Source: an optimization exercise on an open RTL-to-GDS flow (aim: small area and a short achievable clock period). Production flows keep margins and buffers that such runs may drop. At most, simulation tests tie the RTL to the original design; equivalence was not proved. The series may have gaps, and a smaller design here may also do less where the tests do not look. For runs 2 to 5, 7, 11 and 12, only the layout was checked, not whether the RTL still works. No activity file was given, so power comes from the tool's default toggle rates.

File: flow/design.v
module ALU(Ain,Bin,ALUop,out,Z);
input [15:0] Ain, Bin;
input [1:0] ALUop;
output [15:0] out;
output Z;
assign out = (ALUop == 2'b00) ? (Ain + Bin) : (ALUop == 2'b01) ? (Ain - Bin) : (ALUop == 2'b10) ? (Ain & Bin) : (~Bin) ;
assign Z =  (out == 16'b0000000000000000) ?  1'b1 : 1'b0;
endmodule
module regfile(data_in,writenum,write,readnum,clk,data_out);
input [15:0] data_in;
input [2:0] writenum, readnum;
input write, clk;
output [15:0] data_out;
reg [15:0] R[7:0];  
reg [15:0] data_out;
always_ff @ (posedge clk)
begin 
if (write)  
    R[writenum] <= data_in;   
end  
assign data_out = R[readnum];  
endmodule
module shifter(in,shift,sout);
input [15:0] in;
input [1:0] shift;
output [15:0] sout;
reg [15:0] sout;
always_comb 
begin 
    if (shift == 2'b00)
        sout = in;
    else if (shift == 2'b01)
        sout = in << 1;
    else if (shift == 2'b10)
        sout = in >> 1;
    else if (shift == 2'b11)
    begin
      sout = in >> 1;
      sout[15] = in[15];
    end 
    else 
    sout = 16'bxxxxxxxxxxxxxxxx;
end 
endmodule
module datapath (clk, writenum, readnum, write, datapath_in, vsel, loada, loadb, loadc, shift, asel, bsel, ALUop, loads, Z_out, datapath_out);
input write, clk, loada, loadb, loadc, asel, bsel, loads, vsel;
input [1:0] ALUop, shift;
input [2:0] writenum, readnum;
input [15:0] datapath_in;
output Z_out;
output [15:0] datapath_out;
wire [15:0] data_in;
reg[15:0] aloaded, in;
wire [15:0] Bin, Ain;
reg Z_out;
reg [15:0] datapath_out;
wire [15:0] data_out, sout, out;
wire Z;
assign data_in = vsel ? datapath_in : datapath_out;  
regfile REGFILE(data_in, writenum, write, readnum, clk, data_out);  
always_ff @(posedge clk)  
begin
if (loada == 1) 
begin
 aloaded <= data_out ;
end
end 
always_ff @(posedge clk)  
begin
if (loadb == 1) 
begin
 in <= data_out ;
end
end 
shifter SHIFTER(in,shift,sout);
assign Bin = bsel ? ({11'b0, datapath_in[4:0]}) : sout ;  
assign Ain = asel ? (16'b0000000000000000) : aloaded ;
ALU alu(Ain,Bin,ALUop,out,Z);  
always_ff @(posedge clk)  
begin
if (loads == 1) 
begin
 Z_out <= Z ;
end
end 
always_ff @(posedge clk)  
begin
if (loadc == 1) 
begin
 datapath_out <= out ;
end
end 
endmodule 
File: flow/run.sh
#!/bin/bash
# synth_recipe.tcl (not shown) runs the flow's synth.tcl, then flattens the netlist and writes it again
# the make line also repeats each setting of config.mk as NAME=value (left out here)
make -C /OpenROAD-flow-scripts/flow DESIGN_CONFIG=/design/flow/config.mk WORK_HOME=/design/flow/orfs CLKGATE_MAP_FILE= SYNTH_SCRIPT=/design/flow/synth_recipe.tcl finish
File: flow/config.mk
export PLATFORM = sky130hd
export DESIGN_NAME = datapath
export DESIGN_NICKNAME = datapath
export VERILOG_FILES = /design/flow/design.v
export SDC_FILE = /design/flow/constraint.sdc
export NUM_CORES = 4
export LEC_CHECK = 0
export CAP_MARGIN = 20
export CORE_MARGIN = 2
export CORE_UTILIZATION = 40
export SLEW_MARGIN = 20
File: flow/constraint.sdc
create_clock -name core_clock -period 5.5 [get_ports {clk}]
set_input_delay 1.1000 -clock core_clock [delete_from_list [all_inputs] [get_ports {clk}]]
set_output_delay 1.1000 -clock core_clock [all_outputs]
set_load 0.01 [all_outputs]
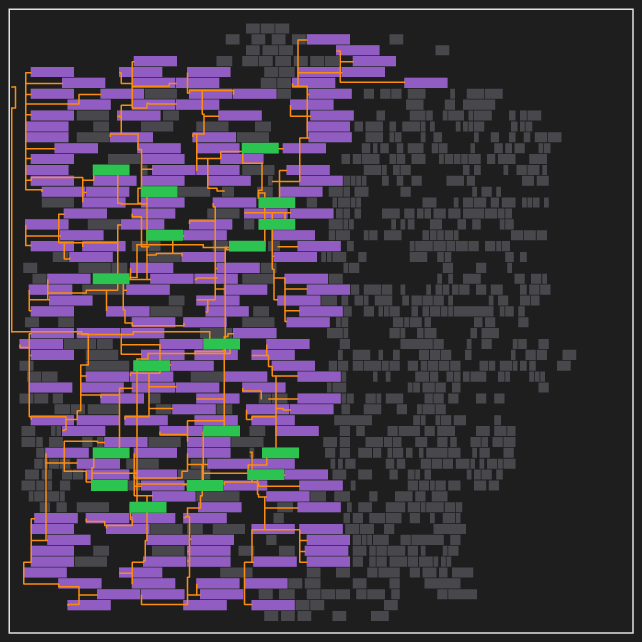
Run 1: clock wires, drivers and flops
Scale: 4 px per um.
[clock wires] orange | length: 1780 um
[flip-flops] purple | count: 177
[clock-net drivers] green | count: 17
routed clock nets	18
clock-net power: 1.22 mW
Clock Latency Late Sink: 0.42 ns
Clock Power Share: 0.351
clock skew: 0.00799 ns

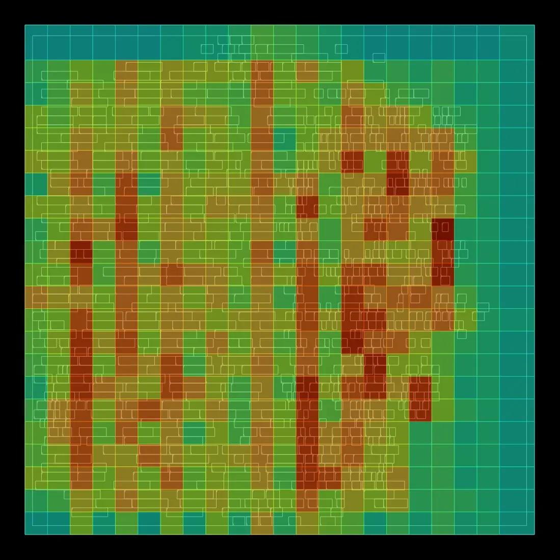
Run 1: track usage over the die
GR Util met3: 0.0247
met1 global-route usage: 0.253

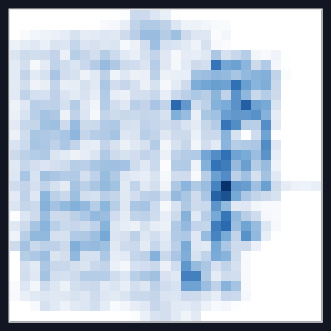
Run 1: routed metal per tile
Scale: 2 px per um. The die is cut into 31 by 31 equal tiles; white is low, dark blue is high, scaled to the fullest tile. Values are wire area over tile area, all layers added.
nearly empty tiles	23%
densest ninth of the die	left middle
emptiest ninth of the die	bottom right
tiles over half the peak	5.9%
fullest tile	0.73
WL final: 22.3 mm
WL/cell: 20.6 um
vias after detailed routing: 6095

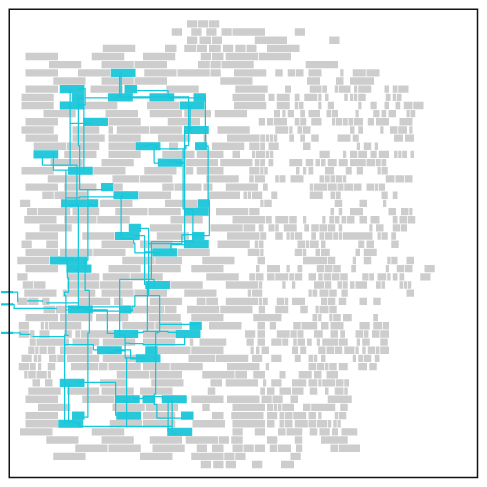
Run 1: nets reached from selected ports
Scale: 3 px per um.
port	color	bits	direction	edge	end cells	wire
readnum	cyan	3	input	left	48	1240 um
# IOs: 52
number of port buffers: 51

==> results.ini, run 1 <==
[logic_synthesis]
synthAdderAreaFrac = 0.0449
synth-xor-area-share = 0.00858
ys_async_sr_fraction = 0
synthesis.area_mm2 = 0.00919
yosysSeqAreaShare = 0.578
synth_compound_area_frac = 0.0957
yosys_register_bits = 177
synthCells = 664
synthSimpleGateAreaFrac = 0.0922
synth_area_per_cell_um2 = 13.8
synth_top_area_share = 0.578
synth_cell_type_count = 68
ys_warn_count = 4
yosys-top-cells-count = edfxtp_1 (177), nor2_1 (50), mux2_2 (37), mux4_2 (35), nand2_1 (33)
synth.most_common_cell = edfxtp_1
synth_area_leaders = edfxtp_1 (58%), mux4_2 (8.6%), mux2_2 (4.5%)

[power_and_ir_drop]
power.leakage_nw = 4.08
seq-power_mw = 1.60
finalPower_mw = 3.47
power.density_mw_per_mm2 = 310
switching_power_mw = 0.868
p_seq_frac = 0.461
netSwitchingFraction = 0.250
ir_drop_mv = 0.255

[setup_path]
crit_chain = clkdlybuf4s50_1 > inv_1 > buf_4 > mux2i_1 > ha_1 > a21o_1 > buf_4 > o211ai_1 > o22ai_2 > o41ai_4 > o31ai_2 > mux2_4 > a211o_1 > or4_1 > or4_4 > nor4_2
timing.rr.end = Z_out$_DFFE_PP_
cp.depth = 16
path_buf_inv = 4
critPathMaxFanout = 3
worstSetupStartpointType = primary input
path_class = primary input to flip-flop
rrSetupSlack_ns = 0.83
crit_end = Z_out$_DFFE_PP_
crit_slowest_cell = or4_1
cp.required_ns = 5.75
slowest_delay_ns = 0.55
crit_arrival_ns = 5.49

[routing]
m1WireLength_mm = 9.76
wl_met2_mm = 11.2
maxUsedRoutingLayer = met4
first_pass_iters = 5
wl_met3_um = 830
antenna_left = 0
drc = 0
viasPerCell = 5.63

[die]
placeableCoreArea_mm2 = 0.0226
dieHeight_um = 156
die_area_mm2 = 0.0242
start_util = 0.407
num_tap_cells = 285

[sta]
period_minus_slack_ns = 5.24
hold_ws_ns = 0.712
min_period_over_period = 0.953
hold_violations = 0
slew-limit-headroom = 0.325
maxClockFrequency_mhz = 191
finalSetupViolCount = 0
rsz0062_at_grt = false

[grt]
grt_pass1_wl_mm = 34.8
track_usage = 0.190
grt_busiest_layer = met2
grt_max_degree = 38
overflow = 0

[cells_and_area]
final_common_cell = edfxtp_1
buffers = 136
drive_above_1_share = 0.262
largest_register_ffs = 128
multi_input_area_mm2 = 0.00368
multi_input_area_share = 0.328
final_nets = 851
regArea_mm2 = 0.00532
final_util = 0.497
n_sequential_cell = 177
nFillCells = 1965
regMostFlops = REGFILE.R
final-nonclk-buf-share = 0.103
final_cell_mix = edfxtp_1 (177), buf_4 (84), nor2_1 (50)

[clocking]
clockBufferDepth = 2
cts_buffers = 17
cts_tree = done
ctsHoldBuffers = 0
root_buffer = clkbuf_16
cts_htree_levels = 4
postCtsSetupBuffers = 0

[placed_design]
place_congestion = 0.895
dpl_cell_area_mm2 = 0.0106

[min_path]
worstHoldEndpoint = REGFILE.R[7][3]$_DFFE_PP_
min_path_cells = 1
hp-class = flip-flop to flip-flop

[outcome]
status = finished clean

[run]
cap_violations = 0

Run 1, static IR drop:
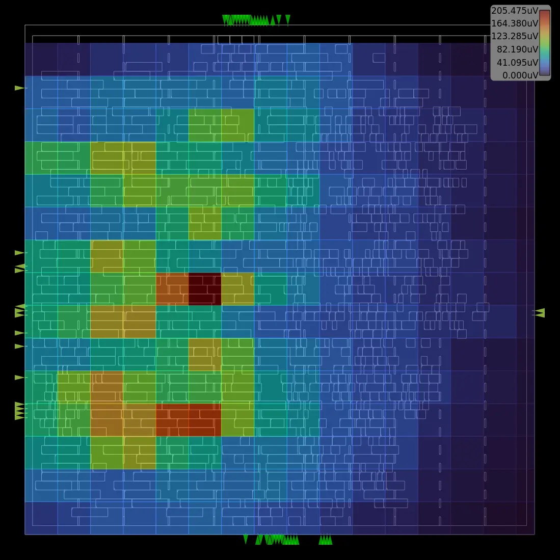

## Run 2: what changed since run 1
==> flow/design.v (replaced) <==
module ALU(Ain, Bin, ALUop, out, Z);
  input [15:0] Ain, Bin;
  input [1:0] ALUop;
  output [15:0] out;
  output Z;
  wire        cin = ALUop[0];
  wire [15:0] bx  = Bin ^ {16{ALUop[0]}};
  wire [15:0] g   = Ain & bx;
  wire [15:0] p   = Ain ^ bx;
  wire [15:0] t   = Ain | bx;
  wire [15:0] gl [0:4];
  wire [15:0] pl [0:4];
  assign gl[0] = {g[15:1], g[0] | (p[0] & cin)};
  assign pl[0] = p;
  genvar k, i;
  generate
    for (k = 0; k < 4; k = k + 1) begin : lvl
      for (i = 0; i < 16; i = i + 1) begin : bit_
        if ((i >> k) & 1) begin : comb
          localparam integer J = ((i >> k) << k) - 1;
          assign gl[k+1][i] = gl[k][i] | (pl[k][i] & gl[k][J]);
          assign pl[k+1][i] = pl[k][i] & pl[k][J];
        end else begin : pass
          assign gl[k+1][i] = gl[k][i];
          assign pl[k+1][i] = pl[k][i];
        end
      end
    end
  endgenerate
  wire [15:0] c   = {gl[4][14:0], cin};
  wire [15:0] sum = p ^ c;
  assign out = ALUop[1] ? (ALUop[0] ? bx : g) : sum;
  wire zas  = &(p ~^ {t[14:0], cin});
  wire zand = ~|g;
  wire znot = ~|bx;
  assign Z = ALUop[1] ? (ALUop[0] ? znot : zand) : zas;
endmodule
module regfile(data_in, writenum, write, readnum, clk, data_out);
  input [15:0] data_in;
  input [2:0] writenum, readnum;
  input write, clk;
  output [15:0] data_out;
  reg [15:0] R [7:0];
  always_ff @(posedge clk)
    if (write)
      R[writenum] <= data_in;
  assign data_out = R[readnum];
endmodule
module shifter(in, shift, sout);
  input [15:0] in;
  input [1:0] shift;
  output [15:0] sout;
  assign sout = (shift == 2'b00) ? in :
                (shift == 2'b01) ? {in[14:0], 1'b0} :
                (shift == 2'b10) ? {1'b0, in[15:1]} :
                                   {in[15], in[15:1]};
endmodule
module datapath (clk, writenum, readnum, write, datapath_in, vsel, loada, loadb, loadc, shift, asel, bsel, ALUop, loads, Z_out, datapath_out);
  input write, clk, loada, loadb, loadc, asel, bsel, loads, vsel;
  input [1:0] ALUop, shift;
  input [2:0] writenum, readnum;
  input [15:0] datapath_in;
  output reg Z_out;
  output reg [15:0] datapath_out;
  reg  [15:0] aloaded, in;
  wire [15:0] data_in, data_out, sout, Ain, Bin, out;
  wire Z;
  assign data_in = vsel ? datapath_in : datapath_out;
  regfile REGFILE(data_in, writenum, write, readnum, clk, data_out);
  always_ff @(posedge clk) if (loada) aloaded <= data_out;
  always_ff @(posedge clk) if (loadb) in <= data_out;
  shifter SHIFTER(in, shift, sout);
  assign Bin = bsel ? {11'b0, datapath_in[4:0]} : sout;
  assign Ain = asel ? 16'b0 : aloaded;
  ALU alu(Ain, Bin, ALUop, out, Z);
  always_ff @(posedge clk) if (loads) Z_out <= Z;
  always_ff @(posedge clk) if (loadc) datapath_out <= out;
endmodule
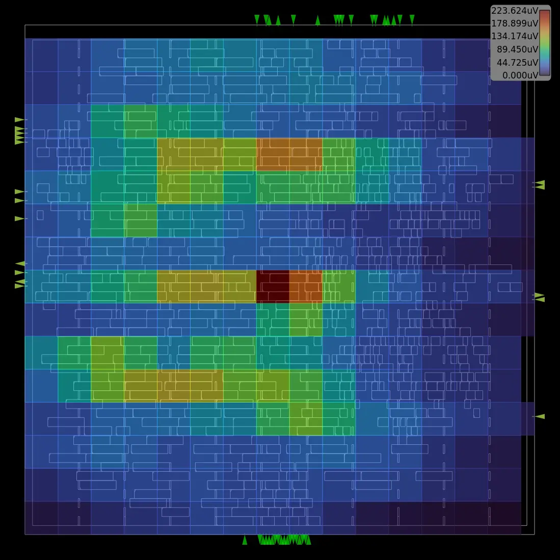
Run 2: static IR drop
Psw: 0.900 mW
total power: 3.32 mW

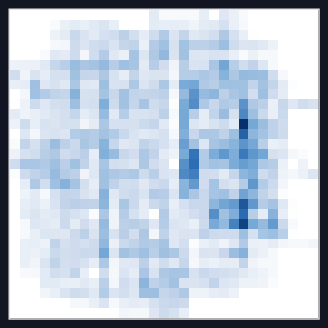
Run 2: routed metal per tile
Scale: 2 px per um. The die is cut into 31 by 31 equal tiles; white is low, dark blue is high, scaled to the fullest tile. Values are wire area over tile area, all layers added.
WL/cell: 21.3 um
vias after detailed routing: 5355

==> run 2 against run 1 <==
  * Clock-buffer cell count decreased by 1
  * Area after synthesis shrank 1.9%
  * Wire length decreased by 8.4%
  * First-iteration DRC count fell by 22%
  * Combinational power down 14%
  * Worst setup slack gained 0.68 ns
  * Maximum frequency increased by 15%
  * Synthesized cell count down 7.1%
  * Non-clock buffer count decreased by 69
  * Flip-flop and latch count unchanged
  * Die area down 1.9%
  * Final cell count decreased by 11%
  * Critical path type unchanged
==> results.ini, run 2 <==
[die]
start_util = 0.410
io_pins = 52
num_tap_cells = 280
placeableCoreArea_mm2 = 0.0220
row_count = 54
dieHeight_um = 154
die_area_mm2 = 0.0237

[power_and_ir_drop]
ir_drop_mv = 0.198
netSwitchingFraction = 0.271
clkPwrFrac = 0.347
seq-power_mw = 1.61
p_seq_frac = 0.485
power.density_mw_per_mm2 = 320
power_clock_mw = 1.15
power.leakage_nw = 3.65

[logic_synthesis]
synthCells = 617
synthesis.area_mm2 = 0.00901
yosys_register_bits = 177
yosysSeqAreaShare = 0.590
synth.most_common_cell = edfxtp_1
synth_compound_area_frac = 0.0659
synth-xor-area-share = 0.0368
synthAdderAreaFrac = 0.0497
ys_warn_count = 3
synth_area_per_cell_um2 = 14.6
yosys-top-cells-count = edfxtp_1 (177), mux2_2 (38), nand2_1 (35), inv_1 (33), mux4_2 (32)
synthSimpleGateAreaFrac = 0.0739
synth_top_area_share = 0.590
ys_async_sr_fraction = 0
synth_cell_type_count = 57
synth_area_leaders = edfxtp_1 (59%), mux4_2 (8.0%), mux2_2 (4.7%)

[cells_and_area]
largest_register_ffs = 128
final-nonclk-buf-share = 0.0593
multi_input_area_mm2 = 0.00341
final_common_cell = edfxtp_1
regArea_mm2 = 0.00532
drive_above_1_share = 0.201
final_util = 0.473
final_nets = 736
regMostFlops = REGFILE.R
comb.multi_input.count = 370
buffers = 67
nFillCells = 1881
final_cell_mix = edfxtp_1 (177), clkdlybuf4s50_1 (48), mux2_2 (38)

[grt]
overflow = 0
grt_pass1_wl_mm = 31.7
grt_busiest_layer = met2
grt_util_met1 = 0.234

[routing]
drc = 0
viasPerCell = 5.58
wl_met2_mm = 10.4
m1WireLength_mm = 8.87
maxUsedRoutingLayer = met4
antenna_left = 0

[clocking]
ctsHoldBuffers = 0
cts_tree = done
postCtsSetupBuffers = 0
clock_latency_ns = 0.43
cts_buffers = 17
clockBufferDepth = 2

[setup_path]
cp.required_ns = 5.77
cp.depth = 13
worstSetupStartpointType = primary input
crit_chain = clkdlybuf4s50_1 > buf_4 > inv_2 > a211oi_1 > a21oi_1 > xnor2_1 > ha_1 > a21oi_1 > a21oi_1 > a211oi_2 > and2_1 > fa_1 > o21ai_0
path_class = primary input to flip-flop
slowest_delay_ns = 0.64
path_buf_inv = 3
crit_slowest_cell = clkdlybuf4s50_1
rrSetupSlack_ns = 2.05
crit_end = datapath_out[8]$_DFFE_PP_
crit_arrival_ns = 4.83
timing.rr.end = datapath_out[8]$_DFFE_PP_

[sta]
finalSetupViolCount = 0
slew-limit-headroom = 0.325
hold_ws_ns = 0.743
fin_skew_ns = 0.0162
maxClockFrequency_mhz = 219
hold_violations = 0
period_minus_slack_ns = 4.56

[run]
cap_violations = 0

[outcome]
status = finished clean

[min_path]
worstHoldEndpoint = REGFILE.R[0][1]$_DFFE_PP_
hp-class = flip-flop to flip-flop

[placed_design]
io_buffers = 51
place_congestion = 0.890

Run 2, clock wires, drivers and flops:
Scale: 4 px per um.
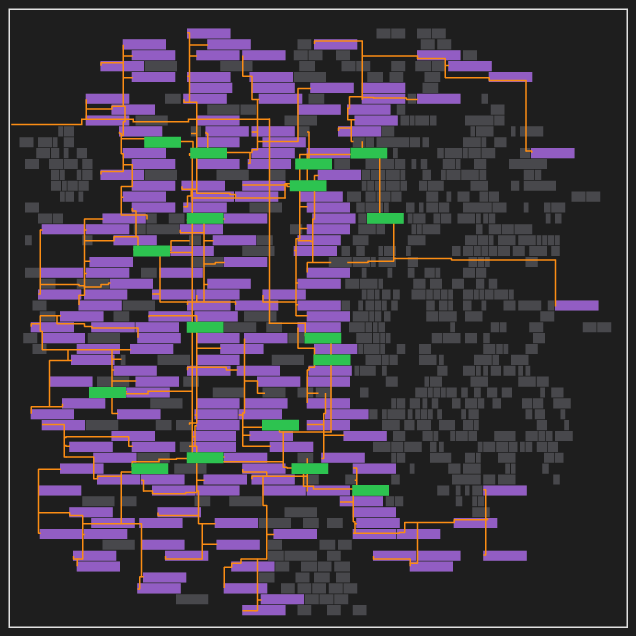

## Run 3: what changed since run 2
--- a/flow/config.mk
+++ b/flow/config.mk
@@ -9,3 +9,4 @@
 export CORE_MARGIN = 2
-export CORE_UTILIZATION = 40
+export CORE_UTILIZATION = 60
+export SETUP_SLACK_MARGIN = 2.0
 export SLEW_MARGIN = 20
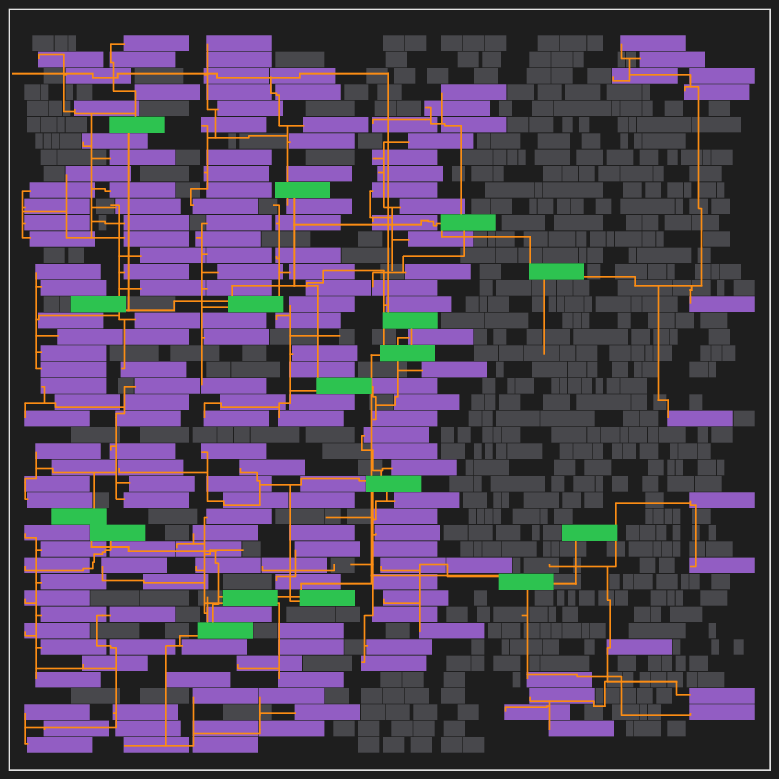
Run 3: clock wires, drivers and flops
Scale: 6 px per um.
[flip-flops] purple | count: 177
[clock-net drivers] green | count: 17
[clock wires] orange | length: 1960 um
routed clock nets	18
Clock Power Share: 0.341
clock skew: 0.0131 ns
clock-net power: 1.16 mW
Clock Latency Late Sink: 0.44 ns

==> run 3 against run 2 <==
  * Critical path depth decreased by 1
  * Via count increased by 1.8%
  * Non-clock buffer count increased by 17
  * Maximum frequency increased by 34%
  * Final area increased by 3.6%
  * Utilization increased by 26 points
  * Flip-flop and latch count unchanged
  * Hold slack improved by 0.021 ns
  * Register-to-register slack improved by 0.43 ns
  * Global-route usage increased by 8.0 points
  * Critical path type unchanged
  * Highest routed layer unchanged
==> results.ini, run 3 <==
[routing]
dr_total_vias = 5454
wl_met2_mm = 10.1
wirelength_mm = 19.8
wl_met3_mm = 1.00
drc = 0
first_pass_iters = 5

[cells_and_area]
buffers = 84
multi_input_area_share = 0.344
final_nets = 753
final-nonclk-buf-share = 0.0738

[setup_path]
crit_slowest_cell = ha_2
worstSetupStartpointType = primary input
rrSetupSlack_ns = 2.48
timing.rr.end = datapath_out[9]$_DFFE_PP_
slowest_delay_ns = 0.36
cp.required_ns = 5.77
crit_end = datapath_out[14]$_DFFE_PP_
critPathMaxFanout = 7
crit_arrival_ns = 3.66

[grt]
grt_pass1_wl_mm = 30.9
overflow = 0
grt.met3_usage = 0.0506
grt_max_degree = 36

[min_path]
worstHoldEndpoint = REGFILE.R[2][11]$_DFFE_PP_

[logic_synthesis]
synth_area_per_cell_um2 = 14.6
synth_top_area_share = 0.590
yosysSeqAreaShare = 0.590
synth_compound_area_frac = 0.0659
synth.most_common_cell = edfxtp_1

[clocking]
cts_buffers = 17
postCtsSetupBuffers = 10
root_buffer = clkbuf_16
cts_tree = done

[power_and_ir_drop]
power.density_mw_per_mm2 = 317
switching_power_mw = 0.935

[outcome]
status = finished clean

[sta]
finalSetupViolCount = 0
hold_ws_ns = 0.763
slew-limit-headroom = 0.348
rsz0062_at_grt = false

[die]
row_count = 44
die_area_mm2 = 0.0160
start_util = 0.618

[run]
cap_violations = 0

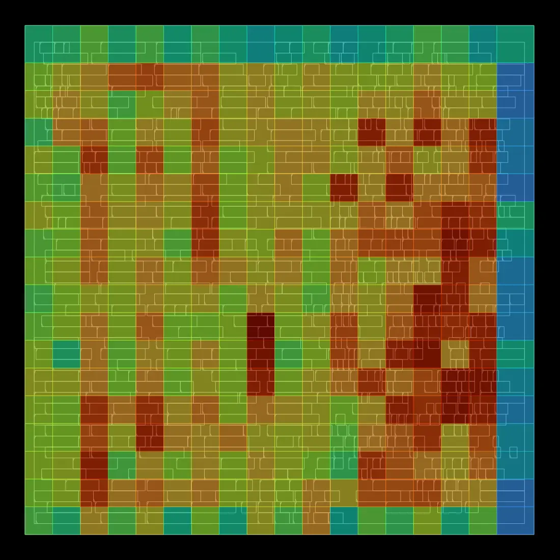
Run 3: track usage over the die
met1 global-route usage: 0.335
Total GRT Usage: 0.260
final core occ: 0.737
GR peak layer: met2

Run 3, pin placement:
Scale: 4 px per um. Pins as bars across the die edge, other pins in gray.
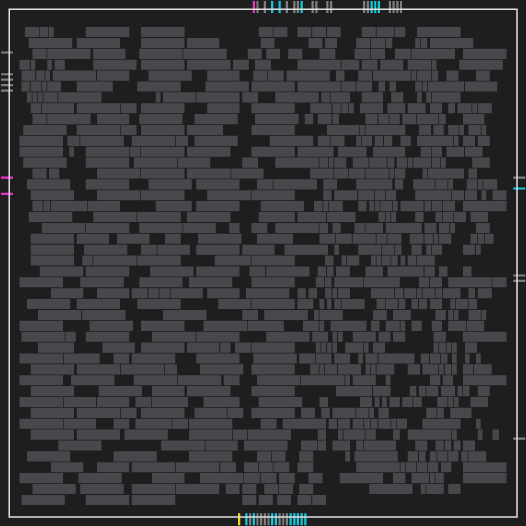

## Run 4: what changed since run 3
--- a/flow/config.mk
+++ b/flow/config.mk
@@ -10,3 +10,3 @@
 export CORE_UTILIZATION = 60
-export SETUP_SLACK_MARGIN = 2.0
+export SETUP_SLACK_MARGIN = 3.0
 export SLEW_MARGIN = 20
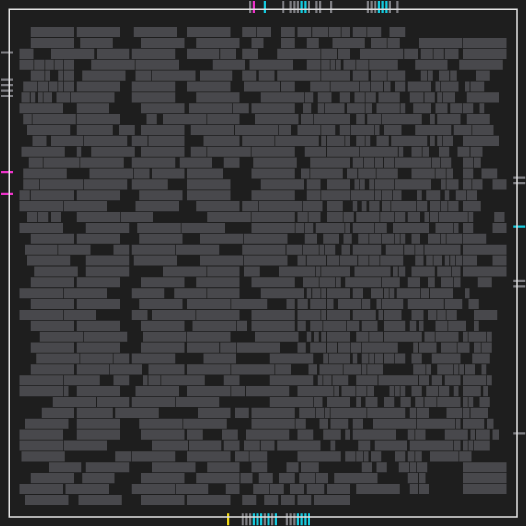
Run 4: pin placement
Scale: 4 px per um. Pins as bars across the die edge, other pins in gray.
port	color	pins	direction	edge
datapath_out	cyan	16	output	9 bottom, 6 top, 1 right
loadc	yellow	1	input	bottom
readnum	magenta	3	input	2 left, 1 top
all pins by edge	21 top, 18 bottom, 7 left, 6 right
overall die height: 127 um
Die W: 127 um

==> run 4 against run 3 <==
  * Register-to-register slack barely moved
  * Die area did not move
  * Global-route usage rose by 1.9 points
  * Synthesized cell count did not move
  * Maximum frequency rose by 0.81%
  * Final cell count rose by 4.2%
  * Total power rose by 6.1%
==> results.ini, run 4 <==
[routing]
dr_total_vias = 5696
post_drt_wl_per_cell_um = 23.9
wirelength_mm = 21.9
wl_met3_um = 856
m1WireLength_mm = 8.52
antenna_left = 0
drc = 0
maxUsedRoutingLayer = met4
first_pass_iters = 5
wl_met2_mm = 11.8
viasPerCell = 6.20

[setup_path]
crit_arrival_ns = 3.65
rrSetupSlack_ns = 2.48
slowest_delay_ns = 0.43
reg2reg_from = in[2]$_DFFE_PP_
cp.required_ns = 5.78
cp.depth = 12
worstSetupStartpointType = primary input
path_buf_inv = 2
timing.rr.end = datapath_out[8]$_DFFE_PP_
crit_slowest_cell = fa_2
critPathMaxFanout = 8

[cells_and_area]
regArea_mm2 = 0.00532
final_cell_mix = edfxtp_1 (177), buf_4 (55), mux2_2 (37)
multi_input_area_mm2 = 0.00409
nFillCells = 799
buffers = 121
drive_above_1_share = 0.379
n_sequential_cell = 177
comb.multi_input.count = 370
regMostFlops = REGFILE.R
final_util = 0.791
final_common_cell = edfxtp_1
final-nonclk-buf-share = 0.101
largest_register_ffs = 128

[clocking]
clock_latency_ns = 0.44
clock_sinks = 177
cts_htree_levels = 4
ctsHoldBuffers = 0
cts_buffers = 17
cts_tree = done
postCtsSetupBuffers = 36

[power_and_ir_drop]
ir_drop_mv = 0.310
switching_power_mw = 0.984
power.density_mw_per_mm2 = 314
power.leakage_nw = 4.14
clkPwrFrac = 0.341
finalPower_mw = 3.62
seq-power_mw = 1.61

[min_path]
min_path_cells = 1
hp-class = flip-flop to flip-flop

[die]
die_area_mm2 = 0.0160
io_pins = 52
placeableCoreArea_mm2 = 0.0146
start_util = 0.618
row_count = 44
num_tap_cells = 184

[logic_synthesis]
yosys_register_bits = 177
synthCells = 617
synthSimpleGateAreaFrac = 0.0739
ys_async_sr_fraction = 0
synth_compound_area_frac = 0.0659
synth.most_common_cell = edfxtp_1
synth_edf_count = 177
synth_area_leaders = edfxtp_1 (59%), mux4_2 (8.0%), mux2_2 (4.7%)
synth_area_per_cell_um2 = 14.6
synth_cell_type_count = 57
synth-xor-area-share = 0.0368
synth_top_area_share = 0.590
synthAdderAreaFrac = 0.0497
ys_warn_count = 3
yosysSeqAreaShare = 0.590

[sta]
finalSetupViolCount = 0
hold_violations = 0
hold_ws_ns = 0.752
slew-limit-headroom = 0.354
period_minus_slack_ns = 3.36
maxClockFrequency_mhz = 297
rsz0062_at_grt = true
min_period_over_period = 0.611

[grt]
grt_pass1_wl_mm = 32.9
track_usage = 0.278
grt.met3_usage = 0.0502
overflow = 0
grt_util_met1 = 0.349

[outcome]
status = finished clean

[placed_design]
place_congestion = 0.883
io_buffers = 51

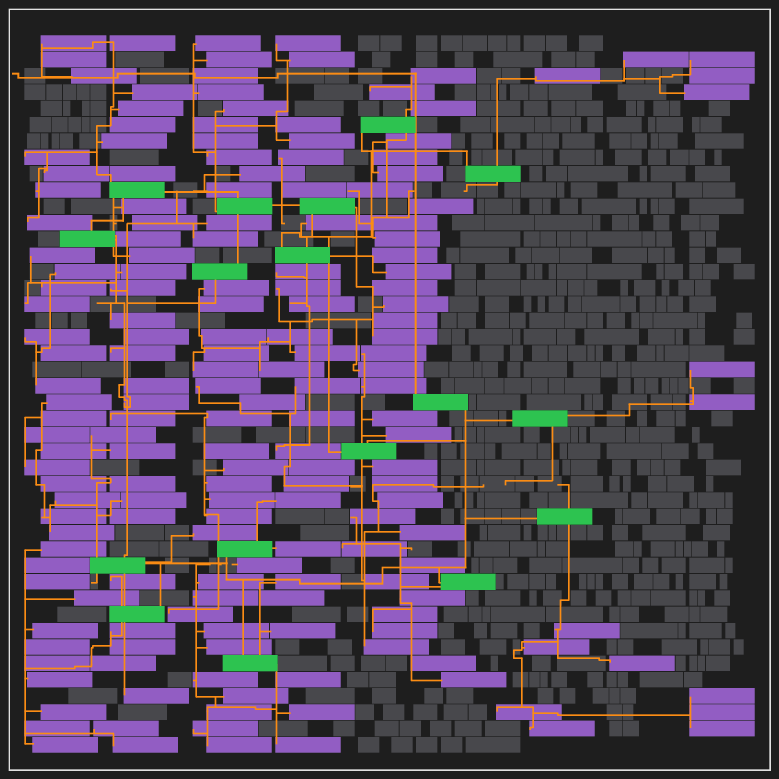
Run 4: clock wires, drivers and flops
Scale: 6 px per um.
clock skew: 0.0124 ns
clock-net power: 1.23 mW

Run 4, nets reached from selected ports:
Scale: 4 px per um.
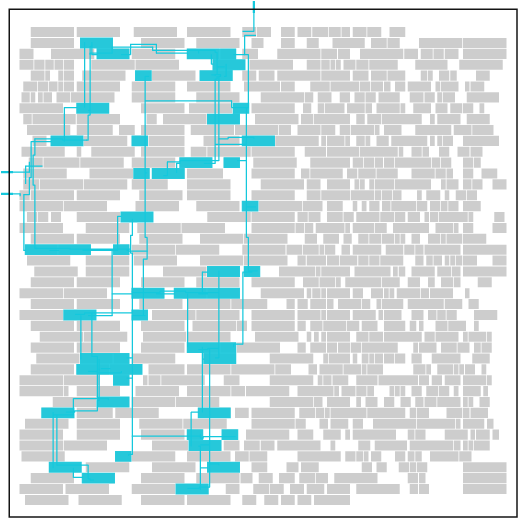

## Run 5: what changed since run 4
--- a/flow/config.mk
+++ b/flow/config.mk
@@ -10,3 +10,3 @@
 export CORE_UTILIZATION = 60
-export SETUP_SLACK_MARGIN = 3.0
+export SETUP_SLACK_MARGIN = 2.5
 export SLEW_MARGIN = 20
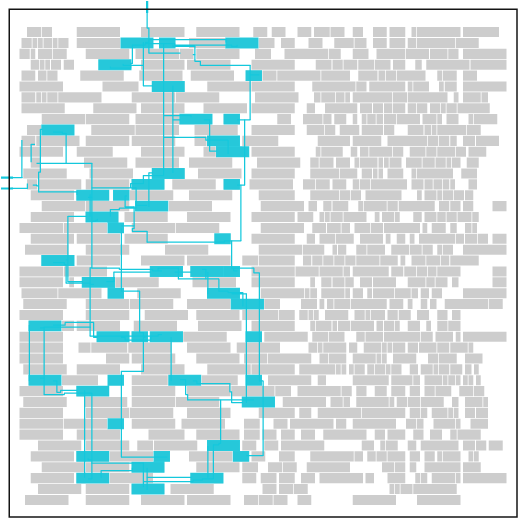
Run 5: nets reached from selected ports
Scale: 4 px per um.
port	color	bits	direction	edge	end cells	wire
readnum	cyan	3	input	2 left, 1 top	48	1080 um

==> run 5 against run 4 <==
  * Sequential power is essentially flat
  * Synthesized cell count is the same
  * Combinational power shrank 2%
  * Critical path depth is the same
  * Global-route usage grew 0.34 points
  * First-iteration DRC count grew 7.5%
  * Area after synthesis is the same
  * Sequential share of layout area grew 0.62 points
  * Register-to-register slack lost 0.06 ns
  * Clock power grew 4%
  * Critical endpoint unchanged
  * Hold slack lost 0.00062 ns
==> results.ini, run 5 <==
[outcome]
status = finished clean

[logic_synthesis]
synthesis.area_mm2 = 0.00901
synthAdderAreaFrac = 0.0497
synth_edf_count = 177
synthCells = 617
synth.most_common_cell = edfxtp_1
yosys_register_bits = 177
yosysSeqAreaShare = 0.590
synth_area_leaders = edfxtp_1 (59%), mux4_2 (8.0%), mux2_2 (4.7%)
ys_warn_count = 3
synth_compound_area_frac = 0.0659
synthSimpleGateAreaFrac = 0.0739
ys_async_sr_fraction = 0
synth_cell_type_count = 57
synth_top_area_share = 0.590
synth_area_per_cell_um2 = 14.6
yosys-top-cells-count = edfxtp_1 (177), mux2_2 (38), nand2_1 (35), inv_1 (33), mux4_2 (32)

[power_and_ir_drop]
seq-power_mw = 1.61
power.leakage_nw = 4.08
ir_drop_mv = 0.346
clkPwrFrac = 0.351

[sta]
slew-limit-headroom = 0.345
fin_skew_ns = 0.0158
hold_ws_ns = 0.752
rsz0062_at_grt = true
hold_violations = 0
min_period_over_period = 0.610

[cells_and_area]
final_common_cell = edfxtp_1
multi_input_area_mm2 = 0.00395
regMostFlops = REGFILE.R
nFillCells = 826
sh_seq_area = 0.467
regArea_mm2 = 0.00532
comb.multi_input.count = 370
largest_register_ffs = 128
final_cell_mix = edfxtp_1 (177), buf_4 (55), clkdlybuf4s50_1 (41)
final_util = 0.780
final-nonclk-buf-share = 0.0980
drive_above_1_share = 0.358
buffers = 118
n_sequential_cell = 177

[clocking]
clockBufferDepth = 2
postCtsSetupBuffers = 44
cts_buffers = 17
clock_latency_ns = 0.43
ctsHoldBuffers = 0
root_buffer = clkbuf_16
cts_tree = done
cts_htree_levels = 4

[setup_path]
cp_top_family = adder cells
worstSetupStartpointType = primary input
path_buf_inv = 1
slowest_delay_ns = 0.57
critPathMaxFanout = 5
crit_end = datapath_out[8]$_DFFE_PP_
cp.depth = 12
crit_slowest_cell = fa_2
cp.required_ns = 5.68
rrSetupSlack_ns = 2.42
crit_arrival_ns = 3.53
path_class = primary input to flip-flop
timing.rr.end = datapath_out[8]$_DFFE_PP_

[run]
cap_violations = 0

[die]
die_x_um = 127
start_util = 0.618
row_count = 44
dieHeight_um = 127
die_area_mm2 = 0.0160
placeableCoreArea_mm2 = 0.0146
io_pins = 52

[grt]
grt.met3_usage = 0.0456
track_usage = 0.282
grt_busiest_layer = met2
overflow = 0
grt_pass1_wl_mm = 33.4
grt_util_met1 = 0.361
grt_max_degree = 43

[placed_design]
place_congestion = 0.926
io_buffers = 51
dpl_cell_area_mm2 = 0.00978

[min_path]
worstHoldEndpoint = REGFILE.R[0][6]$_DFFE_PP_
min_path_cells = 1
hp-class = flip-flop to flip-flop

[routing]
dr_total_vias = 5715
viasPerCell = 6.25
m1WireLength_mm = 8.51
drc = 0
antenna_left = 0
first_pass_iters = 5
wirelength_mm = 21.3
wl_met2_mm = 10.9

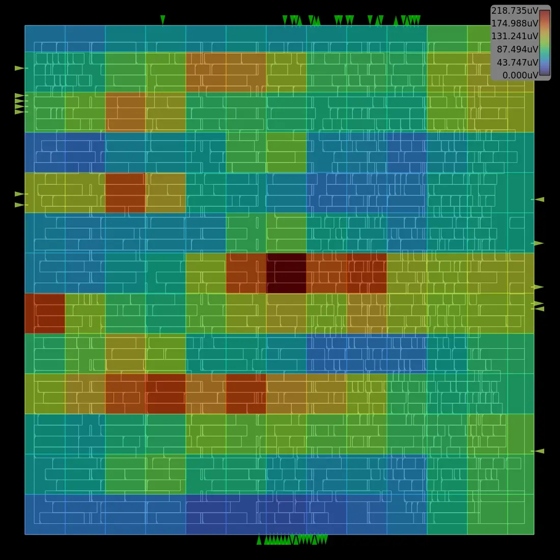
Run 5: static IR drop
Psw: 1.00 mW
total power: 3.65 mW
P per Cell Area: 321 mW/mm2
Pint: 2.65 mW

Run 5, routed metal per tile:
Scale: 3 px per um. The die is cut into 25 by 25 equal tiles; white is low, dark blue is high, scaled to the fullest tile. Values are wire area over tile area, all layers added.
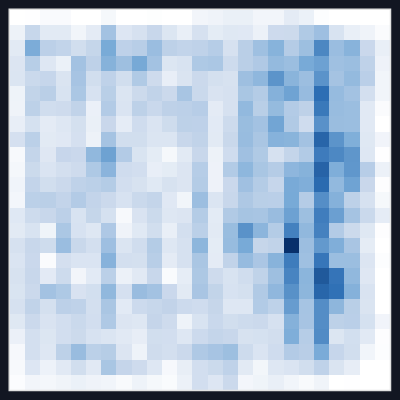

## Run 6: files that changed since run 5, shown whole
==> flow/design.v <==
module ALU(Aq, Bq, imm, shift, asel, bsel, ALUop, out, Z);
  input  [15:0] Aq, Bq;
  input  [4:0]  imm;
  input  [1:0]  shift, ALUop;
  input         asel, bsel;
  output [15:0] out;
  output        Z;
  wire [15:0] sh  = (shift == 2'b00) ? Bq :
                    (shift == 2'b01) ? {Bq[14:0], 1'b0} :
                    (shift == 2'b10) ? {1'b0, Bq[15:1]} :
                                       {Bq[15], Bq[15:1]};
  wire [15:0] Bin = bsel ? {11'b0, imm} : sh;
  wire [15:0] Ain = asel ? 16'b0 : Aq;
  wire        cin = ALUop[0];
  wire [15:0] bx  = Bin ^ {16{ALUop[0]}};
  wire [15:0] g0  = Ain & bx;
  wire [15:0] t   = Ain | bx;
  wire [15:0] p   = Ain ^ bx;
  wire [15:0] g   = {g0[15:1], g0[0] | (t[0] & cin)};
  wire [15:0] x   = ALUop[0] ? bx : g0;
  wire [15:0] y0  = ALUop[1] ? x : p;
  wire [15:0] y1  = ALUop[1] ? x : ~p;
  wire [15:0] c;
  wire g1_1;
  wire g1_3;
  wire t1_3;
  wire g1_5;
  wire t1_5;
  wire g1_7;
  wire t1_7;
  wire g1_9;
  wire t1_9;
  wire g1_11;
  wire t1_11;
  wire g1_13;
  wire t1_13;
  wire g1_1_i;
  wire g2_2;
  wire g2_3;
  wire g1_5_i;
  wire t1_5_i;
  wire g2_6;
  wire t2_6;
  wire g2_7;
  wire t2_7;
  wire g1_9_i;
  wire t1_9_i;
  wire g2_10;
  wire t2_10;
  wire g2_11;
  wire t2_11;
  wire g1_13_i;
  wire t1_13_i;
  wire g2_14;
  wire t2_14;
  wire g3_4;
  wire g2_3_i;
  wire g3_5;
  wire g3_6;
  wire g3_7;
  wire g3_12;
  wire t3_12;
  wire g2_11_i;
  wire t2_11_i;
  wire g3_13;
  wire t3_13;
  wire g3_14;
  wire t3_14;
  wire g3_7_i;
  wire g4_8;
  wire g4_9;
  wire g4_10;
  wire g4_11;
  wire g4_12;
  wire g4_13;
  wire g4_14;
  g_aoi u1 (.gh(g[1]), .th(t[1]), .gl(g[0]), .go(g1_1));
  pg_aoi u2 (.gh(g[3]), .th(t[3]), .gl(g[2]), .tl(t[2]), .go(g1_3), .to(t1_3));
  pg_aoi u3 (.gh(g[5]), .th(t[5]), .gl(g[4]), .tl(t[4]), .go(g1_5), .to(t1_5));
  pg_aoi u4 (.gh(g[7]), .th(t[7]), .gl(g[6]), .tl(t[6]), .go(g1_7), .to(t1_7));
  pg_aoi u5 (.gh(g[9]), .th(t[9]), .gl(g[8]), .tl(t[8]), .go(g1_9), .to(t1_9));
  pg_aoi u6 (.gh(g[11]), .th(t[11]), .gl(g[10]), .tl(t[10]), .go(g1_11), .to(t1_11));
  pg_aoi u7 (.gh(g[13]), .th(t[13]), .gl(g[12]), .tl(t[12]), .go(g1_13), .to(t1_13));
  pfx_inv u8 (.a(g1_1), .y(g1_1_i));
  g_aoi u9 (.gh(g[2]), .th(t[2]), .gl(g1_1_i), .go(g2_2));
  g_oai u10 (.gh(g1_3), .th(t1_3), .gl(g1_1), .go(g2_3));
  pfx_inv u11 (.a(g1_5), .y(g1_5_i));
  pfx_inv u12 (.a(t1_5), .y(t1_5_i));
  pg_aoi u13 (.gh(g[6]), .th(t[6]), .gl(g1_5_i), .tl(t1_5_i), .go(g2_6), .to(t2_6));
  pg_oai u14 (.gh(g1_7), .th(t1_7), .gl(g1_5), .tl(t1_5), .go(g2_7), .to(t2_7));
  pfx_inv u15 (.a(g1_9), .y(g1_9_i));
  pfx_inv u16 (.a(t1_9), .y(t1_9_i));
  pg_aoi u17 (.gh(g[10]), .th(t[10]), .gl(g1_9_i), .tl(t1_9_i), .go(g2_10), .to(t2_10));
  pg_oai u18 (.gh(g1_11), .th(t1_11), .gl(g1_9), .tl(t1_9), .go(g2_11), .to(t2_11));
  pfx_inv u19 (.a(g1_13), .y(g1_13_i));
  pfx_inv u20 (.a(t1_13), .y(t1_13_i));
  pg_aoi u21 (.gh(g[14]), .th(t[14]), .gl(g1_13_i), .tl(t1_13_i), .go(g2_14), .to(t2_14));
  g_aoi u22 (.gh(g[4]), .th(t[4]), .gl(g2_3), .go(g3_4));
  pfx_inv u23 (.a(g2_3), .y(g2_3_i));
  g_oai u24 (.gh(g1_5), .th(t1_5), .gl(g2_3_i), .go(g3_5));
  g_oai u25 (.gh(g2_6), .th(t2_6), .gl(g2_3_i), .go(g3_6));
  g_aoi u26 (.gh(g2_7), .th(t2_7), .gl(g2_3), .go(g3_7));
  pg_aoi u27 (.gh(g[12]), .th(t[12]), .gl(g2_11), .tl(t2_11), .go(g3_12), .to(t3_12));
  pfx_inv u28 (.a(g2_11), .y(g2_11_i));
  pfx_inv u29 (.a(t2_11), .y(t2_11_i));
  pg_oai u30 (.gh(g1_13), .th(t1_13), .gl(g2_11_i), .tl(t2_11_i), .go(g3_13), .to(t3_13));
  pg_oai u31 (.gh(g2_14), .th(t2_14), .gl(g2_11_i), .tl(t2_11_i), .go(g3_14), .to(t3_14));
  pfx_inv u32 (.a(g3_7), .y(g3_7_i));
  g_aoi u33 (.gh(g[8]), .th(t[8]), .gl(g3_7_i), .go(g4_8));
  g_oai u34 (.gh(g1_9), .th(t1_9), .gl(g3_7), .go(g4_9));
  g_oai u35 (.gh(g2_10), .th(t2_10), .gl(g3_7), .go(g4_10));
  g_aoi u36 (.gh(g2_11), .th(t2_11), .gl(g3_7_i), .go(g4_11));
  g_oai u37 (.gh(g3_12), .th(t3_12), .gl(g3_7), .go(g4_12));
  g_aoi u38 (.gh(g3_13), .th(t3_13), .gl(g3_7_i), .go(g4_13));
  g_aoi u39 (.gh(g3_14), .th(t3_14), .gl(g3_7_i), .go(g4_14));
  assign c = {~g4_14, ~g4_13, g4_12, ~g4_11, g4_10, g4_9, ~g4_8, ~g3_7, g3_6, g3_5, ~g3_4, g2_3, ~g2_2, ~g1_1, g[0], cin};
  assign out = (c & y1) | (~c & y0);
  wire [15:0] zb = ALUop[1] ? ~x : (p ~^ {t[14:0], cin});
  assign Z = &zb;
endmodule
module pg_aoi(gh, th, gl, tl, go, to);
  input gh, th, gl, tl;
  output go, to;
  assign go = ~(gh | (th & gl));
  assign to = ~(th & tl);
endmodule
module g_aoi(gh, th, gl, go);
  input gh, th, gl;
  output go;
  assign go = ~(gh | (th & gl));
endmodule
module pg_oai(gh, th, gl, tl, go, to);
  input gh, th, gl, tl;
  output go, to;
  assign go = ~(gh & (th | gl));
  assign to = ~(th | tl);
endmodule
module g_oai(gh, th, gl, go);
  input gh, th, gl;
  output go;
  assign go = ~(gh & (th | gl));
endmodule
module pfx_inv(a, y);
  input a;
  output y;
  assign y = ~a;
endmodule
module regfile(data_in, writenum, write, readnum, clk, data_out);
  input [15:0] data_in;
  input [2:0] writenum, readnum;
  input write, clk;
  output [15:0] data_out;
  reg [15:0] R [7:0];
  always_ff @(posedge clk)
    if (write)
      R[writenum] <= data_in;
  assign data_out = R[readnum];
endmodule
module datapath (clk, writenum, readnum, write, datapath_in, vsel, loada, loadb, loadc, shift, asel, bsel, ALUop, loads, Z_out, datapath_out);
  input write, clk, loada, loadb, loadc, asel, bsel, loads, vsel;
  input [1:0] ALUop, shift;
  input [2:0] writenum, readnum;
  input [15:0] datapath_in;
  output reg Z_out;
  output reg [15:0] datapath_out;
  reg  [15:0] aloaded, in;
  wire [15:0] data_in, data_out, out;
  wire Z;
  assign data_in = vsel ? datapath_in : datapath_out;
  regfile REGFILE(data_in, writenum, write, readnum, clk, data_out);
  always_ff @(posedge clk) if (loada) aloaded <= data_out;
  always_ff @(posedge clk) if (loadb) in <= data_out;
  ALU alu(aloaded, in, datapath_in[4:0], shift, asel, bsel, ALUop, out, Z);
  always_ff @(posedge clk) if (loads) Z_out <= Z;
  always_ff @(posedge clk) if (loadc) datapath_out <= out;
endmodule
==> flow/config.mk <==
export PLATFORM = sky130hd
export DESIGN_NAME = datapath
export DESIGN_NICKNAME = datapath
export VERILOG_FILES = /design/flow/design.v
export SDC_FILE = /design/flow/constraint.sdc
export NUM_CORES = 4
export LEC_CHECK = 0
export CAP_MARGIN = 20
export CORE_MARGIN = 2
export CORE_UTILIZATION = 60
export SETUP_SLACK_MARGIN = 2.5
export SLEW_MARGIN = 20
export SYNTH_HIERARCHICAL = 1
export SYNTH_MINIMUM_KEEP_SIZE = 0
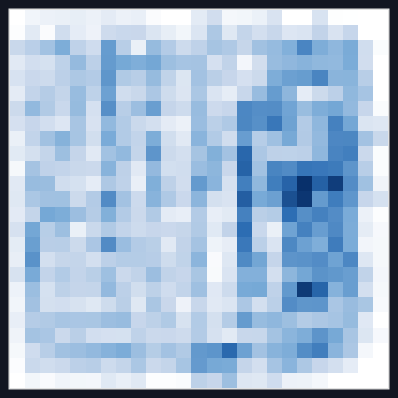
Run 6: routed metal per tile
Scale: 3 px per um. The die is cut into 25 by 25 equal tiles; white is low, dark blue is high, scaled to the fullest tile. Values are wire area over tile area, all layers added.
nearly empty tiles	4.5%
densest ninth of the die	right middle
fullest tile	0.63
Total GRT Usage: 0.261
WL final: 19.8 mm
WL/cell: 23.1 um

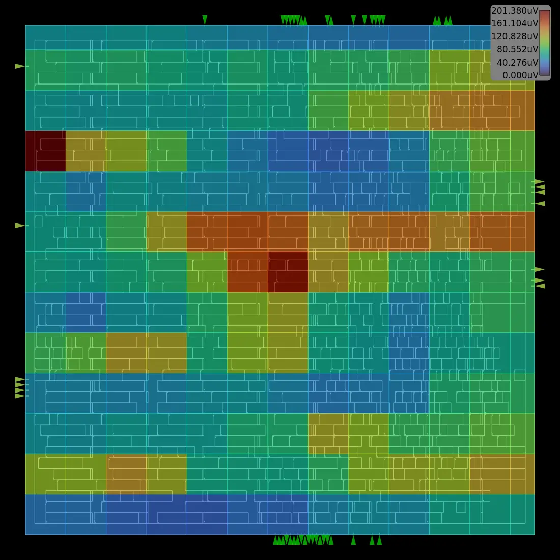
Run 6: static IR drop
Pint: 2.51 mW
total power: 3.46 mW

==> run 6 against run 5 <==
  * Still clean on timing, DRC and antenna
  * Via count decreased by 7.6%
  * Clock power decreased by 8%
  * Register-to-register slack improved by 0.35 ns
  * Critical path type unchanged
==> results.ini, run 6 <==
[logic_synthesis]
yosys_register_bits = 177
synth_area_per_cell_um2 = 15.6
synth_edf_count = 177
synth_area_leaders = edfxtp_1 (59%), mux4_1 (8.2%), mux2_2 (3.2%)
yosys-top-cells-count = edfxtp_1 (177), nand2_1 (29), mux4_1 (28), mux2_2 (25), nor2b_1 (22)
synthAdderAreaFrac = 0.0252
synth-xor-area-share = 0.0402
synthSimpleGateAreaFrac = 0.0699
synth_cell_type_count = 54
synth.most_common_cell = edfxtp_1
ys_async_sr_fraction = 0
synthesis.area_mm2 = 0.00893
yosys-mux-area-fraction = 0.160
synth_top_area_share = 0.595
yosysSeqAreaShare = 0.595
yosysTopAreaCell = edfxtp_1
synth_compound_area_frac = 0.0734
ys_warn_count = 8

[setup_path]
rrSetupSlack_ns = 2.77
crit_slowest_cell = or4b_4
worstSetupStartpointType = primary input
path_buf_inv = 2
cp_top_family = simple AND/OR/NAND/NOR gates
cp.required_ns = 5.75
critPathMaxFanout = 8
crit_chain = buf_16 > buf_8 > mux2i_2 > a211oi_2 > xor2_1 > ha_2 > nor3_2 > a31oi_2 > or4b_4 > or3_4 > o41ai_2
path_class = primary input to flip-flop
slowest_delay_ns = 0.56
reg2reg_from = in[8]$_DFFE_PP_
cp.depth = 11

[clocking]
cts_htree_levels = 4
clock_latency_ns = 0.43
clockBufferDepth = 2
postCtsSetupBuffers = 25
root_buffer = clkbuf_16
cts_tree = done
clock_sinks = 177

[cells_and_area]
regArea_mm2 = 0.00532
sh_seq_area = 0.490
final_cell_mix = edfxtp_1 (177), clkdlybuf4s50_1 (41), buf_4 (39)
final_common_cell = edfxtp_1
regMostFlops = REGFILE.R
multi_input_area_share = 0.338
buffers = 97
final_util = 0.746
largest_register_ffs = 128
nFillCells = 889
final_nets = 715
comb.multi_input.count = 347
multi_input_area_mm2 = 0.00366
n_sequential_cell = 177

[run]
cap_violations = 0

[die]
die_area_mm2 = 0.0159
die_x_um = 126
dieHeight_um = 126
io_pins = 52
num_tap_cells = 184
row_count = 44
start_util = 0.615
placeableCoreArea_mm2 = 0.0145

[sta]
slew-limit-headroom = 0.281
fin_skew_ns = 0.00755
min_period_over_period = 0.575
maxClockFrequency_mhz = 316
hold_ws_ns = 0.723
period_minus_slack_ns = 3.16
rsz0062_at_grt = true
hold_violations = 0

[routing]
dr_total_vias = 5283
first_pass_iters = 5
wl_met3_um = 817
antenna_left = 0
wl_met2_mm = 10.1
drc = 0
m1WireLength_mm = 8.31

[placed_design]
io_buffers = 51
dpl_cell_area_mm2 = 0.00960
place_congestion = 0.935

[power_and_ir_drop]
ir_drop_mv = 0.494
p_seq_frac = 0.466
switching_power_mw = 0.955
power.density_mw_per_mm2 = 319
power_clock_mw = 1.18
seq-power_mw = 1.61
power.leakage_nw = 3.86
netSwitchingFraction = 0.276
clkPwrFrac = 0.341

[outcome]
status = finished clean

[grt]
grt_max_degree = 46
grt_util_met1 = 0.345
grt.met3_usage = 0.0472
grt_pass1_wl_mm = 30.6
grt_busiest_layer = met2

[min_path]
hp-class = flip-flop to flip-flop
min_path_cells = 1

Run 6, clock wires, drivers and flops:
Scale: 6 px per um.
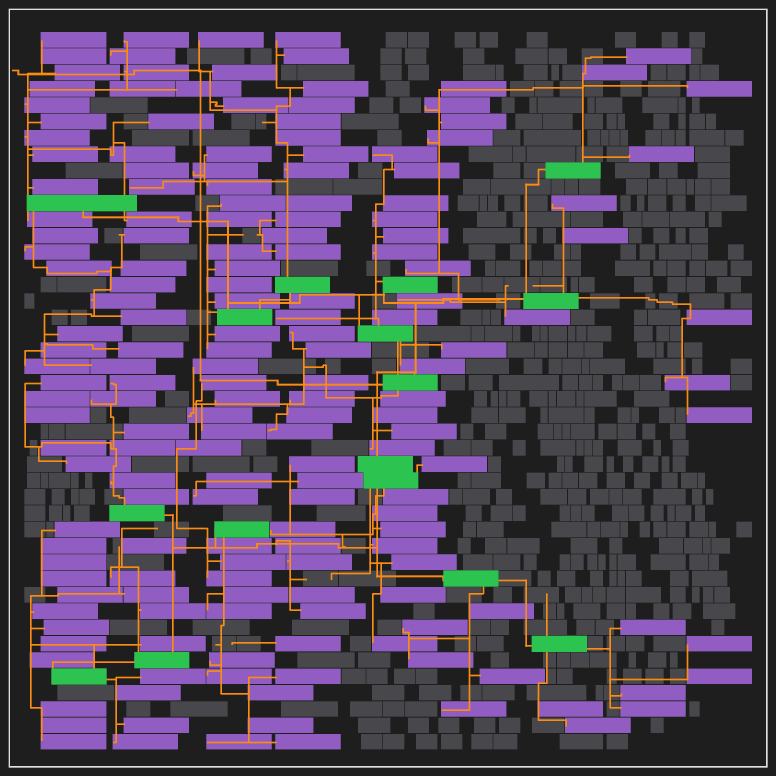

## Run 7: what changed since run 6
--- a/flow/design.v
+++ b/flow/design.v
@@ -1,8 +1,8 @@
-module ALU(Aq, Bq, imm, shift, asel, bsel, ALUop, out, Z);
-  input  [15:0] Aq, Bq;
+module ALU(Aq, Bq, imm, shift, asel, bsel, ALUop, Cq, loadc, Sq, loads, Cnext, Snext);
+  input  [15:0] Aq, Bq, Cq;
   input  [4:0]  imm;
   input  [1:0]  shift, ALUop;
-  input         asel, bsel;
-  output [15:0] out;
-  output        Z;
+  input         asel, bsel, loadc, Sq, loads;
+  output [15:0] Cnext;
+  output        Snext;
   wire [15:0] sh  = (shift == 2'b00) ? Bq :
@@ -20,4 +20,4 @@
   wire [15:0] x   = ALUop[0] ? bx : g0;
-  wire [15:0] y0  = ALUop[1] ? x : p;
-  wire [15:0] y1  = ALUop[1] ? x : ~p;
+  wire [15:0] y0  = loadc ? (ALUop[1] ? x : p) : Cq;
+  wire [15:0] y1  = loadc ? (ALUop[1] ? x : ~p) : Cq;
   wire [15:0] c;
@@ -116,5 +116,15 @@
   assign c = {~g4_14, ~g4_13, g4_12, ~g4_11, g4_10, g4_9, ~g4_8, ~g3_7, g3_6, g3_5, ~g3_4, g2_3, ~g2_2, ~g1_1, g[0], cin};
-  assign out = (c & y1) | (~c & y0);
+  genvar i;
+  generate
+    for (i = 0; i < 16; i = i + 1) begin : sel
+      csel u (.c(c[i]), .y0(y0[i]), .y1(y1[i]), .o(Cnext[i]));
+    end
+  endgenerate
   wire [15:0] zb = ALUop[1] ? ~x : (p ~^ {t[14:0], cin});
-  assign Z = &zb;
+  assign Snext = loads ? &zb : Sq;
+endmodule
+module csel(c, y0, y1, o);
+  input c, y0, y1;
+  output o;
+  assign o = c ? y1 : y0;
 endmodule
@@ -152,7 +162,20 @@
   output [15:0] data_out;
-  reg [15:0] R [7:0];
-  always_ff @(posedge clk)
-    if (write)
-      R[writenum] <= data_in;
+  reg  [15:0] R [7:0];
+  wire [15:0] Rn [7:0];
+  genvar k, b;
+  generate
+    for (k = 0; k < 8; k = k + 1) begin : r
+      wire we = write & (writenum == k);
+      for (b = 0; b < 16; b = b + 1) begin : bit_
+        hold_ao h (.e(we), .en(~we), .d(data_in[b]), .q(R[k][b]), .o(Rn[k][b]));
+      end
+      always_ff @(posedge clk) R[k] <= Rn[k];
+    end
+  endgenerate
   assign data_out = R[readnum];
+endmodule
+module hold_ao(e, en, d, q, o);
+  input e, en, d, q;
+  output o;
+  assign o = (e & d) | (en & q);
 endmodule
@@ -166,11 +189,19 @@
   reg  [15:0] aloaded, in;
-  wire [15:0] data_in, data_out, out;
-  wire Z;
+  wire [15:0] data_in, data_out, an, bn, cn;
+  wire sn;
   assign data_in = vsel ? datapath_in : datapath_out;
   regfile REGFILE(data_in, writenum, write, readnum, clk, data_out);
-  always_ff @(posedge clk) if (loada) aloaded <= data_out;
-  always_ff @(posedge clk) if (loadb) in <= data_out;
-  ALU alu(aloaded, in, datapath_in[4:0], shift, asel, bsel, ALUop, out, Z);
-  always_ff @(posedge clk) if (loads) Z_out <= Z;
-  always_ff @(posedge clk) if (loadc) datapath_out <= out;
-endmodule
+  genvar b;
+  generate
+    for (b = 0; b < 16; b = b + 1) begin : ab
+      hold_ao ha (.e(loada), .en(~loada), .d(data_out[b]), .q(aloaded[b]), .o(an[b]));
+      hold_ao hb (.e(loadb), .en(~loadb), .d(data_out[b]), .q(in[b]), .o(bn[b]));
+    end
+  endgenerate
+  always_ff @(posedge clk) aloaded <= an;
+  always_ff @(posedge clk) in <= bn;
+  ALU alu(aloaded, in, datapath_in[4:0], shift, asel, bsel, ALUop,
+          datapath_out, loadc, Z_out, loads, cn, sn);
+  always_ff @(posedge clk) Z_out <= sn;
+  always_ff @(posedge clk) datapath_out <= cn;
+endmodule
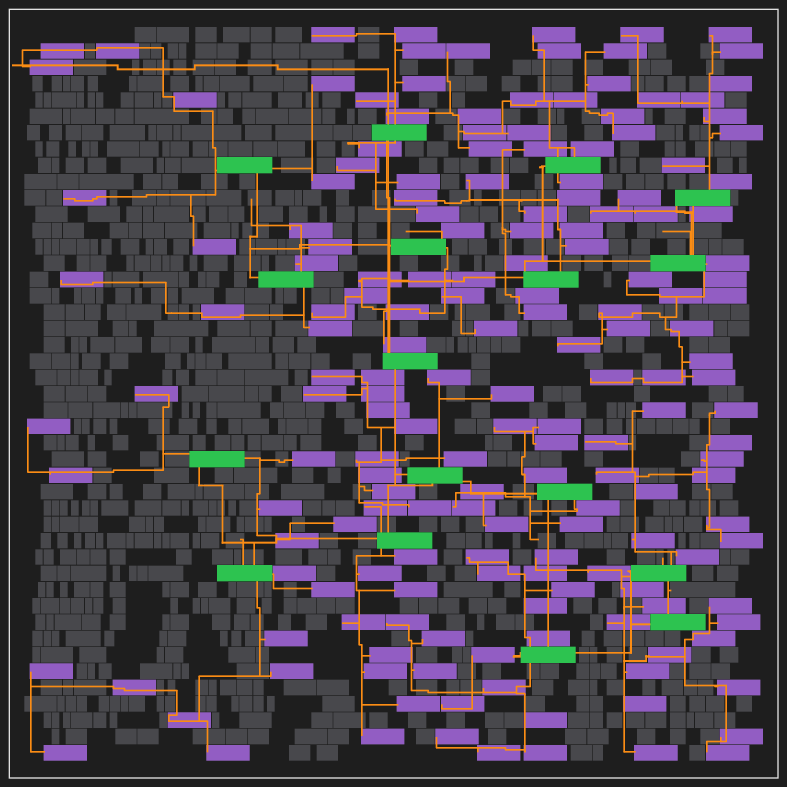
Run 7: clock wires, drivers and flops
Scale: 6 px per um.
[clock wires] orange | length: 2100 um
[flip-flops] purple | count: 177
[clock-net drivers] green | count: 17
routed clock nets	18
Clock Power Share: 0.276
clock skew: 0.0104 ns

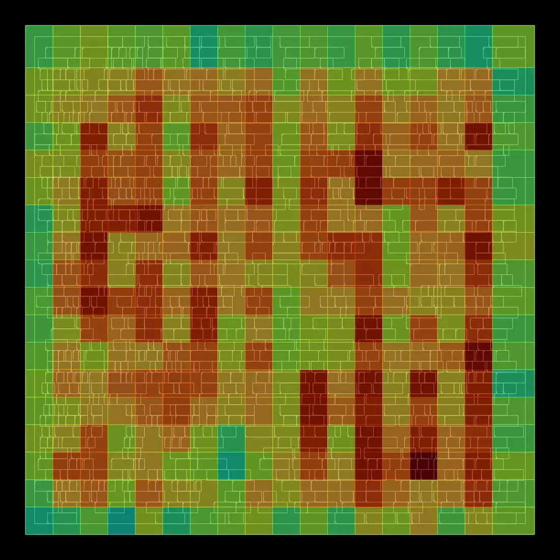
Run 7: track usage over the die
met2 GRT Util: 0.548
final core occ: 0.728
GR Util met3: 0.0609
WL/cell: 22.5 um
met1 global-route usage: 0.433

==> run 7 against run 6 <==
  * Utilization is 1.8 points lower
  * Final area is 1.4% higher
  * Worst setup slack better by 0.036 ns
  * Global-route usage is 7.2 points higher
  * Synthesized cell count is 65% higher
  * Maximum frequency is 1.2% higher
  * Sequential share of layout area is 17 points lower
==> results.ini, run 7 <==
[outcome]
status = finished clean

[setup_path]
slowest_delay_ns = 0.62
cp.depth = 5
cp_top_family = buffers and inverters
crit_slowest_cell = nand2_1

[logic_synthesis]
synthesis.area_mm2 = 0.00921
ys_warn_count = 9
synth_area_leaders = dfxtp_1 (38%), a22o_1 (15%), mux2i_1 (6.2%)
yosys-top-cells-count = dfxtp_1 (177), a22o_1 (160), nor2_1 (77), mux2i_1 (57), inv_1 (47)
synth_cell_type_count = 67
synth_area_per_cell_um2 = 9.72
ys_async_sr_fraction = 0
synth-xor-area-share = 0.0228
synthSimpleGateAreaFrac = 0.113
synthAdderAreaFrac = 0.0245
synth.most_common_cell = dfxtp_1

[grt]
grt_busiest_layer = met2
overflow = 0

[placed_design]
dpl_cell_area_mm2 = 0.00985

[sta]
maxClockFrequency_mhz = 320
hold_violations = 0
min_period_over_period = 0.569
hold_ws_ns = 0.470
period_minus_slack_ns = 3.13
slew-limit-headroom = 0.262

[routing]
drc = 0
antenna_left = 0
first_pass_iters = 5
dr_total_vias = 7987
wirelength_mm = 27.4

[die]
die_area_mm2 = 0.0164
die_x_um = 128
start_util = 0.610

[clocking]
cts_tree = done
clock_latency_ns = 0.44

[cells_and_area]
largest_register_ffs = 128
regMostFlops = REGFILE.R
nFillCells = 1053
drive_above_1_share = 0.209
final_common_cell = dfxtp_1
comb.multi_input.count = 679

[run]
cap_violations = 0

[power_and_ir_drop]
finalPower_mw = 4.45
power.density_mw_per_mm2 = 405
p_int_mw = 3.01

[min_path]
worstHoldEndpoint = REGFILE.R[2][9]$_DFF_P_
min_path_cells = 1

Run 7, pin placement:
Scale: 4 px per um. Pins as bars across the die edge, other pins in gray.
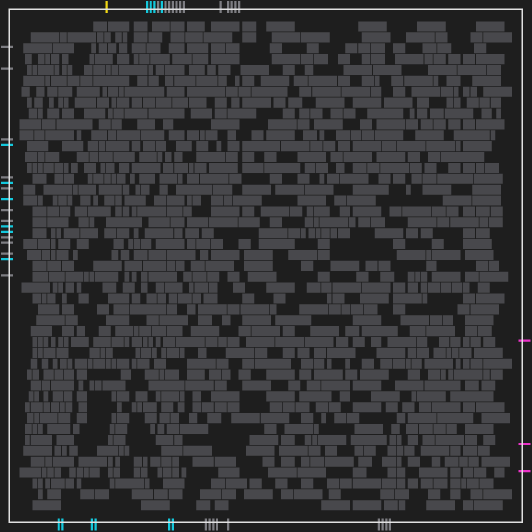

## Run 8: files that changed since run 7, shown whole
==> flow/design.v <==
module ALU(Aq, Bq, imm, shift, asel, bsel, ALUop, out, Z);
  input  [15:0] Aq, Bq;
  input  [4:0]  imm;
  input  [1:0]  shift, ALUop;
  input         asel, bsel;
  output [15:0] out;
  output        Z;
  wire [15:0] sh  = (shift == 2'b00) ? Bq :
                    (shift == 2'b01) ? {Bq[14:0], 1'b0} :
                    (shift == 2'b10) ? {1'b0, Bq[15:1]} :
                                       {Bq[15], Bq[15:1]};
  wire [15:0] Bin = bsel ? {11'b0, imm} : sh;
  wire [15:0] Ain = asel ? 16'b0 : Aq;
  wire        sub = ALUop[0];
  wire [15:0] ai  = Ain ^ {16{sub}};
  wire [15:0] g   = ai & Bin & {16{~ALUop[1]}};
  wire [15:0] t   = ai | Bin;
  wire [15:0] sr  = Ain ^ Bin;
  wire [15:0] x   = ALUop[0] ? ~Bin : (Ain & Bin);
  wire [15:0] y   = ALUop[1] ? x : sr;
  wire [15:0] zas = sub ? ~sr : (sr ~^ {t[14:0], 1'b0});
  wire [15:0] zb  = ALUop[1] ? ~x : zas;
  wire g1_1;
  wire g1_3;
  wire t1_3;
  wire g1_5;
  wire t1_5;
  wire g1_7;
  wire t1_7;
  wire g1_9;
  wire t1_9;
  wire g1_11;
  wire t1_11;
  wire g1_13;
  wire t1_13;
  wire g1_1_n;
  wire g2_2;
  wire g2_3;
  wire g1_5_n;
  wire t1_5_n;
  wire g2_6;
  wire t2_6;
  wire g2_7;
  wire t2_7;
  wire g1_9_n;
  wire t1_9_n;
  wire g2_10;
  wire t2_10;
  wire g2_11;
  wire t2_11;
  wire g1_13_n;
  wire t1_13_n;
  wire g2_14;
  wire t2_14;
  wire g3_4;
  wire g2_3_n;
  wire g3_5;
  wire g3_6;
  wire g3_7;
  wire g3_12;
  wire t3_12;
  wire g2_11_n;
  wire t2_11_n;
  wire g3_13;
  wire t3_13;
  wire g3_14;
  wire t3_14;
  wire g3_7_n;
  wire g4_8;
  wire g4_9;
  wire g4_10;
  wire g4_11;
  wire g4_12;
  wire g4_13;
  wire g4_14;
  g_aoi u1 (.gh(g[1]), .th(t[1]), .gl(g[0]), .go(g1_1));
  pg_aoi u2 (.gh(g[3]), .th(t[3]), .gl(g[2]), .tl(t[2]), .go(g1_3), .to(t1_3));
  pg_aoi u3 (.gh(g[5]), .th(t[5]), .gl(g[4]), .tl(t[4]), .go(g1_5), .to(t1_5));
  pg_aoi u4 (.gh(g[7]), .th(t[7]), .gl(g[6]), .tl(t[6]), .go(g1_7), .to(t1_7));
  pg_aoi u5 (.gh(g[9]), .th(t[9]), .gl(g[8]), .tl(t[8]), .go(g1_9), .to(t1_9));
  pg_aoi u6 (.gh(g[11]), .th(t[11]), .gl(g[10]), .tl(t[10]), .go(g1_11), .to(t1_11));
  pg_aoi u7 (.gh(g[13]), .th(t[13]), .gl(g[12]), .tl(t[12]), .go(g1_13), .to(t1_13));
  pfx_inv u8 (.a(g1_1), .y(g1_1_n));
  g_aoi u9 (.gh(g[2]), .th(t[2]), .gl(g1_1_n), .go(g2_2));
  g_oai u10 (.gh(g1_3), .th(t1_3), .gl(g1_1), .go(g2_3));
  pfx_inv u11 (.a(g1_5), .y(g1_5_n));
  pfx_inv u12 (.a(t1_5), .y(t1_5_n));
  pg_aoi u13 (.gh(g[6]), .th(t[6]), .gl(g1_5_n), .tl(t1_5_n), .go(g2_6), .to(t2_6));
  pg_oai u14 (.gh(g1_7), .th(t1_7), .gl(g1_5), .tl(t1_5), .go(g2_7), .to(t2_7));
  pfx_inv u15 (.a(g1_9), .y(g1_9_n));
  pfx_inv u16 (.a(t1_9), .y(t1_9_n));
  pg_aoi u17 (.gh(g[10]), .th(t[10]), .gl(g1_9_n), .tl(t1_9_n), .go(g2_10), .to(t2_10));
  pg_oai u18 (.gh(g1_11), .th(t1_11), .gl(g1_9), .tl(t1_9), .go(g2_11), .to(t2_11));
  pfx_inv u19 (.a(g1_13), .y(g1_13_n));
  pfx_inv u20 (.a(t1_13), .y(t1_13_n));
  pg_aoi u21 (.gh(g[14]), .th(t[14]), .gl(g1_13_n), .tl(t1_13_n), .go(g2_14), .to(t2_14));
  g_aoi u22 (.gh(g[4]), .th(t[4]), .gl(g2_3), .go(g3_4));
  pfx_inv u23 (.a(g2_3), .y(g2_3_n));
  g_oai u24 (.gh(g1_5), .th(t1_5), .gl(g2_3_n), .go(g3_5));
  g_oai u25 (.gh(g2_6), .th(t2_6), .gl(g2_3_n), .go(g3_6));
  g_aoi u26 (.gh(g2_7), .th(t2_7), .gl(g2_3), .go(g3_7));
  pg_aoi u27 (.gh(g[12]), .th(t[12]), .gl(g2_11), .tl(t2_11), .go(g3_12), .to(t3_12));
  pfx_inv u28 (.a(g2_11), .y(g2_11_n));
  pfx_inv u29 (.a(t2_11), .y(t2_11_n));
  pg_oai u30 (.gh(g1_13), .th(t1_13), .gl(g2_11_n), .tl(t2_11_n), .go(g3_13), .to(t3_13));
  pg_oai u31 (.gh(g2_14), .th(t2_14), .gl(g2_11_n), .tl(t2_11_n), .go(g3_14), .to(t3_14));
  pfx_inv u32 (.a(g3_7), .y(g3_7_n));
  g_aoi u33 (.gh(g[8]), .th(t[8]), .gl(g3_7_n), .go(g4_8));
  g_oai u34 (.gh(g1_9), .th(t1_9), .gl(g3_7), .go(g4_9));
  g_oai u35 (.gh(g2_10), .th(t2_10), .gl(g3_7), .go(g4_10));
  g_aoi u36 (.gh(g2_11), .th(t2_11), .gl(g3_7_n), .go(g4_11));
  g_oai u37 (.gh(g3_12), .th(t3_12), .gl(g3_7), .go(g4_12));
  g_aoi u38 (.gh(g3_13), .th(t3_13), .gl(g3_7_n), .go(g4_13));
  g_aoi u39 (.gh(g3_14), .th(t3_14), .gl(g3_7_n), .go(g4_14));
  assign out[0] = y[0];
  cxor cx1 (.c(g[0]), .y(y[1]), .o(out[1]));
  cxnor cx2 (.c(g1_1), .y(y[2]), .o(out[2]));
  cxnor cx3 (.c(g2_2), .y(y[3]), .o(out[3]));
  cxor cx4 (.c(g2_3), .y(y[4]), .o(out[4]));
  cxnor cx5 (.c(g3_4), .y(y[5]), .o(out[5]));
  cxor cx6 (.c(g3_5), .y(y[6]), .o(out[6]));
  cxor cx7 (.c(g3_6), .y(y[7]), .o(out[7]));
  cxnor cx8 (.c(g3_7), .y(y[8]), .o(out[8]));
  cxnor cx9 (.c(g4_8), .y(y[9]), .o(out[9]));
  cxor cx10 (.c(g4_9), .y(y[10]), .o(out[10]));
  cxor cx11 (.c(g4_10), .y(y[11]), .o(out[11]));
  cxnor cx12 (.c(g4_11), .y(y[12]), .o(out[12]));
  cxor cx13 (.c(g4_12), .y(y[13]), .o(out[13]));
  cxnor cx14 (.c(g4_13), .y(y[14]), .o(out[14]));
  cxnor cx15 (.c(g4_14), .y(y[15]), .o(out[15]));
  wire [7:0] zn1;
  wire [3:0] z2;
  wire [1:0] zn3;
  z_nand zt1_0 (.a(zb[0]), .b(zb[1]), .y(zn1[0]));
  z_nand zt1_1 (.a(zb[2]), .b(zb[3]), .y(zn1[1]));
  z_nand zt1_2 (.a(zb[4]), .b(zb[5]), .y(zn1[2]));
  z_nand zt1_3 (.a(zb[6]), .b(zb[7]), .y(zn1[3]));
  z_nand zt1_4 (.a(zb[8]), .b(zb[9]), .y(zn1[4]));
  z_nand zt1_5 (.a(zb[10]), .b(zb[11]), .y(zn1[5]));
  z_nand zt1_6 (.a(zb[12]), .b(zb[13]), .y(zn1[6]));
  z_nand zt1_7 (.a(zb[14]), .b(zb[15]), .y(zn1[7]));
  z_nor zt2_0 (.a(zn1[0]), .b(zn1[1]), .y(z2[0]));
  z_nor zt2_1 (.a(zn1[2]), .b(zn1[3]), .y(z2[1]));
  z_nor zt2_2 (.a(zn1[4]), .b(zn1[5]), .y(z2[2]));
  z_nor zt2_3 (.a(zn1[6]), .b(zn1[7]), .y(z2[3]));
  z_nand zt3_0 (.a(z2[0]), .b(z2[1]), .y(zn3[0]));
  z_nand zt3_1 (.a(z2[2]), .b(z2[3]), .y(zn3[1]));
  z_nor zt4 (.a(zn3[0]), .b(zn3[1]), .y(Z));
endmodule
module pg_aoi(gh, th, gl, tl, go, to);
  input gh, th, gl, tl;
  output go, to;
  assign go = ~(gh | (th & gl));
  assign to = ~(th & tl);
endmodule
module g_aoi(gh, th, gl, go);
  input gh, th, gl;
  output go;
  assign go = ~(gh | (th & gl));
endmodule
module pg_oai(gh, th, gl, tl, go, to);
  input gh, th, gl, tl;
  output go, to;
  assign go = ~(gh & (th | gl));
  assign to = ~(th | tl);
endmodule
module g_oai(gh, th, gl, go);
  input gh, th, gl;
  output go;
  assign go = ~(gh & (th | gl));
endmodule
module pfx_inv(a, y);
  input a;
  output y;
  assign y = ~a;
endmodule
module cxor(c, y, o);
  input c, y;
  output o;
  assign o = c ^ y;
endmodule
module cxnor(c, y, o);
  input c, y;
  output o;
  assign o = ~(c ^ y);
endmodule
module z_nand(a, b, y);
  input a, b;
  output y;
  assign y = ~(a & b);
endmodule
module z_nor(a, b, y);
  input a, b;
  output y;
  assign y = ~(a | b);
endmodule
module regfile(data_in, writenum, write, readnum, clk, data_out);
  input [15:0] data_in;
  input [2:0] writenum, readnum;
  input write, clk;
  output [15:0] data_out;
  reg [15:0] R [7:0];
  always_ff @(posedge clk)
    if (write)
      R[writenum] <= data_in;
  assign data_out = R[readnum];
endmodule
module datapath (clk, writenum, readnum, write, datapath_in, vsel, loada, loadb, loadc, shift, asel, bsel, ALUop, loads, Z_out, datapath_out);
  input write, clk, loada, loadb, loadc, asel, bsel, loads, vsel;
  input [1:0] ALUop, shift;
  input [2:0] writenum, readnum;
  input [15:0] datapath_in;
  output reg Z_out;
  output reg [15:0] datapath_out;
  reg  [15:0] aloaded, in;
  wire [15:0] data_in, data_out, out;
  wire Z;
  assign data_in = vsel ? datapath_in : datapath_out;
  regfile REGFILE(data_in, writenum, write, readnum, clk, data_out);
  always_ff @(posedge clk) if (loada) aloaded <= data_out;
  always_ff @(posedge clk) if (loadb) in <= data_out;
  ALU alu(aloaded, in, datapath_in[4:0], shift, asel, bsel, ALUop, out, Z);
  always_ff @(posedge clk) if (loads) Z_out <= Z;
  always_ff @(posedge clk) if (loadc) datapath_out <= out;
endmodule
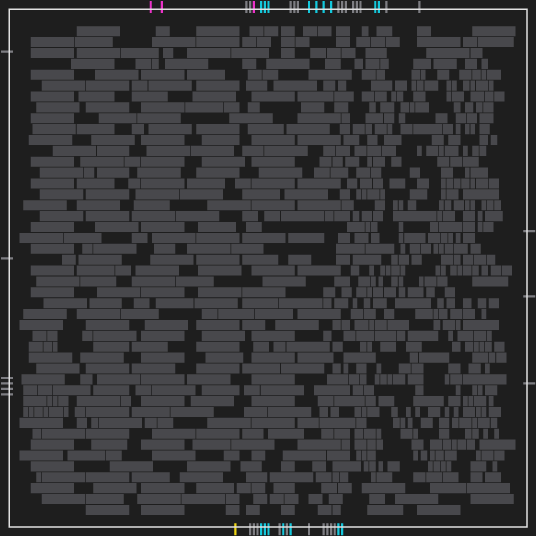
Run 8: pin placement
Scale: 4 px per um. Pins as bars across the die edge, other pins in gray.
port	color	pins	direction	edge
loadc	yellow	1	input	bottom
readnum	magenta	3	input	top
datapath_out	cyan	16	output	9 top, 7 bottom
overall die height: 129 um
Die W: 129 um

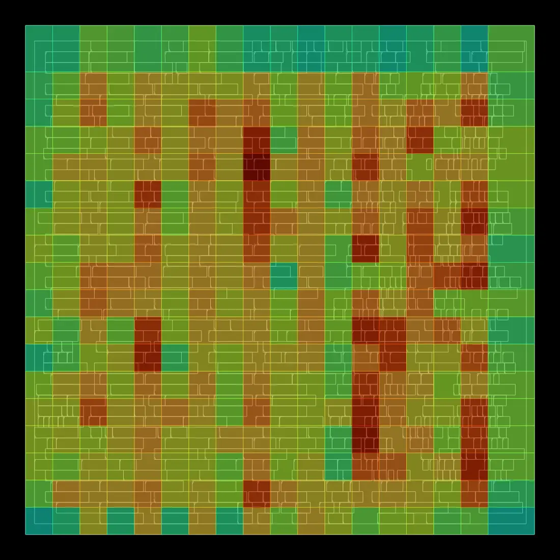
Run 8: track usage over the die
WL/cell: 21.6 um
met1 global-route usage: 0.360
Total GRT Usage: 0.258

==> run 8 against run 7 <==
  * Still clean on timing, DRC and antenna
  * Global-route usage shrank 7.4 points
  * Synthesized cell count shrank 31%
  * Total power shrank 23%
  * Critical path depth grew 8
  * Combinational power shrank 55%
  * Hold slack gained 0.21 ns
  * Area after synthesis grew 1.9%
  * Clock skew is essentially flat
  * Via count shrank 28%
  * Worst setup slack gained 0.19 ns
  * Critical path type unchanged
  * Largest cell class is now sequential cells
  * Largest power group unchanged
==> results.ini, run 8 <==
[outcome]
status = finished clean

[power_and_ir_drop]
netSwitchingFraction = 0.272
switching_power_mw = 0.931
seq-power_mw = 1.63
power.density_mw_per_mm2 = 309
clkPwrFrac = 0.341

[logic_synthesis]
synthCells = 657
synth.most_common_cell = edfxtp_1
synth_edf_count = 177
yosys-mux-area-fraction = 0.173
yosys_register_bits = 177
synth_cell_type_count = 55
synth_area_per_cell_um2 = 14.3
synthAdderAreaFrac = 0.0213
yosysTopAreaCell = edfxtp_1
yosys-top-cells-count = edfxtp_1 (177), nand2_1 (44), mux2_2 (43), nor2_1 (36), inv_1 (34)
ys_async_sr_fraction = 0
synth_compound_area_frac = 0.0827
synth_top_area_share = 0.566
yosysSeqAreaShare = 0.566
synth-xor-area-share = 0.0280
synthesis.area_mm2 = 0.00938
synthSimpleGateAreaFrac = 0.0879

[cells_and_area]
multi_input_area_share = 0.358
largest_register_ffs = 128
multi_input_area_mm2 = 0.00396
final_nets = 780
final_util = 0.725
final_common_cell = edfxtp_1
final_cell_mix = edfxtp_1 (177), clkdlybuf4s50_1 (44), nand2_1 (43)
nFillCells = 986
final-nonclk-buf-share = 0.0716
buffers = 85
drive_above_1_share = 0.272
comb.multi_input.count = 414

[grt]
grt_pass1_wl_mm = 31.4
met2_usage = 0.420
overflow = 0
grt_busiest_layer = met2
grt_max_degree = 37

[routing]
viasPerCell = 6.06
drc = 0
maxUsedRoutingLayer = met4
antenna_left = 0
first_pass_iters = 5
wl_met3_um = 697

[min_path]
min_path_cells = 1
hp-class = flip-flop to flip-flop
worstHoldEndpoint = REGFILE.R[2][10]$_DFFE_PP_

[setup_path]
rrSetupSlack_ns = 3.02
worstSetupStartpointType = primary input
cp.required_ns = 5.79
crit_arrival_ns = 3.22
crit_slowest_cell = clkdlybuf4s50_1
crit_end = Z_out$_DFFE_PP_
cp_top_family = simple AND/OR/NAND/NOR gates
crit_chain = clkdlybuf4s50_1 > nor2b_1 > a211o_1 > inv_2 > ha_4 > nor2b_1 > a22oi_1 > o21ai_1 > nor3_1 > nand2_1 > nor2_1 > nand2_1 > nor2_1

[sta]
slew-limit-headroom = 0.275
period_minus_slack_ns = 2.93
min_period_over_period = 0.533
rsz0062_at_grt = true

[placed_design]
dpl_cell_area_mm2 = 0.0100
place_congestion = 0.877
io_buffers = 51

[clocking]
cts_buffers = 17
cts_tree = done
clock_latency_ns = 0.43
ctsHoldBuffers = 0
root_buffer = clkbuf_16
postCtsSetupBuffers = 11

[die]
num_tap_cells = 211
die_area_mm2 = 0.0167
placeableCoreArea_mm2 = 0.0153
row_count = 45
io_pins = 52

[run]
cap_violations = 0

Run 8, clock wires, drivers and flops:
Scale: 6 px per um.
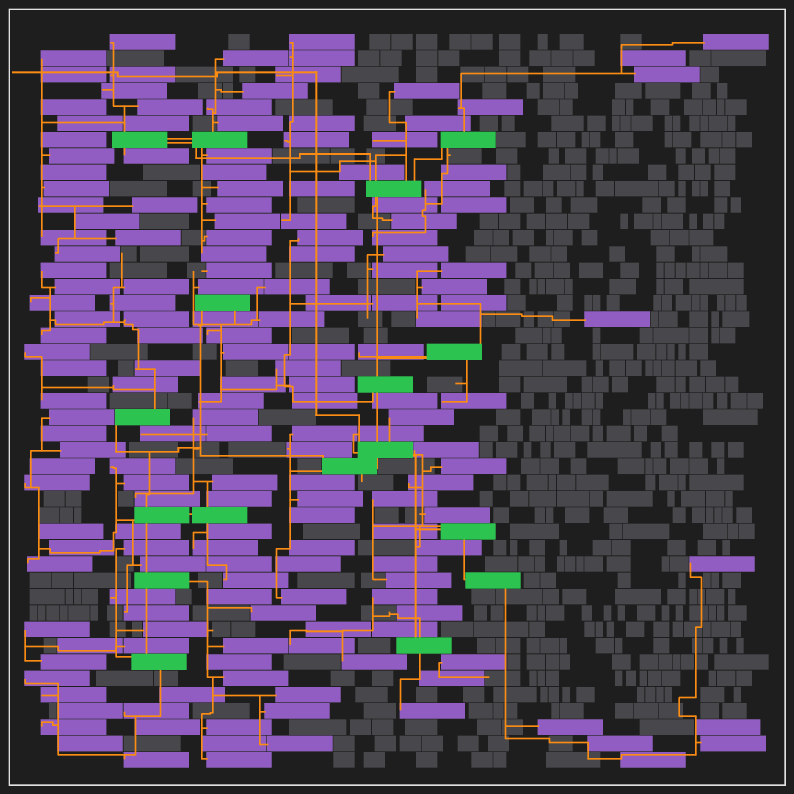

## Run 9: what changed since run 8
--- a/flow/config.mk
+++ b/flow/config.mk
@@ -9,4 +9,6 @@
 export CORE_MARGIN = 2
-export CORE_UTILIZATION = 60
-export SETUP_SLACK_MARGIN = 2.5
+export CORE_UTILIZATION = 70
+export CTS_BUF_LIST = sky130_fd_sc_hd__clkbuf_4 sky130_fd_sc_hd__clkbuf_8
+export CTS_CLUSTER_SIZE = 30
+export SETUP_SLACK_MARGIN = 2.8
 export SLEW_MARGIN = 20
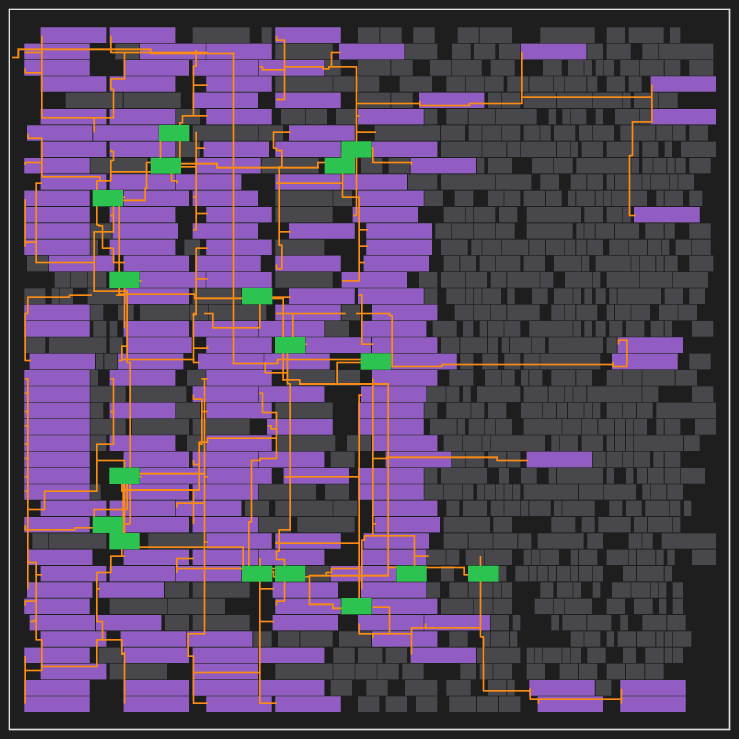
Run 9: clock wires, drivers and flops
Scale: 6 px per um.
clock-net power: 0.916 mW
Clock Latency Late Sink: 0.46 ns
Clock Power Share: 0.281
clock skew: 0.0256 ns

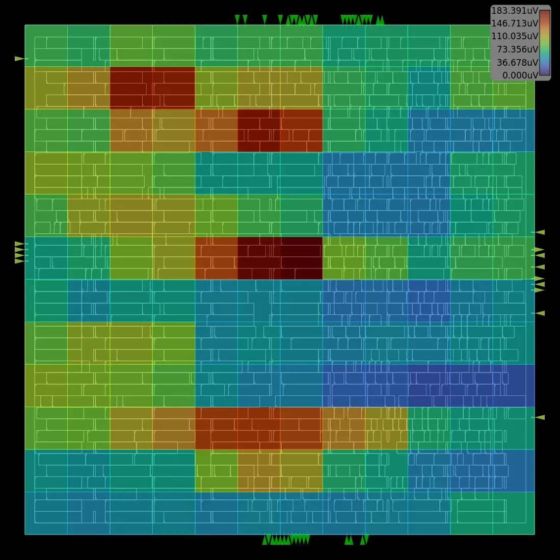
Run 9: static IR drop
Psw: 0.913 mW
P per Cell Area: 287 mW/mm2

==> run 9 against run 8 <==
  * Still clean on timing, DRC and antenna
  * Combinational power increased by 13%
  * Clock-buffer cell count unchanged
  * Clock power decreased by 22%
  * Total power decreased by 4.8%
  * Area after synthesis unchanged
  * Critical endpoint unchanged
  * Largest power group unchanged
==> results.ini, run 9 <==
[logic_synthesis]
synth-xor-area-share = 0.0280
synthAdderAreaFrac = 0.0213
yosysTopAreaCell = edfxtp_1
yosys-top-cells-count = edfxtp_1 (177), nand2_1 (44), mux2_2 (43), nor2_1 (36), inv_1 (34)
synth_edf_count = 177
synth_cell_type_count = 55
ys_warn_count = 8
yosys-mux-area-fraction = 0.173
synth.most_common_cell = edfxtp_1
synth_compound_area_frac = 0.0827
synth_area_leaders = edfxtp_1 (57%), mux4_1 (7.8%), mux2_2 (5.2%)
yosysSeqAreaShare = 0.566

[outcome]
status = finished clean

[routing]
dr_total_vias = 6251
antenna_left = 0
post_drt_wl_per_cell_um = 24.4
m1WireLength_mm = 8.92
viasPerCell = 6.62
drc = 0
wl_met2_mm = 11.5
wl_met3_mm = 1.70

[sta]
finalSetupViolCount = 0
min_period_over_period = 0.523
period_minus_slack_ns = 2.88
rsz0062_at_grt = true
maxClockFrequency_mhz = 348
hold_ws_ns = 0.726

[grt]
grt_busiest_layer = met2
grt.met3_usage = 0.0542
grt_pass1_wl_mm = 34.7
grt_max_degree = 37
overflow = 0

[cells_and_area]
comb.multi_input.count = 414
buffers = 112
multi_input_area_share = 0.367
largest_register_ffs = 128
sh_seq_area = 0.469
nFillCells = 599
final_util = 0.860
drive_above_1_share = 0.341
final-nonclk-buf-share = 0.0966
final_nets = 807
final_cell_mix = edfxtp_1 (177), buf_4 (47), mux2_2 (39), clkdlybuf4s50_1 (39), nand2_1 (38)

[setup_path]
critPathMaxFanout = 7
path_class = primary input to flip-flop
timing.rr.end = datapath_out[15]$_DFFE_PP_
worstSetupStartpointType = primary input
slowest_delay_ns = 0.32
crit_arrival_ns = 3.19
cp_top_family = simple AND/OR/NAND/NOR gates
crit_slowest_cell = a211o_1
path_buf_inv = 3
rrSetupSlack_ns = 3.02
crit_end = Z_out$_DFFE_PP_
reg2reg_from = in[2]$_DFFE_PP_

[die]
die_x_um = 120
start_util = 0.711
io_pins = 52
num_tap_cells = 176
placeableCoreArea_mm2 = 0.0132

[clocking]
clockBufferDepth = 2
postCtsSetupBuffers = 31
cts_htree_levels = 4
cts_tree = done
cts_buffers = 17
root_buffer = clkbuf_8
clock_sinks = 177

[run]
cap_violations = 0

[power_and_ir_drop]
p_seq_frac = 0.501
p_int_mw = 2.34

[min_path]
hp-class = flip-flop to flip-flop
worstHoldEndpoint = REGFILE.R[2][7]$_DFFE_PP_
min_path_cells = 1

[placed_design]
dpl_cell_area_mm2 = 0.0101
place_congestion = 0.876

Run 9, track usage over the die:
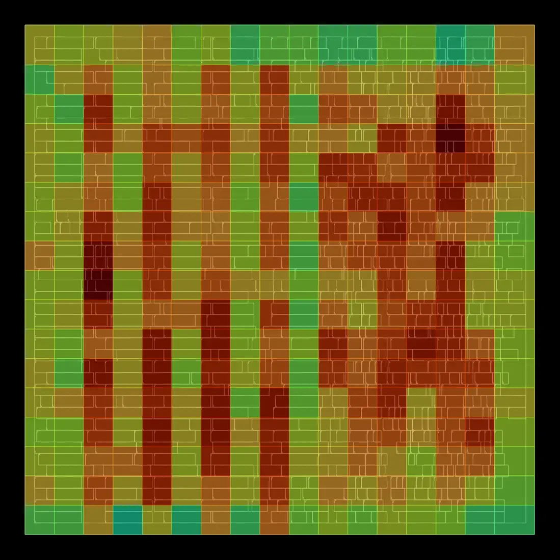

## Run 10: what changed since run 9
==> flow/flow/run.sh (new file) <==
#!/bin/bash
# The standard layout (standard.sh), with every input and output port
# buffered by a buf_4 cell instead of the buffer the resizer picks by default.
set -euo pipefail
bash standard.sh 'BUFFER_PORTS_ARGS=-buffer_cell sky130_fd_sc_hd__buf_4' finish > make.log 2>&1
==> flow/standard.sh (new file) <==
#!/bin/bash
# synth_recipe.tcl (not shown) runs the flow's synth.tcl, then flattens the netlist and writes it again
# the make line also repeats each setting of config.mk as NAME=value (left out here)
make -C /OpenROAD-flow-scripts/flow DESIGN_CONFIG=/design/flow/config.mk WORK_HOME=/design/flow/orfs CLKGATE_MAP_FILE= SYNTH_SCRIPT=/design/flow/synth_recipe.tcl "${@:-finish}"
--- a/flow/config.mk
+++ b/flow/config.mk
@@ -9,6 +9,4 @@
 export CORE_MARGIN = 2
-export CORE_UTILIZATION = 70
-export CTS_BUF_LIST = sky130_fd_sc_hd__clkbuf_4 sky130_fd_sc_hd__clkbuf_8
-export CTS_CLUSTER_SIZE = 30
-export SETUP_SLACK_MARGIN = 2.8
+export CORE_UTILIZATION = 60
+export SETUP_SLACK_MARGIN = 2.5
 export SLEW_MARGIN = 20
removed: flow/run.sh
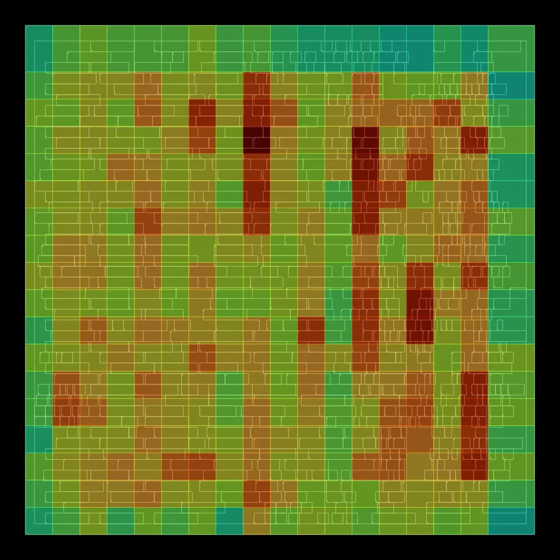
Run 10: track usage over the die
Total GRT Usage: 0.253
met1 global-route usage: 0.354
met2 GRT Util: 0.411
GR Util met3: 0.0479
final core occ: 0.708

==> run 10 against run 9 <==
  * Worst setup slack worse by 0.071 ns
  * Clock skew decreased by 0.010 ns
  * Clock-buffer cell count is the same
  * Synthesized cell count stayed put
  * Non-clock buffer count is 36 lower
  * Final cell count did not move
  * Register-to-register slack is essentially flat
  * Largest cell class unchanged
  * Critical path type unchanged
  * Wire length decreased by 13%
  * Global-route usage is 7.7 points lower
==> results.ini, run 10 <==
[clocking]
cts_htree_levels = 4
clock_sinks = 177
clockBufferDepth = 2
cts_tree = done

[cells_and_area]
multi_input_area_mm2 = 0.00385
regArea_mm2 = 0.00532
multi_input_area_share = 0.356
drive_above_1_share = 0.302
regMostFlops = REGFILE.R
n_sequential_cell = 177
largest_register_ffs = 128
final_nets = 771
nFillCells = 1016
comb.multi_input.count = 414
sh_seq_area = 0.492

[setup_path]
crit_slowest_cell = mux2_2
cp_top_family = simple AND/OR/NAND/NOR gates
cp.required_ns = 5.69
reg2reg_from = in[10]$_DFFE_PP_
crit_end = Z_out$_DFFE_PP_
cp.depth = 12
timing.rr.end = Z_out$_DFFE_PP_
path_buf_inv = 2
worstSetupStartpointType = primary input
path_class = primary input to flip-flop
rrSetupSlack_ns = 3.01
crit_chain = buf_12 > mux2_2 > o211ai_4 > inv_1 > ha_4 > nor2_1 > a31o_2 > or3_1 > nand2_1 > nor2_1 > nand2_1 > nor2_1

[sta]
maxClockFrequency_mhz = 339
period_minus_slack_ns = 2.95
rsz0062_at_grt = false
slew-limit-headroom = 0.444

[run]
cap_violations = 0

[power_and_ir_drop]
ir_drop_mv = 0.333
finalPower_mw = 3.48
power.leakage_nw = 4.00
p_seq_frac = 0.468
power.density_mw_per_mm2 = 322
seq-power_mw = 1.63
netSwitchingFraction = 0.267
switching_power_mw = 0.931

[routing]
m1WireLength_mm = 8.81
antenna_left = 0
post_drt_wl_per_cell_um = 21.2
wirelength_mm = 20.1
viasPerCell = 6.02
maxUsedRoutingLayer = met4
dr_total_vias = 5686
wl_met3_um = 755
drc = 0

[logic_synthesis]
yosys_register_bits = 177
synth_edf_count = 177
synthesis.area_mm2 = 0.00938
synth-xor-area-share = 0.0280
synth_cell_type_count = 55
synth_top_area_share = 0.566
synth_compound_area_frac = 0.0827
synth.most_common_cell = edfxtp_1
synth_area_leaders = edfxtp_1 (57%), mux4_1 (7.8%), mux2_2 (5.2%)
yosys-top-cells-count = edfxtp_1 (177), nand2_1 (44), mux2_2 (43), nor2_1 (36), inv_1 (34)
synthSimpleGateAreaFrac = 0.0879
synthCells = 657
synth_area_per_cell_um2 = 14.3

[placed_design]
io_buffers = 51

[die]
io_pins = 52
die_x_um = 129
num_tap_cells = 211
dieHeight_um = 129
placeableCoreArea_mm2 = 0.0153

[grt]
grt_busiest_layer = met2
overflow = 0
grt_max_degree = 62

[min_path]
hp-class = flip-flop to flip-flop

[outcome]
status = finished clean

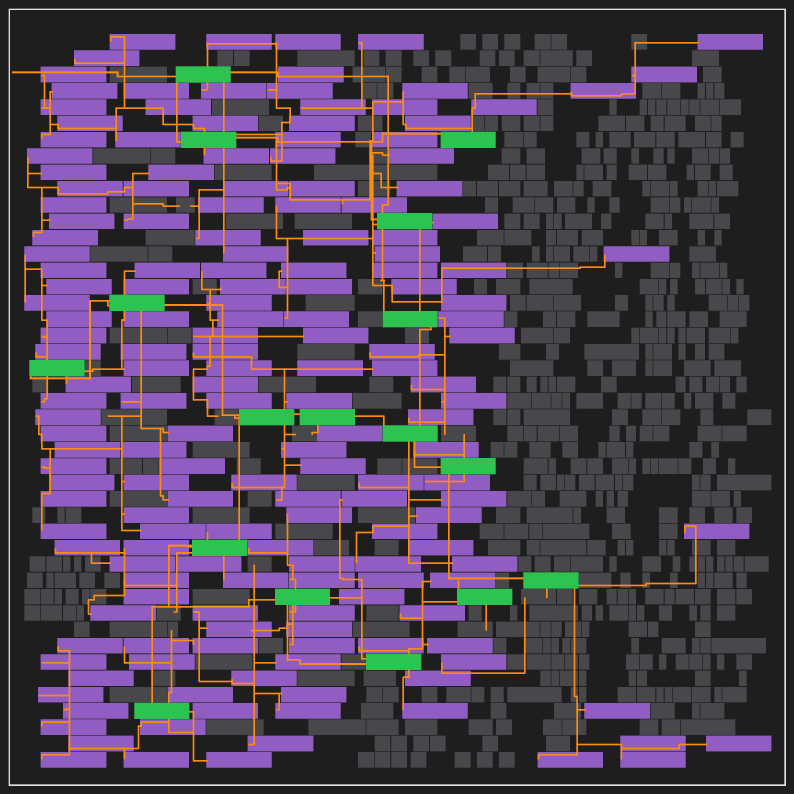
Run 10: clock wires, drivers and flops
Scale: 6 px per um.
clock skew: 0.0156 ns
Clock Latency Late Sink: 0.44 ns
clock-net power: 1.27 mW
Clock Power Share: 0.365

Run 10, pin placement:
Scale: 4 px per um. Pins as bars across the die edge, other pins in gray.
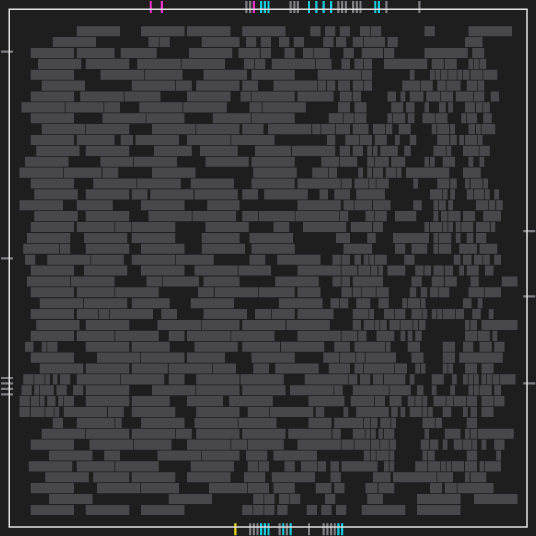

## Run 11: what changed since run 10
--- a/flow/design.v
+++ b/flow/design.v
@@ -1,23 +1,26 @@
-module ALU(Aq, Bq, imm, shift, asel, bsel, ALUop, out, Z);
-  input  [15:0] Aq, Bq;
+module ALU(Aq, Bq, Cq, Sq, imm, shift, asel, bsel, ALUop, loadc, loads, Cn, Sn);
+  input  [15:0] Aq, Bq, Cq;
   input  [4:0]  imm;
   input  [1:0]  shift, ALUop;
-  input         asel, bsel;
-  output [15:0] out;
-  output        Z;
-  wire [15:0] sh  = (shift == 2'b00) ? Bq :
-                    (shift == 2'b01) ? {Bq[14:0], 1'b0} :
-                    (shift == 2'b10) ? {1'b0, Bq[15:1]} :
-                                       {Bq[15], Bq[15:1]};
-  wire [15:0] Bin = bsel ? {11'b0, imm} : sh;
-  wire [15:0] Ain = asel ? 16'b0 : Aq;
-  wire        sub = ALUop[0];
-  wire [15:0] ai  = Ain ^ {16{sub}};
-  wire [15:0] g   = ai & Bin & {16{~ALUop[1]}};
-  wire [15:0] t   = ai | Bin;
-  wire [15:0] sr  = Ain ^ Bin;
-  wire [15:0] x   = ALUop[0] ? ~Bin : (Ain & Bin);
-  wire [15:0] y   = ALUop[1] ? x : sr;
-  wire [15:0] zas = sub ? ~sr : (sr ~^ {t[14:0], 1'b0});
-  wire [15:0] zb  = ALUop[1] ? ~x : zas;
+  input         Sq, asel, bsel, loadc, loads;
+  output [15:0] Cn;
+  output        Sn;
+  wire s0  = ~bsel & (shift == 2'b00);
+  wire sl  = ~bsel & (shift == 2'b01);
+  wire sr  = ~bsel & shift[1];
+  wire s15 = ~bsel & (shift[1] == shift[0]);
+  wire kill = ALUop[1] | ~loadc;
+  wire [15:0] g, t, yc, zb;
+  wire [16:0] bx = {1'b0, Bq, 1'b0};
+  wire [15:0] im = {11'b0, imm};
+  genvar i;
+  generate
+    for (i = 0; i < 16; i = i + 1) begin : b
+      opbit u (.s0(i == 15 ? s15 : s0), .sl(sl), .sr(i == 15 ? 1'b0 : sr), .si(bsel),
+               .b0(bx[i+1]), .bl(bx[i]), .br(bx[i+2]), .imm(im[i]),
+               .a(Aq[i]), .asel(asel), .op(ALUop), .kill(kill), .loadc(loadc), .cq(Cq[i]),
+               .tprev(i == 0 ? 1'b0 : t[i == 0 ? 0 : i-1]),
+               .g(g[i]), .t(t[i]), .yc(yc[i]), .zb(zb[i]));
+    end
+  endgenerate
   wire g1_1;
@@ -114,18 +117,18 @@
   g_aoi u39 (.gh(g3_14), .th(t3_14), .gl(g3_7_n), .go(g4_14));
-  assign out[0] = y[0];
-  cxor cx1 (.c(g[0]), .y(y[1]), .o(out[1]));
-  cxnor cx2 (.c(g1_1), .y(y[2]), .o(out[2]));
-  cxnor cx3 (.c(g2_2), .y(y[3]), .o(out[3]));
-  cxor cx4 (.c(g2_3), .y(y[4]), .o(out[4]));
-  cxnor cx5 (.c(g3_4), .y(y[5]), .o(out[5]));
-  cxor cx6 (.c(g3_5), .y(y[6]), .o(out[6]));
-  cxor cx7 (.c(g3_6), .y(y[7]), .o(out[7]));
-  cxnor cx8 (.c(g3_7), .y(y[8]), .o(out[8]));
-  cxnor cx9 (.c(g4_8), .y(y[9]), .o(out[9]));
-  cxor cx10 (.c(g4_9), .y(y[10]), .o(out[10]));
-  cxor cx11 (.c(g4_10), .y(y[11]), .o(out[11]));
-  cxnor cx12 (.c(g4_11), .y(y[12]), .o(out[12]));
-  cxor cx13 (.c(g4_12), .y(y[13]), .o(out[13]));
-  cxnor cx14 (.c(g4_13), .y(y[14]), .o(out[14]));
-  cxnor cx15 (.c(g4_14), .y(y[15]), .o(out[15]));
+  assign Cn[0] = yc[0];
+  cxor cx1 (.c(g[0]), .y(yc[1]), .o(Cn[1]));
+  cxnor cx2 (.c(g1_1), .y(yc[2]), .o(Cn[2]));
+  cxnor cx3 (.c(g2_2), .y(yc[3]), .o(Cn[3]));
+  cxor cx4 (.c(g2_3), .y(yc[4]), .o(Cn[4]));
+  cxnor cx5 (.c(g3_4), .y(yc[5]), .o(Cn[5]));
+  cxor cx6 (.c(g3_5), .y(yc[6]), .o(Cn[6]));
+  cxor cx7 (.c(g3_6), .y(yc[7]), .o(Cn[7]));
+  cxnor cx8 (.c(g3_7), .y(yc[8]), .o(Cn[8]));
+  cxnor cx9 (.c(g4_8), .y(yc[9]), .o(Cn[9]));
+  cxor cx10 (.c(g4_9), .y(yc[10]), .o(Cn[10]));
+  cxor cx11 (.c(g4_10), .y(yc[11]), .o(Cn[11]));
+  cxnor cx12 (.c(g4_11), .y(yc[12]), .o(Cn[12]));
+  cxor cx13 (.c(g4_12), .y(yc[13]), .o(Cn[13]));
+  cxnor cx14 (.c(g4_13), .y(yc[14]), .o(Cn[14]));
+  cxnor cx15 (.c(g4_14), .y(yc[15]), .o(Cn[15]));
   wire [7:0] zn1;
@@ -147,3 +150,3 @@
   z_nand zt3_1 (.a(z2[2]), .b(z2[3]), .y(zn3[1]));
-  z_nor zt4 (.a(zn3[0]), .b(zn3[1]), .y(Z));
+  z_fin zt4 (.a(zn3[0]), .b(zn3[1]), .ld(loads), .s(Sq), .y(Sn));
 endmodule
@@ -175,2 +178,22 @@
   assign y = ~a;
+endmodule
+module opbit(s0, sl, sr, si, b0, bl, br, imm, a, asel, op, kill, loadc, cq, tprev, g, t, yc, zb);
+  input s0, sl, sr, si, b0, bl, br, imm, a, asel, kill, loadc, cq, tprev;
+  input [1:0] op;
+  output g, t, yc, zb;
+  wire bin = (s0 & b0) | (sl & bl) | (sr & br) | (si & imm);
+  wire ain = a & ~asel;
+  wire ai  = ain ^ op[0];
+  assign g = ai & bin & ~kill;
+  assign t = ai | bin;
+  wire s   = ain ^ bin;
+  wire x   = op[0] ? ~bin : (ain & bin);
+  wire y   = op[1] ? x : s;
+  assign yc = loadc ? y : cq;
+  assign zb = op[1] ? ~x : ~(s ^ (tprev & ~op[0]));
+endmodule
+module z_fin(a, b, ld, s, y);
+  input a, b, ld, s;
+  output y;
+  assign y = ld ? ~(a | b) : s;
 endmodule
@@ -215,4 +238,4 @@
   reg  [15:0] aloaded, in;
-  wire [15:0] data_in, data_out, out;
-  wire Z;
+  wire [15:0] data_in, data_out, cn;
+  wire sn;
   assign data_in = vsel ? datapath_in : datapath_out;
@@ -221,5 +244,6 @@
   always_ff @(posedge clk) if (loadb) in <= data_out;
-  ALU alu(aloaded, in, datapath_in[4:0], shift, asel, bsel, ALUop, out, Z);
-  always_ff @(posedge clk) if (loads) Z_out <= Z;
-  always_ff @(posedge clk) if (loadc) datapath_out <= out;
-endmodule
+  ALU alu(aloaded, in, datapath_out, Z_out, datapath_in[4:0], shift, asel, bsel, ALUop,
+          loadc, loads, cn, sn);
+  always_ff @(posedge clk) Z_out <= sn;
+  always_ff @(posedge clk) datapath_out <= cn;
+endmodule
--- a/flow/config.mk
+++ b/flow/config.mk
@@ -10,3 +10,3 @@
 export CORE_UTILIZATION = 60
-export SETUP_SLACK_MARGIN = 2.5
+export SETUP_SLACK_MARGIN = 2.8
 export SLEW_MARGIN = 20
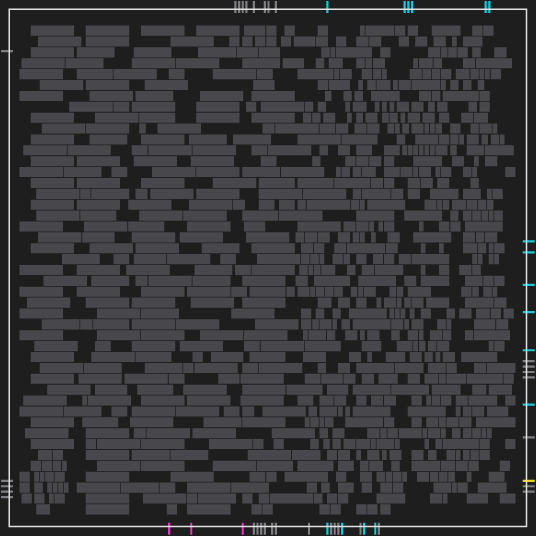
Run 11: pin placement
Scale: 4 px per um. Pins as bars across the die edge, other pins in gray.
port	color	pins	direction	edge
loadc	yellow	1	input	right
readnum	magenta	3	input	bottom
datapath_out	cyan	16	output	6 top, 6 right, 4 bottom
overall die height: 129 um
Die W: 129 um

==> run 11 against run 10 <==
  * Still clean
  * Global-route usage increased by 0.19 points
  * Clock skew decreased by 0.0032 ns
  * Area after synthesis decreased by 0.23%
  * Maximum frequency decreased by 5.9%
  * Flip-flop and latch count unchanged
  * Total power increased by 2.8%
  * Combinational power increased by 28%
  * Hold slack got worse by 0.20 ns
  * Sequential power increased by 4%
  * Final area increased by 4.3%
  * Die area decreased by 0.22%
  * Critical path depth increased by 3
==> results.ini, run 11 <==
[sta]
fin_skew_ns = 0.0124
hold_violations = 0
maxClockFrequency_mhz = 319
rsz0062_at_grt = true
finalSetupViolCount = 0
slew-limit-headroom = 0.433

[setup_path]
reg2reg_from = in[14]$_DFFE_PP_
path_buf_inv = 2
slowest_delay_ns = 0.31
rrSetupSlack_ns = 2.99
critPathMaxFanout = 7
crit_slowest_cell = a311oi_1
crit_end = Z_out$_DFF_P_
crit_chain = buf_8 > inv_6 > ha_4 > nor2b_2 > a22o_1 > a221oi_4 > nand2_1 > nor2b_1 > nor2b_1 > a311oi_1 > nand2_1 > nor2_1 > nand2_1 > nor2_2 > mux2_4

[logic_synthesis]
synthCells = 645
synthesis.area_mm2 = 0.00936
ys_warn_count = 9

[min_path]
hp-class = flip-flop to flip-flop
worstHoldEndpoint = Z_out$_DFF_P_

[cells_and_area]
n_sequential_cell = 177
buffers = 97
nFillCells = 1004
comb.multi_input.count = 443
regMostFlops = REGFILE.R
final_cell_mix = edfxtp_1 (160), buf_4 (87), nor2b_1 (46)
largest_register_ffs = 128
multi_input_area_share = 0.390

[clocking]
clockBufferDepth = 2
clock_latency_ns = 0.43
ctsHoldBuffers = 0
clock_sinks = 177
cts_htree_levels = 4

[placed_design]
place_congestion = 0.836
dpl_cell_area_mm2 = 0.0101

[grt]
grt_pass1_wl_mm = 31.2
grt_util_met1 = 0.345
overflow = 0
grt_max_degree = 80
met2_usage = 0.422
grt_busiest_layer = met2

[power_and_ir_drop]
power.leakage_nw = 4.15
netSwitchingFraction = 0.284
ir_drop_mv = 0.268
finalPower_mw = 3.58
p_int_mw = 2.57
power.density_mw_per_mm2 = 318
seq-power_mw = 1.69
power_clock_mw = 1.14
clkPwrFrac = 0.318

[die]
die_area_mm2 = 0.0166
start_util = 0.616
placeableCoreArea_mm2 = 0.0152
row_count = 45
io_pins = 52

[routing]
antenna_left = 0
drc = 0

[outcome]
status = finished clean

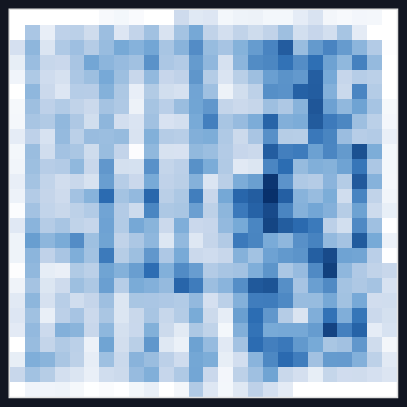
Run 11: routed metal per tile
Scale: 3 px per um. The die is cut into 26 by 26 equal tiles; white is low, dark blue is high, scaled to the fullest tile. Values are wire area over tile area, all layers added.
densest ninth of the die	right middle
tiles over half the peak	24%
fullest tile	0.54
mean over tiles	0.19
nearly empty tiles	5.0%
WL/cell: 21.4 um
WL final: 20.7 mm
vias after detailed routing: 5969

Run 11, clock wires, drivers and flops:
Scale: 6 px per um.
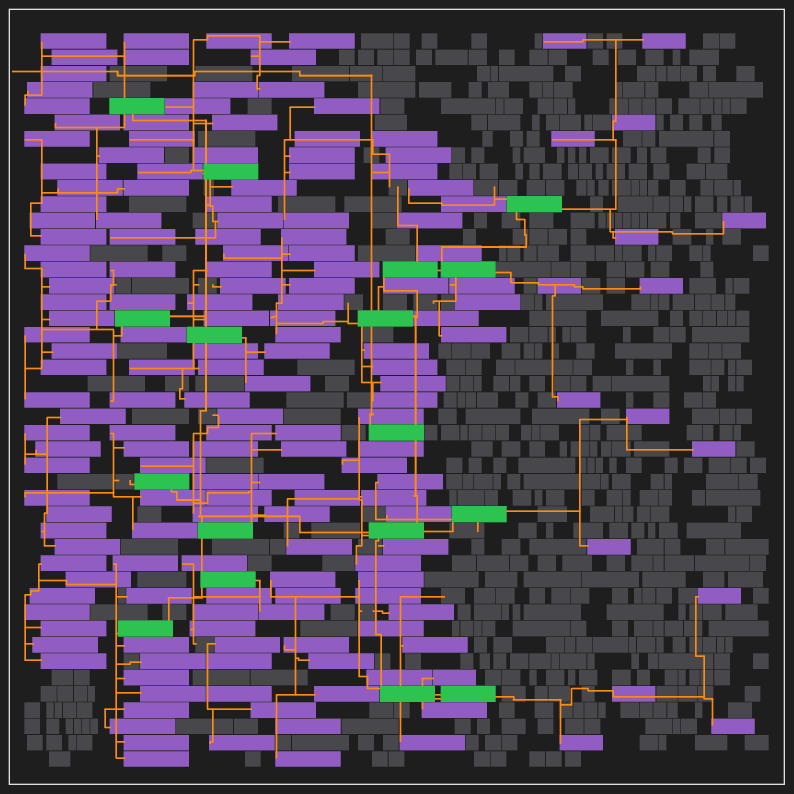

## Run 12: what changed since run 11
--- a/flow/config.mk
+++ b/flow/config.mk
@@ -10,3 +10,3 @@
 export CORE_UTILIZATION = 60
-export SETUP_SLACK_MARGIN = 2.8
+export SETUP_SLACK_MARGIN = 3.1
 export SLEW_MARGIN = 20
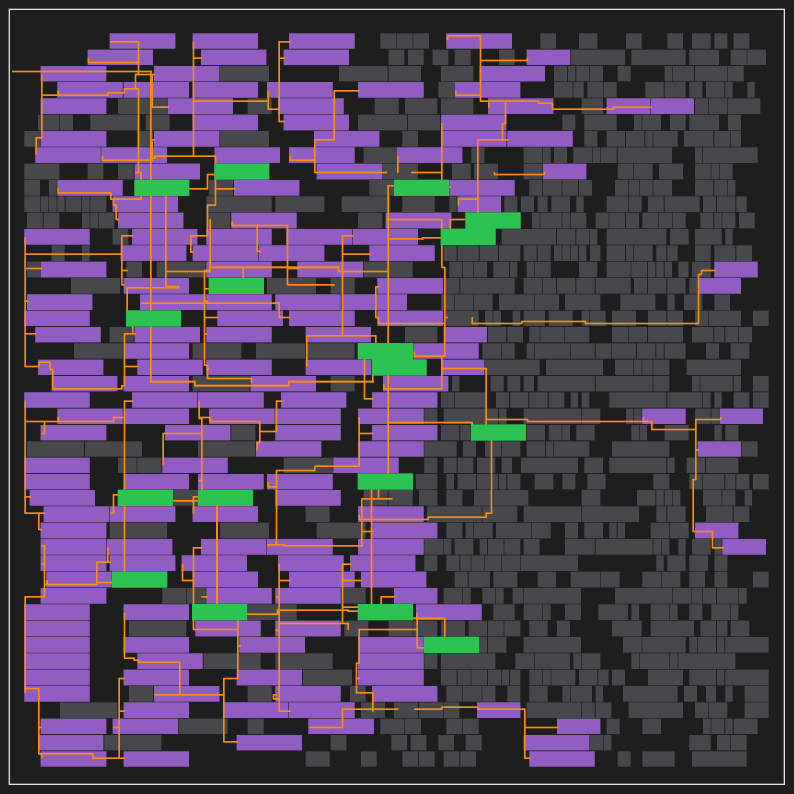
Run 12: clock wires, drivers and flops
Scale: 6 px per um.
[flip-flops] purple | count: 177
[clock-net drivers] green | count: 17
[clock wires] orange | length: 1900 um
routed clock nets	18
Clock Power Share: 0.330
clock skew: 0.0132 ns
clock-net power: 1.23 mW

==> run 12 against run 11 <==
  * Hold slack worse by 0.0051 ns
  * Synthesized cell count unchanged
  * Global-route usage grew 1.2 points
  * Flip-flop and latch count is the same
  * Clock power rose by 8%
  * Non-clock buffer count rose by 6
  * Area after synthesis unchanged
  * Still clean
  * Largest cell class unchanged
==> results.ini, run 12 <==
[power_and_ir_drop]
switching_power_mw = 1.07
finalPower_mw = 3.72
power.density_mw_per_mm2 = 323
ir_drop_mv = 0.292
seq-power_mw = 1.69
netSwitchingFraction = 0.287
p_int_mw = 2.65
p_seq_frac = 0.453
power.leakage_nw = 4.19

[outcome]
status = finished clean

[placed_design]
place_congestion = 0.900
io_buffers = 51
dpl_cell_area_mm2 = 0.0100

[die]
row_count = 45
placeableCoreArea_mm2 = 0.0152
die_x_um = 129
die_area_mm2 = 0.0166
num_tap_cells = 188
dieHeight_um = 129
io_pins = 52

[grt]
grt_pass1_wl_mm = 33.0
grt_max_degree = 80
grt_util_met1 = 0.353
grt_busiest_layer = met2
overflow = 0
met2_usage = 0.456
grt.met3_usage = 0.0441

[routing]
viasPerCell = 6.26
m1WireLength_mm = 9.21
wl_met2_mm = 10.7
first_pass_iters = 4
maxUsedRoutingLayer = met4
wl_met3_um = 815
wirelength_mm = 21.3
antenna_left = 0
drc = 0

[cells_and_area]
largest_register_ffs = 128
final_common_cell = edfxtp_1
final-nonclk-buf-share = 0.0772
nFillCells = 912
multi_input_area_mm2 = 0.00452
inv_count = 29
final_nets = 824
final_cell_mix = edfxtp_1 (160), buf_4 (82), nor2b_1 (45)
fin_area_mm2 = 0.0115
drive_above_1_share = 0.399
n_sequential_cell = 177
comb.multi_input.count = 443
regArea_mm2 = 0.00514
buffers = 103

[clocking]
clock_sinks = 177
clockBufferDepth = 2
clock_latency_ns = 0.43
cts_tree = done
ctsHoldBuffers = 0
cts_htree_levels = 4
postCtsSetupBuffers = 30
root_buffer = clkbuf_16
cts_buffers = 17

[sta]
rsz0062_at_grt = true
finalSetupViolCount = 0
hold_violations = 0
period_minus_slack_ns = 3.06
min_period_over_period = 0.556
hold_ws_ns = 0.502
slew-limit-headroom = 0.363

[setup_path]
cp.depth = 16
timing.rr.end = Z_out$_DFF_P_
path_buf_inv = 3
critPathMaxFanout = 8
crit_slowest_cell = a221oi_4
cp_top_family = simple AND/OR/NAND/NOR gates
reg2reg_from = in[10]$_DFFE_PP_
cp.required_ns = 5.82
crit_arrival_ns = 3.38
slowest_delay_ns = 0.34
path_class = primary input to flip-flop
crit_chain = buf_12 > inv_12 > ha_4 > nor2b_4 > a22o_1 > a221oi_4 > inv_2 > ha_4 > or2_4 > nor2b_2 > a311oi_2 > nand2_1 > nor2_2 > nand2_1 > nor2_1 > mux2_4
rrSetupSlack_ns = 3.02
worstSetupStartpointType = primary input
crit_end = Z_out$_DFF_P_

[min_path]
hp-class = flip-flop to flip-flop
min_path_cells = 1
worstHoldEndpoint = Z_out$_DFF_P_

[logic_synthesis]
ys_warn_count = 9
synth_area_per_cell_um2 = 14.5
synthesis.area_mm2 = 0.00936

[run]
cap_violations = 0

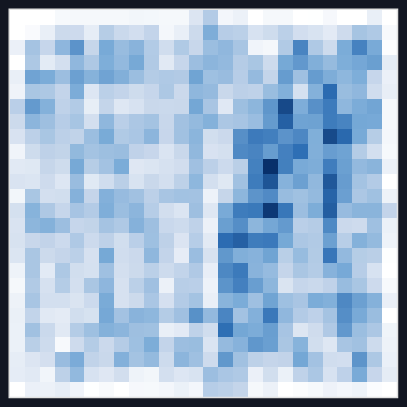
Run 12: routed metal per tile
Scale: 3 px per um. The die is cut into 26 by 26 equal tiles; white is low, dark blue is high, scaled to the fullest tile. Values are wire area over tile area, all layers added.
emptiest ninth of the die	bottom left
densest ninth of the die	right middle
mean over tiles	0.20
tiles over half the peak	15%
Total GRT Usage: 0.267
vias after detailed routing: 6083
WL/cell: 21.9 um


==> notes/layouts.md <==
Pictures saved along the way, in no particular order.

Routed metal per tile.
Plate I
Scale: 3 px per um. The die is cut into 24 by 24 equal tiles; white is low, dark blue is high, scaled to the fullest tile. Values are wire area over tile area, all layers added.
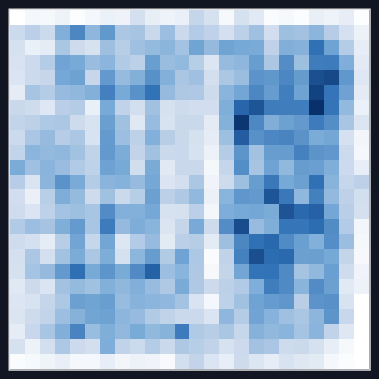
Plate II
Scale: 3 px per um. The die is cut into 26 by 26 equal tiles; white is low, dark blue is high, scaled to the fullest tile. Values are wire area over tile area, all layers added.
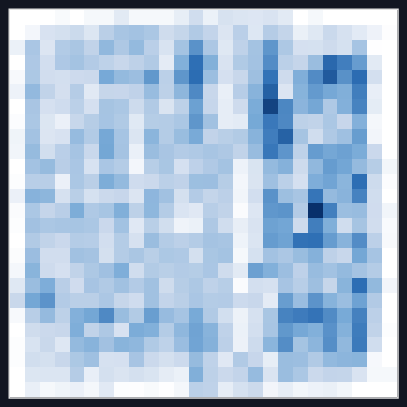
Plate III
Scale: 3 px per um. The die is cut into 25 by 25 equal tiles; white is low, dark blue is high, scaled to the fullest tile. Values are wire area over tile area, all layers added.
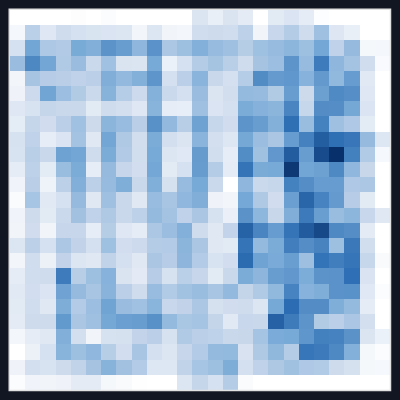
Plate IV
Scale: 3 px per um. The die is cut into 26 by 26 equal tiles; white is low, dark blue is high, scaled to the fullest tile. Values are wire area over tile area, all layers added.
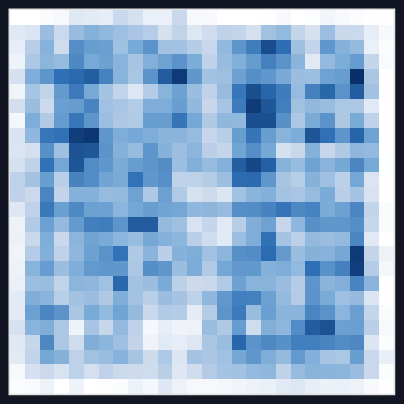
Plate V
Scale: 3 px per um. The die is cut into 25 by 25 equal tiles; white is low, dark blue is high, scaled to the fullest tile. Values are wire area over tile area, all layers added.
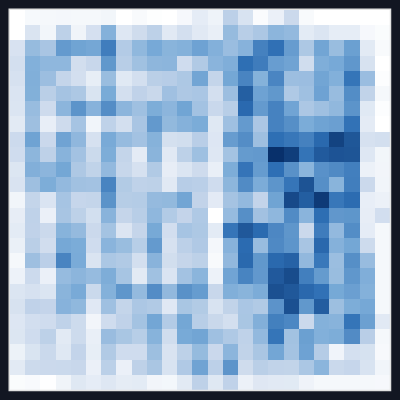
Plate III: run 3
Plate IV: run 7
Plate I: run 9
Plate II: run 10
Plate V: run 4


==> gallery <==
Track usage over the die.
(a)
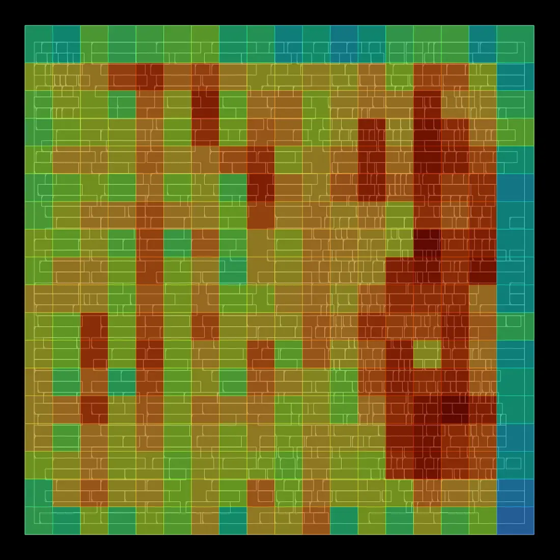
(b)
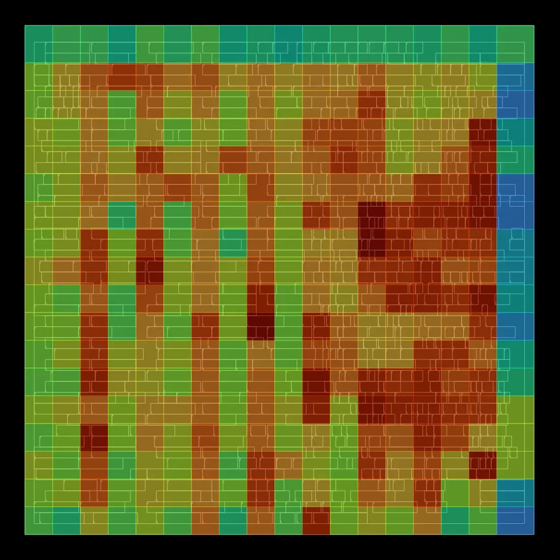
(c)
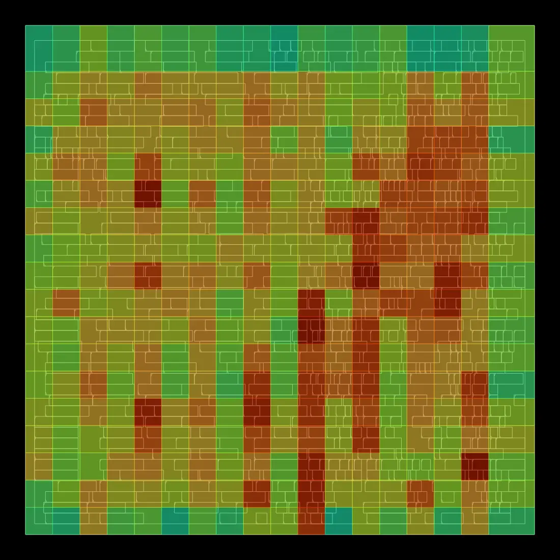
(d)
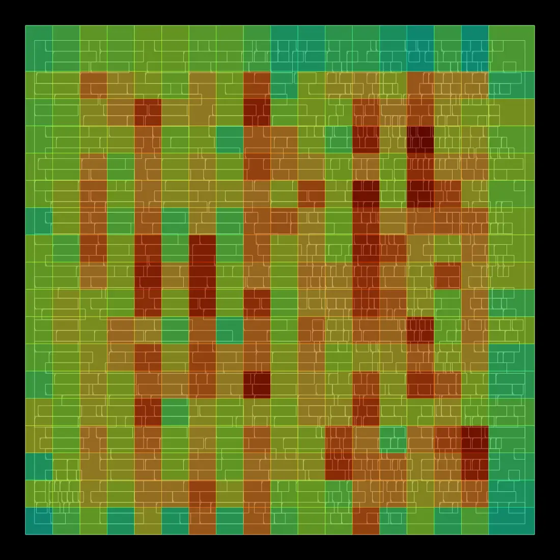
(e)
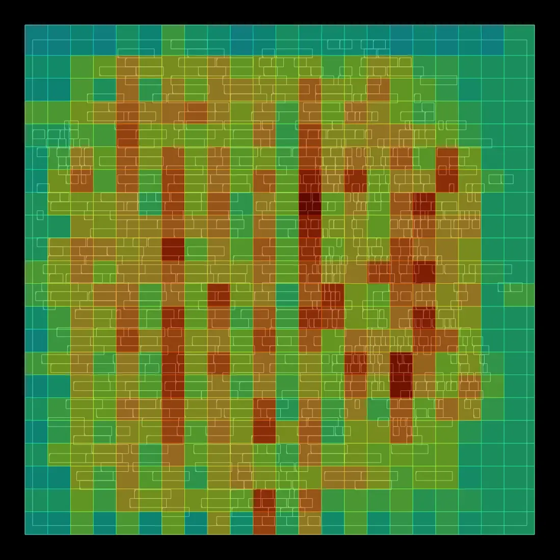
(e) -> run 2
(c) -> run 12
(d) -> run 11
(b) -> run 4
(a) -> run 5
Of these, lowest track usage: (e)
Of these, lowest utilization: (e)

static timing again, ports no longer ideal:
In the flow no input, the clock included, has a driving cell. The finished layouts below were timed again as built, in two steps.
Step 1, drivers: a clkbuf_16 drives clk and a buf_2 each remaining input, both assumed.
Step 2 moves the port delays by t, midway between the first and last clock arrival at a register: inputs arrive t later, outputs are due t later. That takes back most of the time a late clock gives input paths.
Three values: no drivers, after step 1, after step 2; two values: the first two.
run | t, ns | slack for setup (ns) | hold WS [ns]
run 1 | 0.451 | 0.260 / 0.264 / -0.187 | 0.712 / 0.712 / 0.712
run 2 | 0.468 | 0.941 / 0.957 / 0.490 | 0.743 / 0.743 / 0.743
run 3 | 0.475 | 2.110 / 2.093 / 1.619 | 0.763 / 0.763 / 0.763
run 4 | 0.473 | 2.137 / 2.071 / 1.599 | 0.752 / 0.752 / 0.752
run 5 | 0.473 | 2.144 / 2.043 / 1.570 | 0.752 / 0.752 / 0.752
run 6 | 0.471 | 2.335 / 2.318 / 1.847 | 0.723 / 0.723 / 0.723
run 7 | 0.476 | 2.371 / 2.393 / 1.916 | 0.470 / 0.470 / 0.470
run 8 | 0.466 | 2.566 / 2.539 / 2.073 | 0.678 / 0.678 / 0.678
run 9 | 0.482 | 2.623 / 2.559 / 2.077 | 0.726 / 0.726 / 0.726
run 10 | 0.471 | 2.552 / 2.518 / 2.047 | 0.710 / 0.710 / 0.710
run 11 | 0.466 | 2.368 / 2.349 / 1.883 | 0.507 / 0.507 / 0.507
run 12 | 0.466 | 2.443 / 2.420 / 1.955 | 0.502 / 0.502 / 0.502
Met with ideal ports but missed after step 2: setup timing in run 1. The setup slack of run 5, which loses most, moves by -0.101 ns with the drivers and by -0.574 ns with both steps.
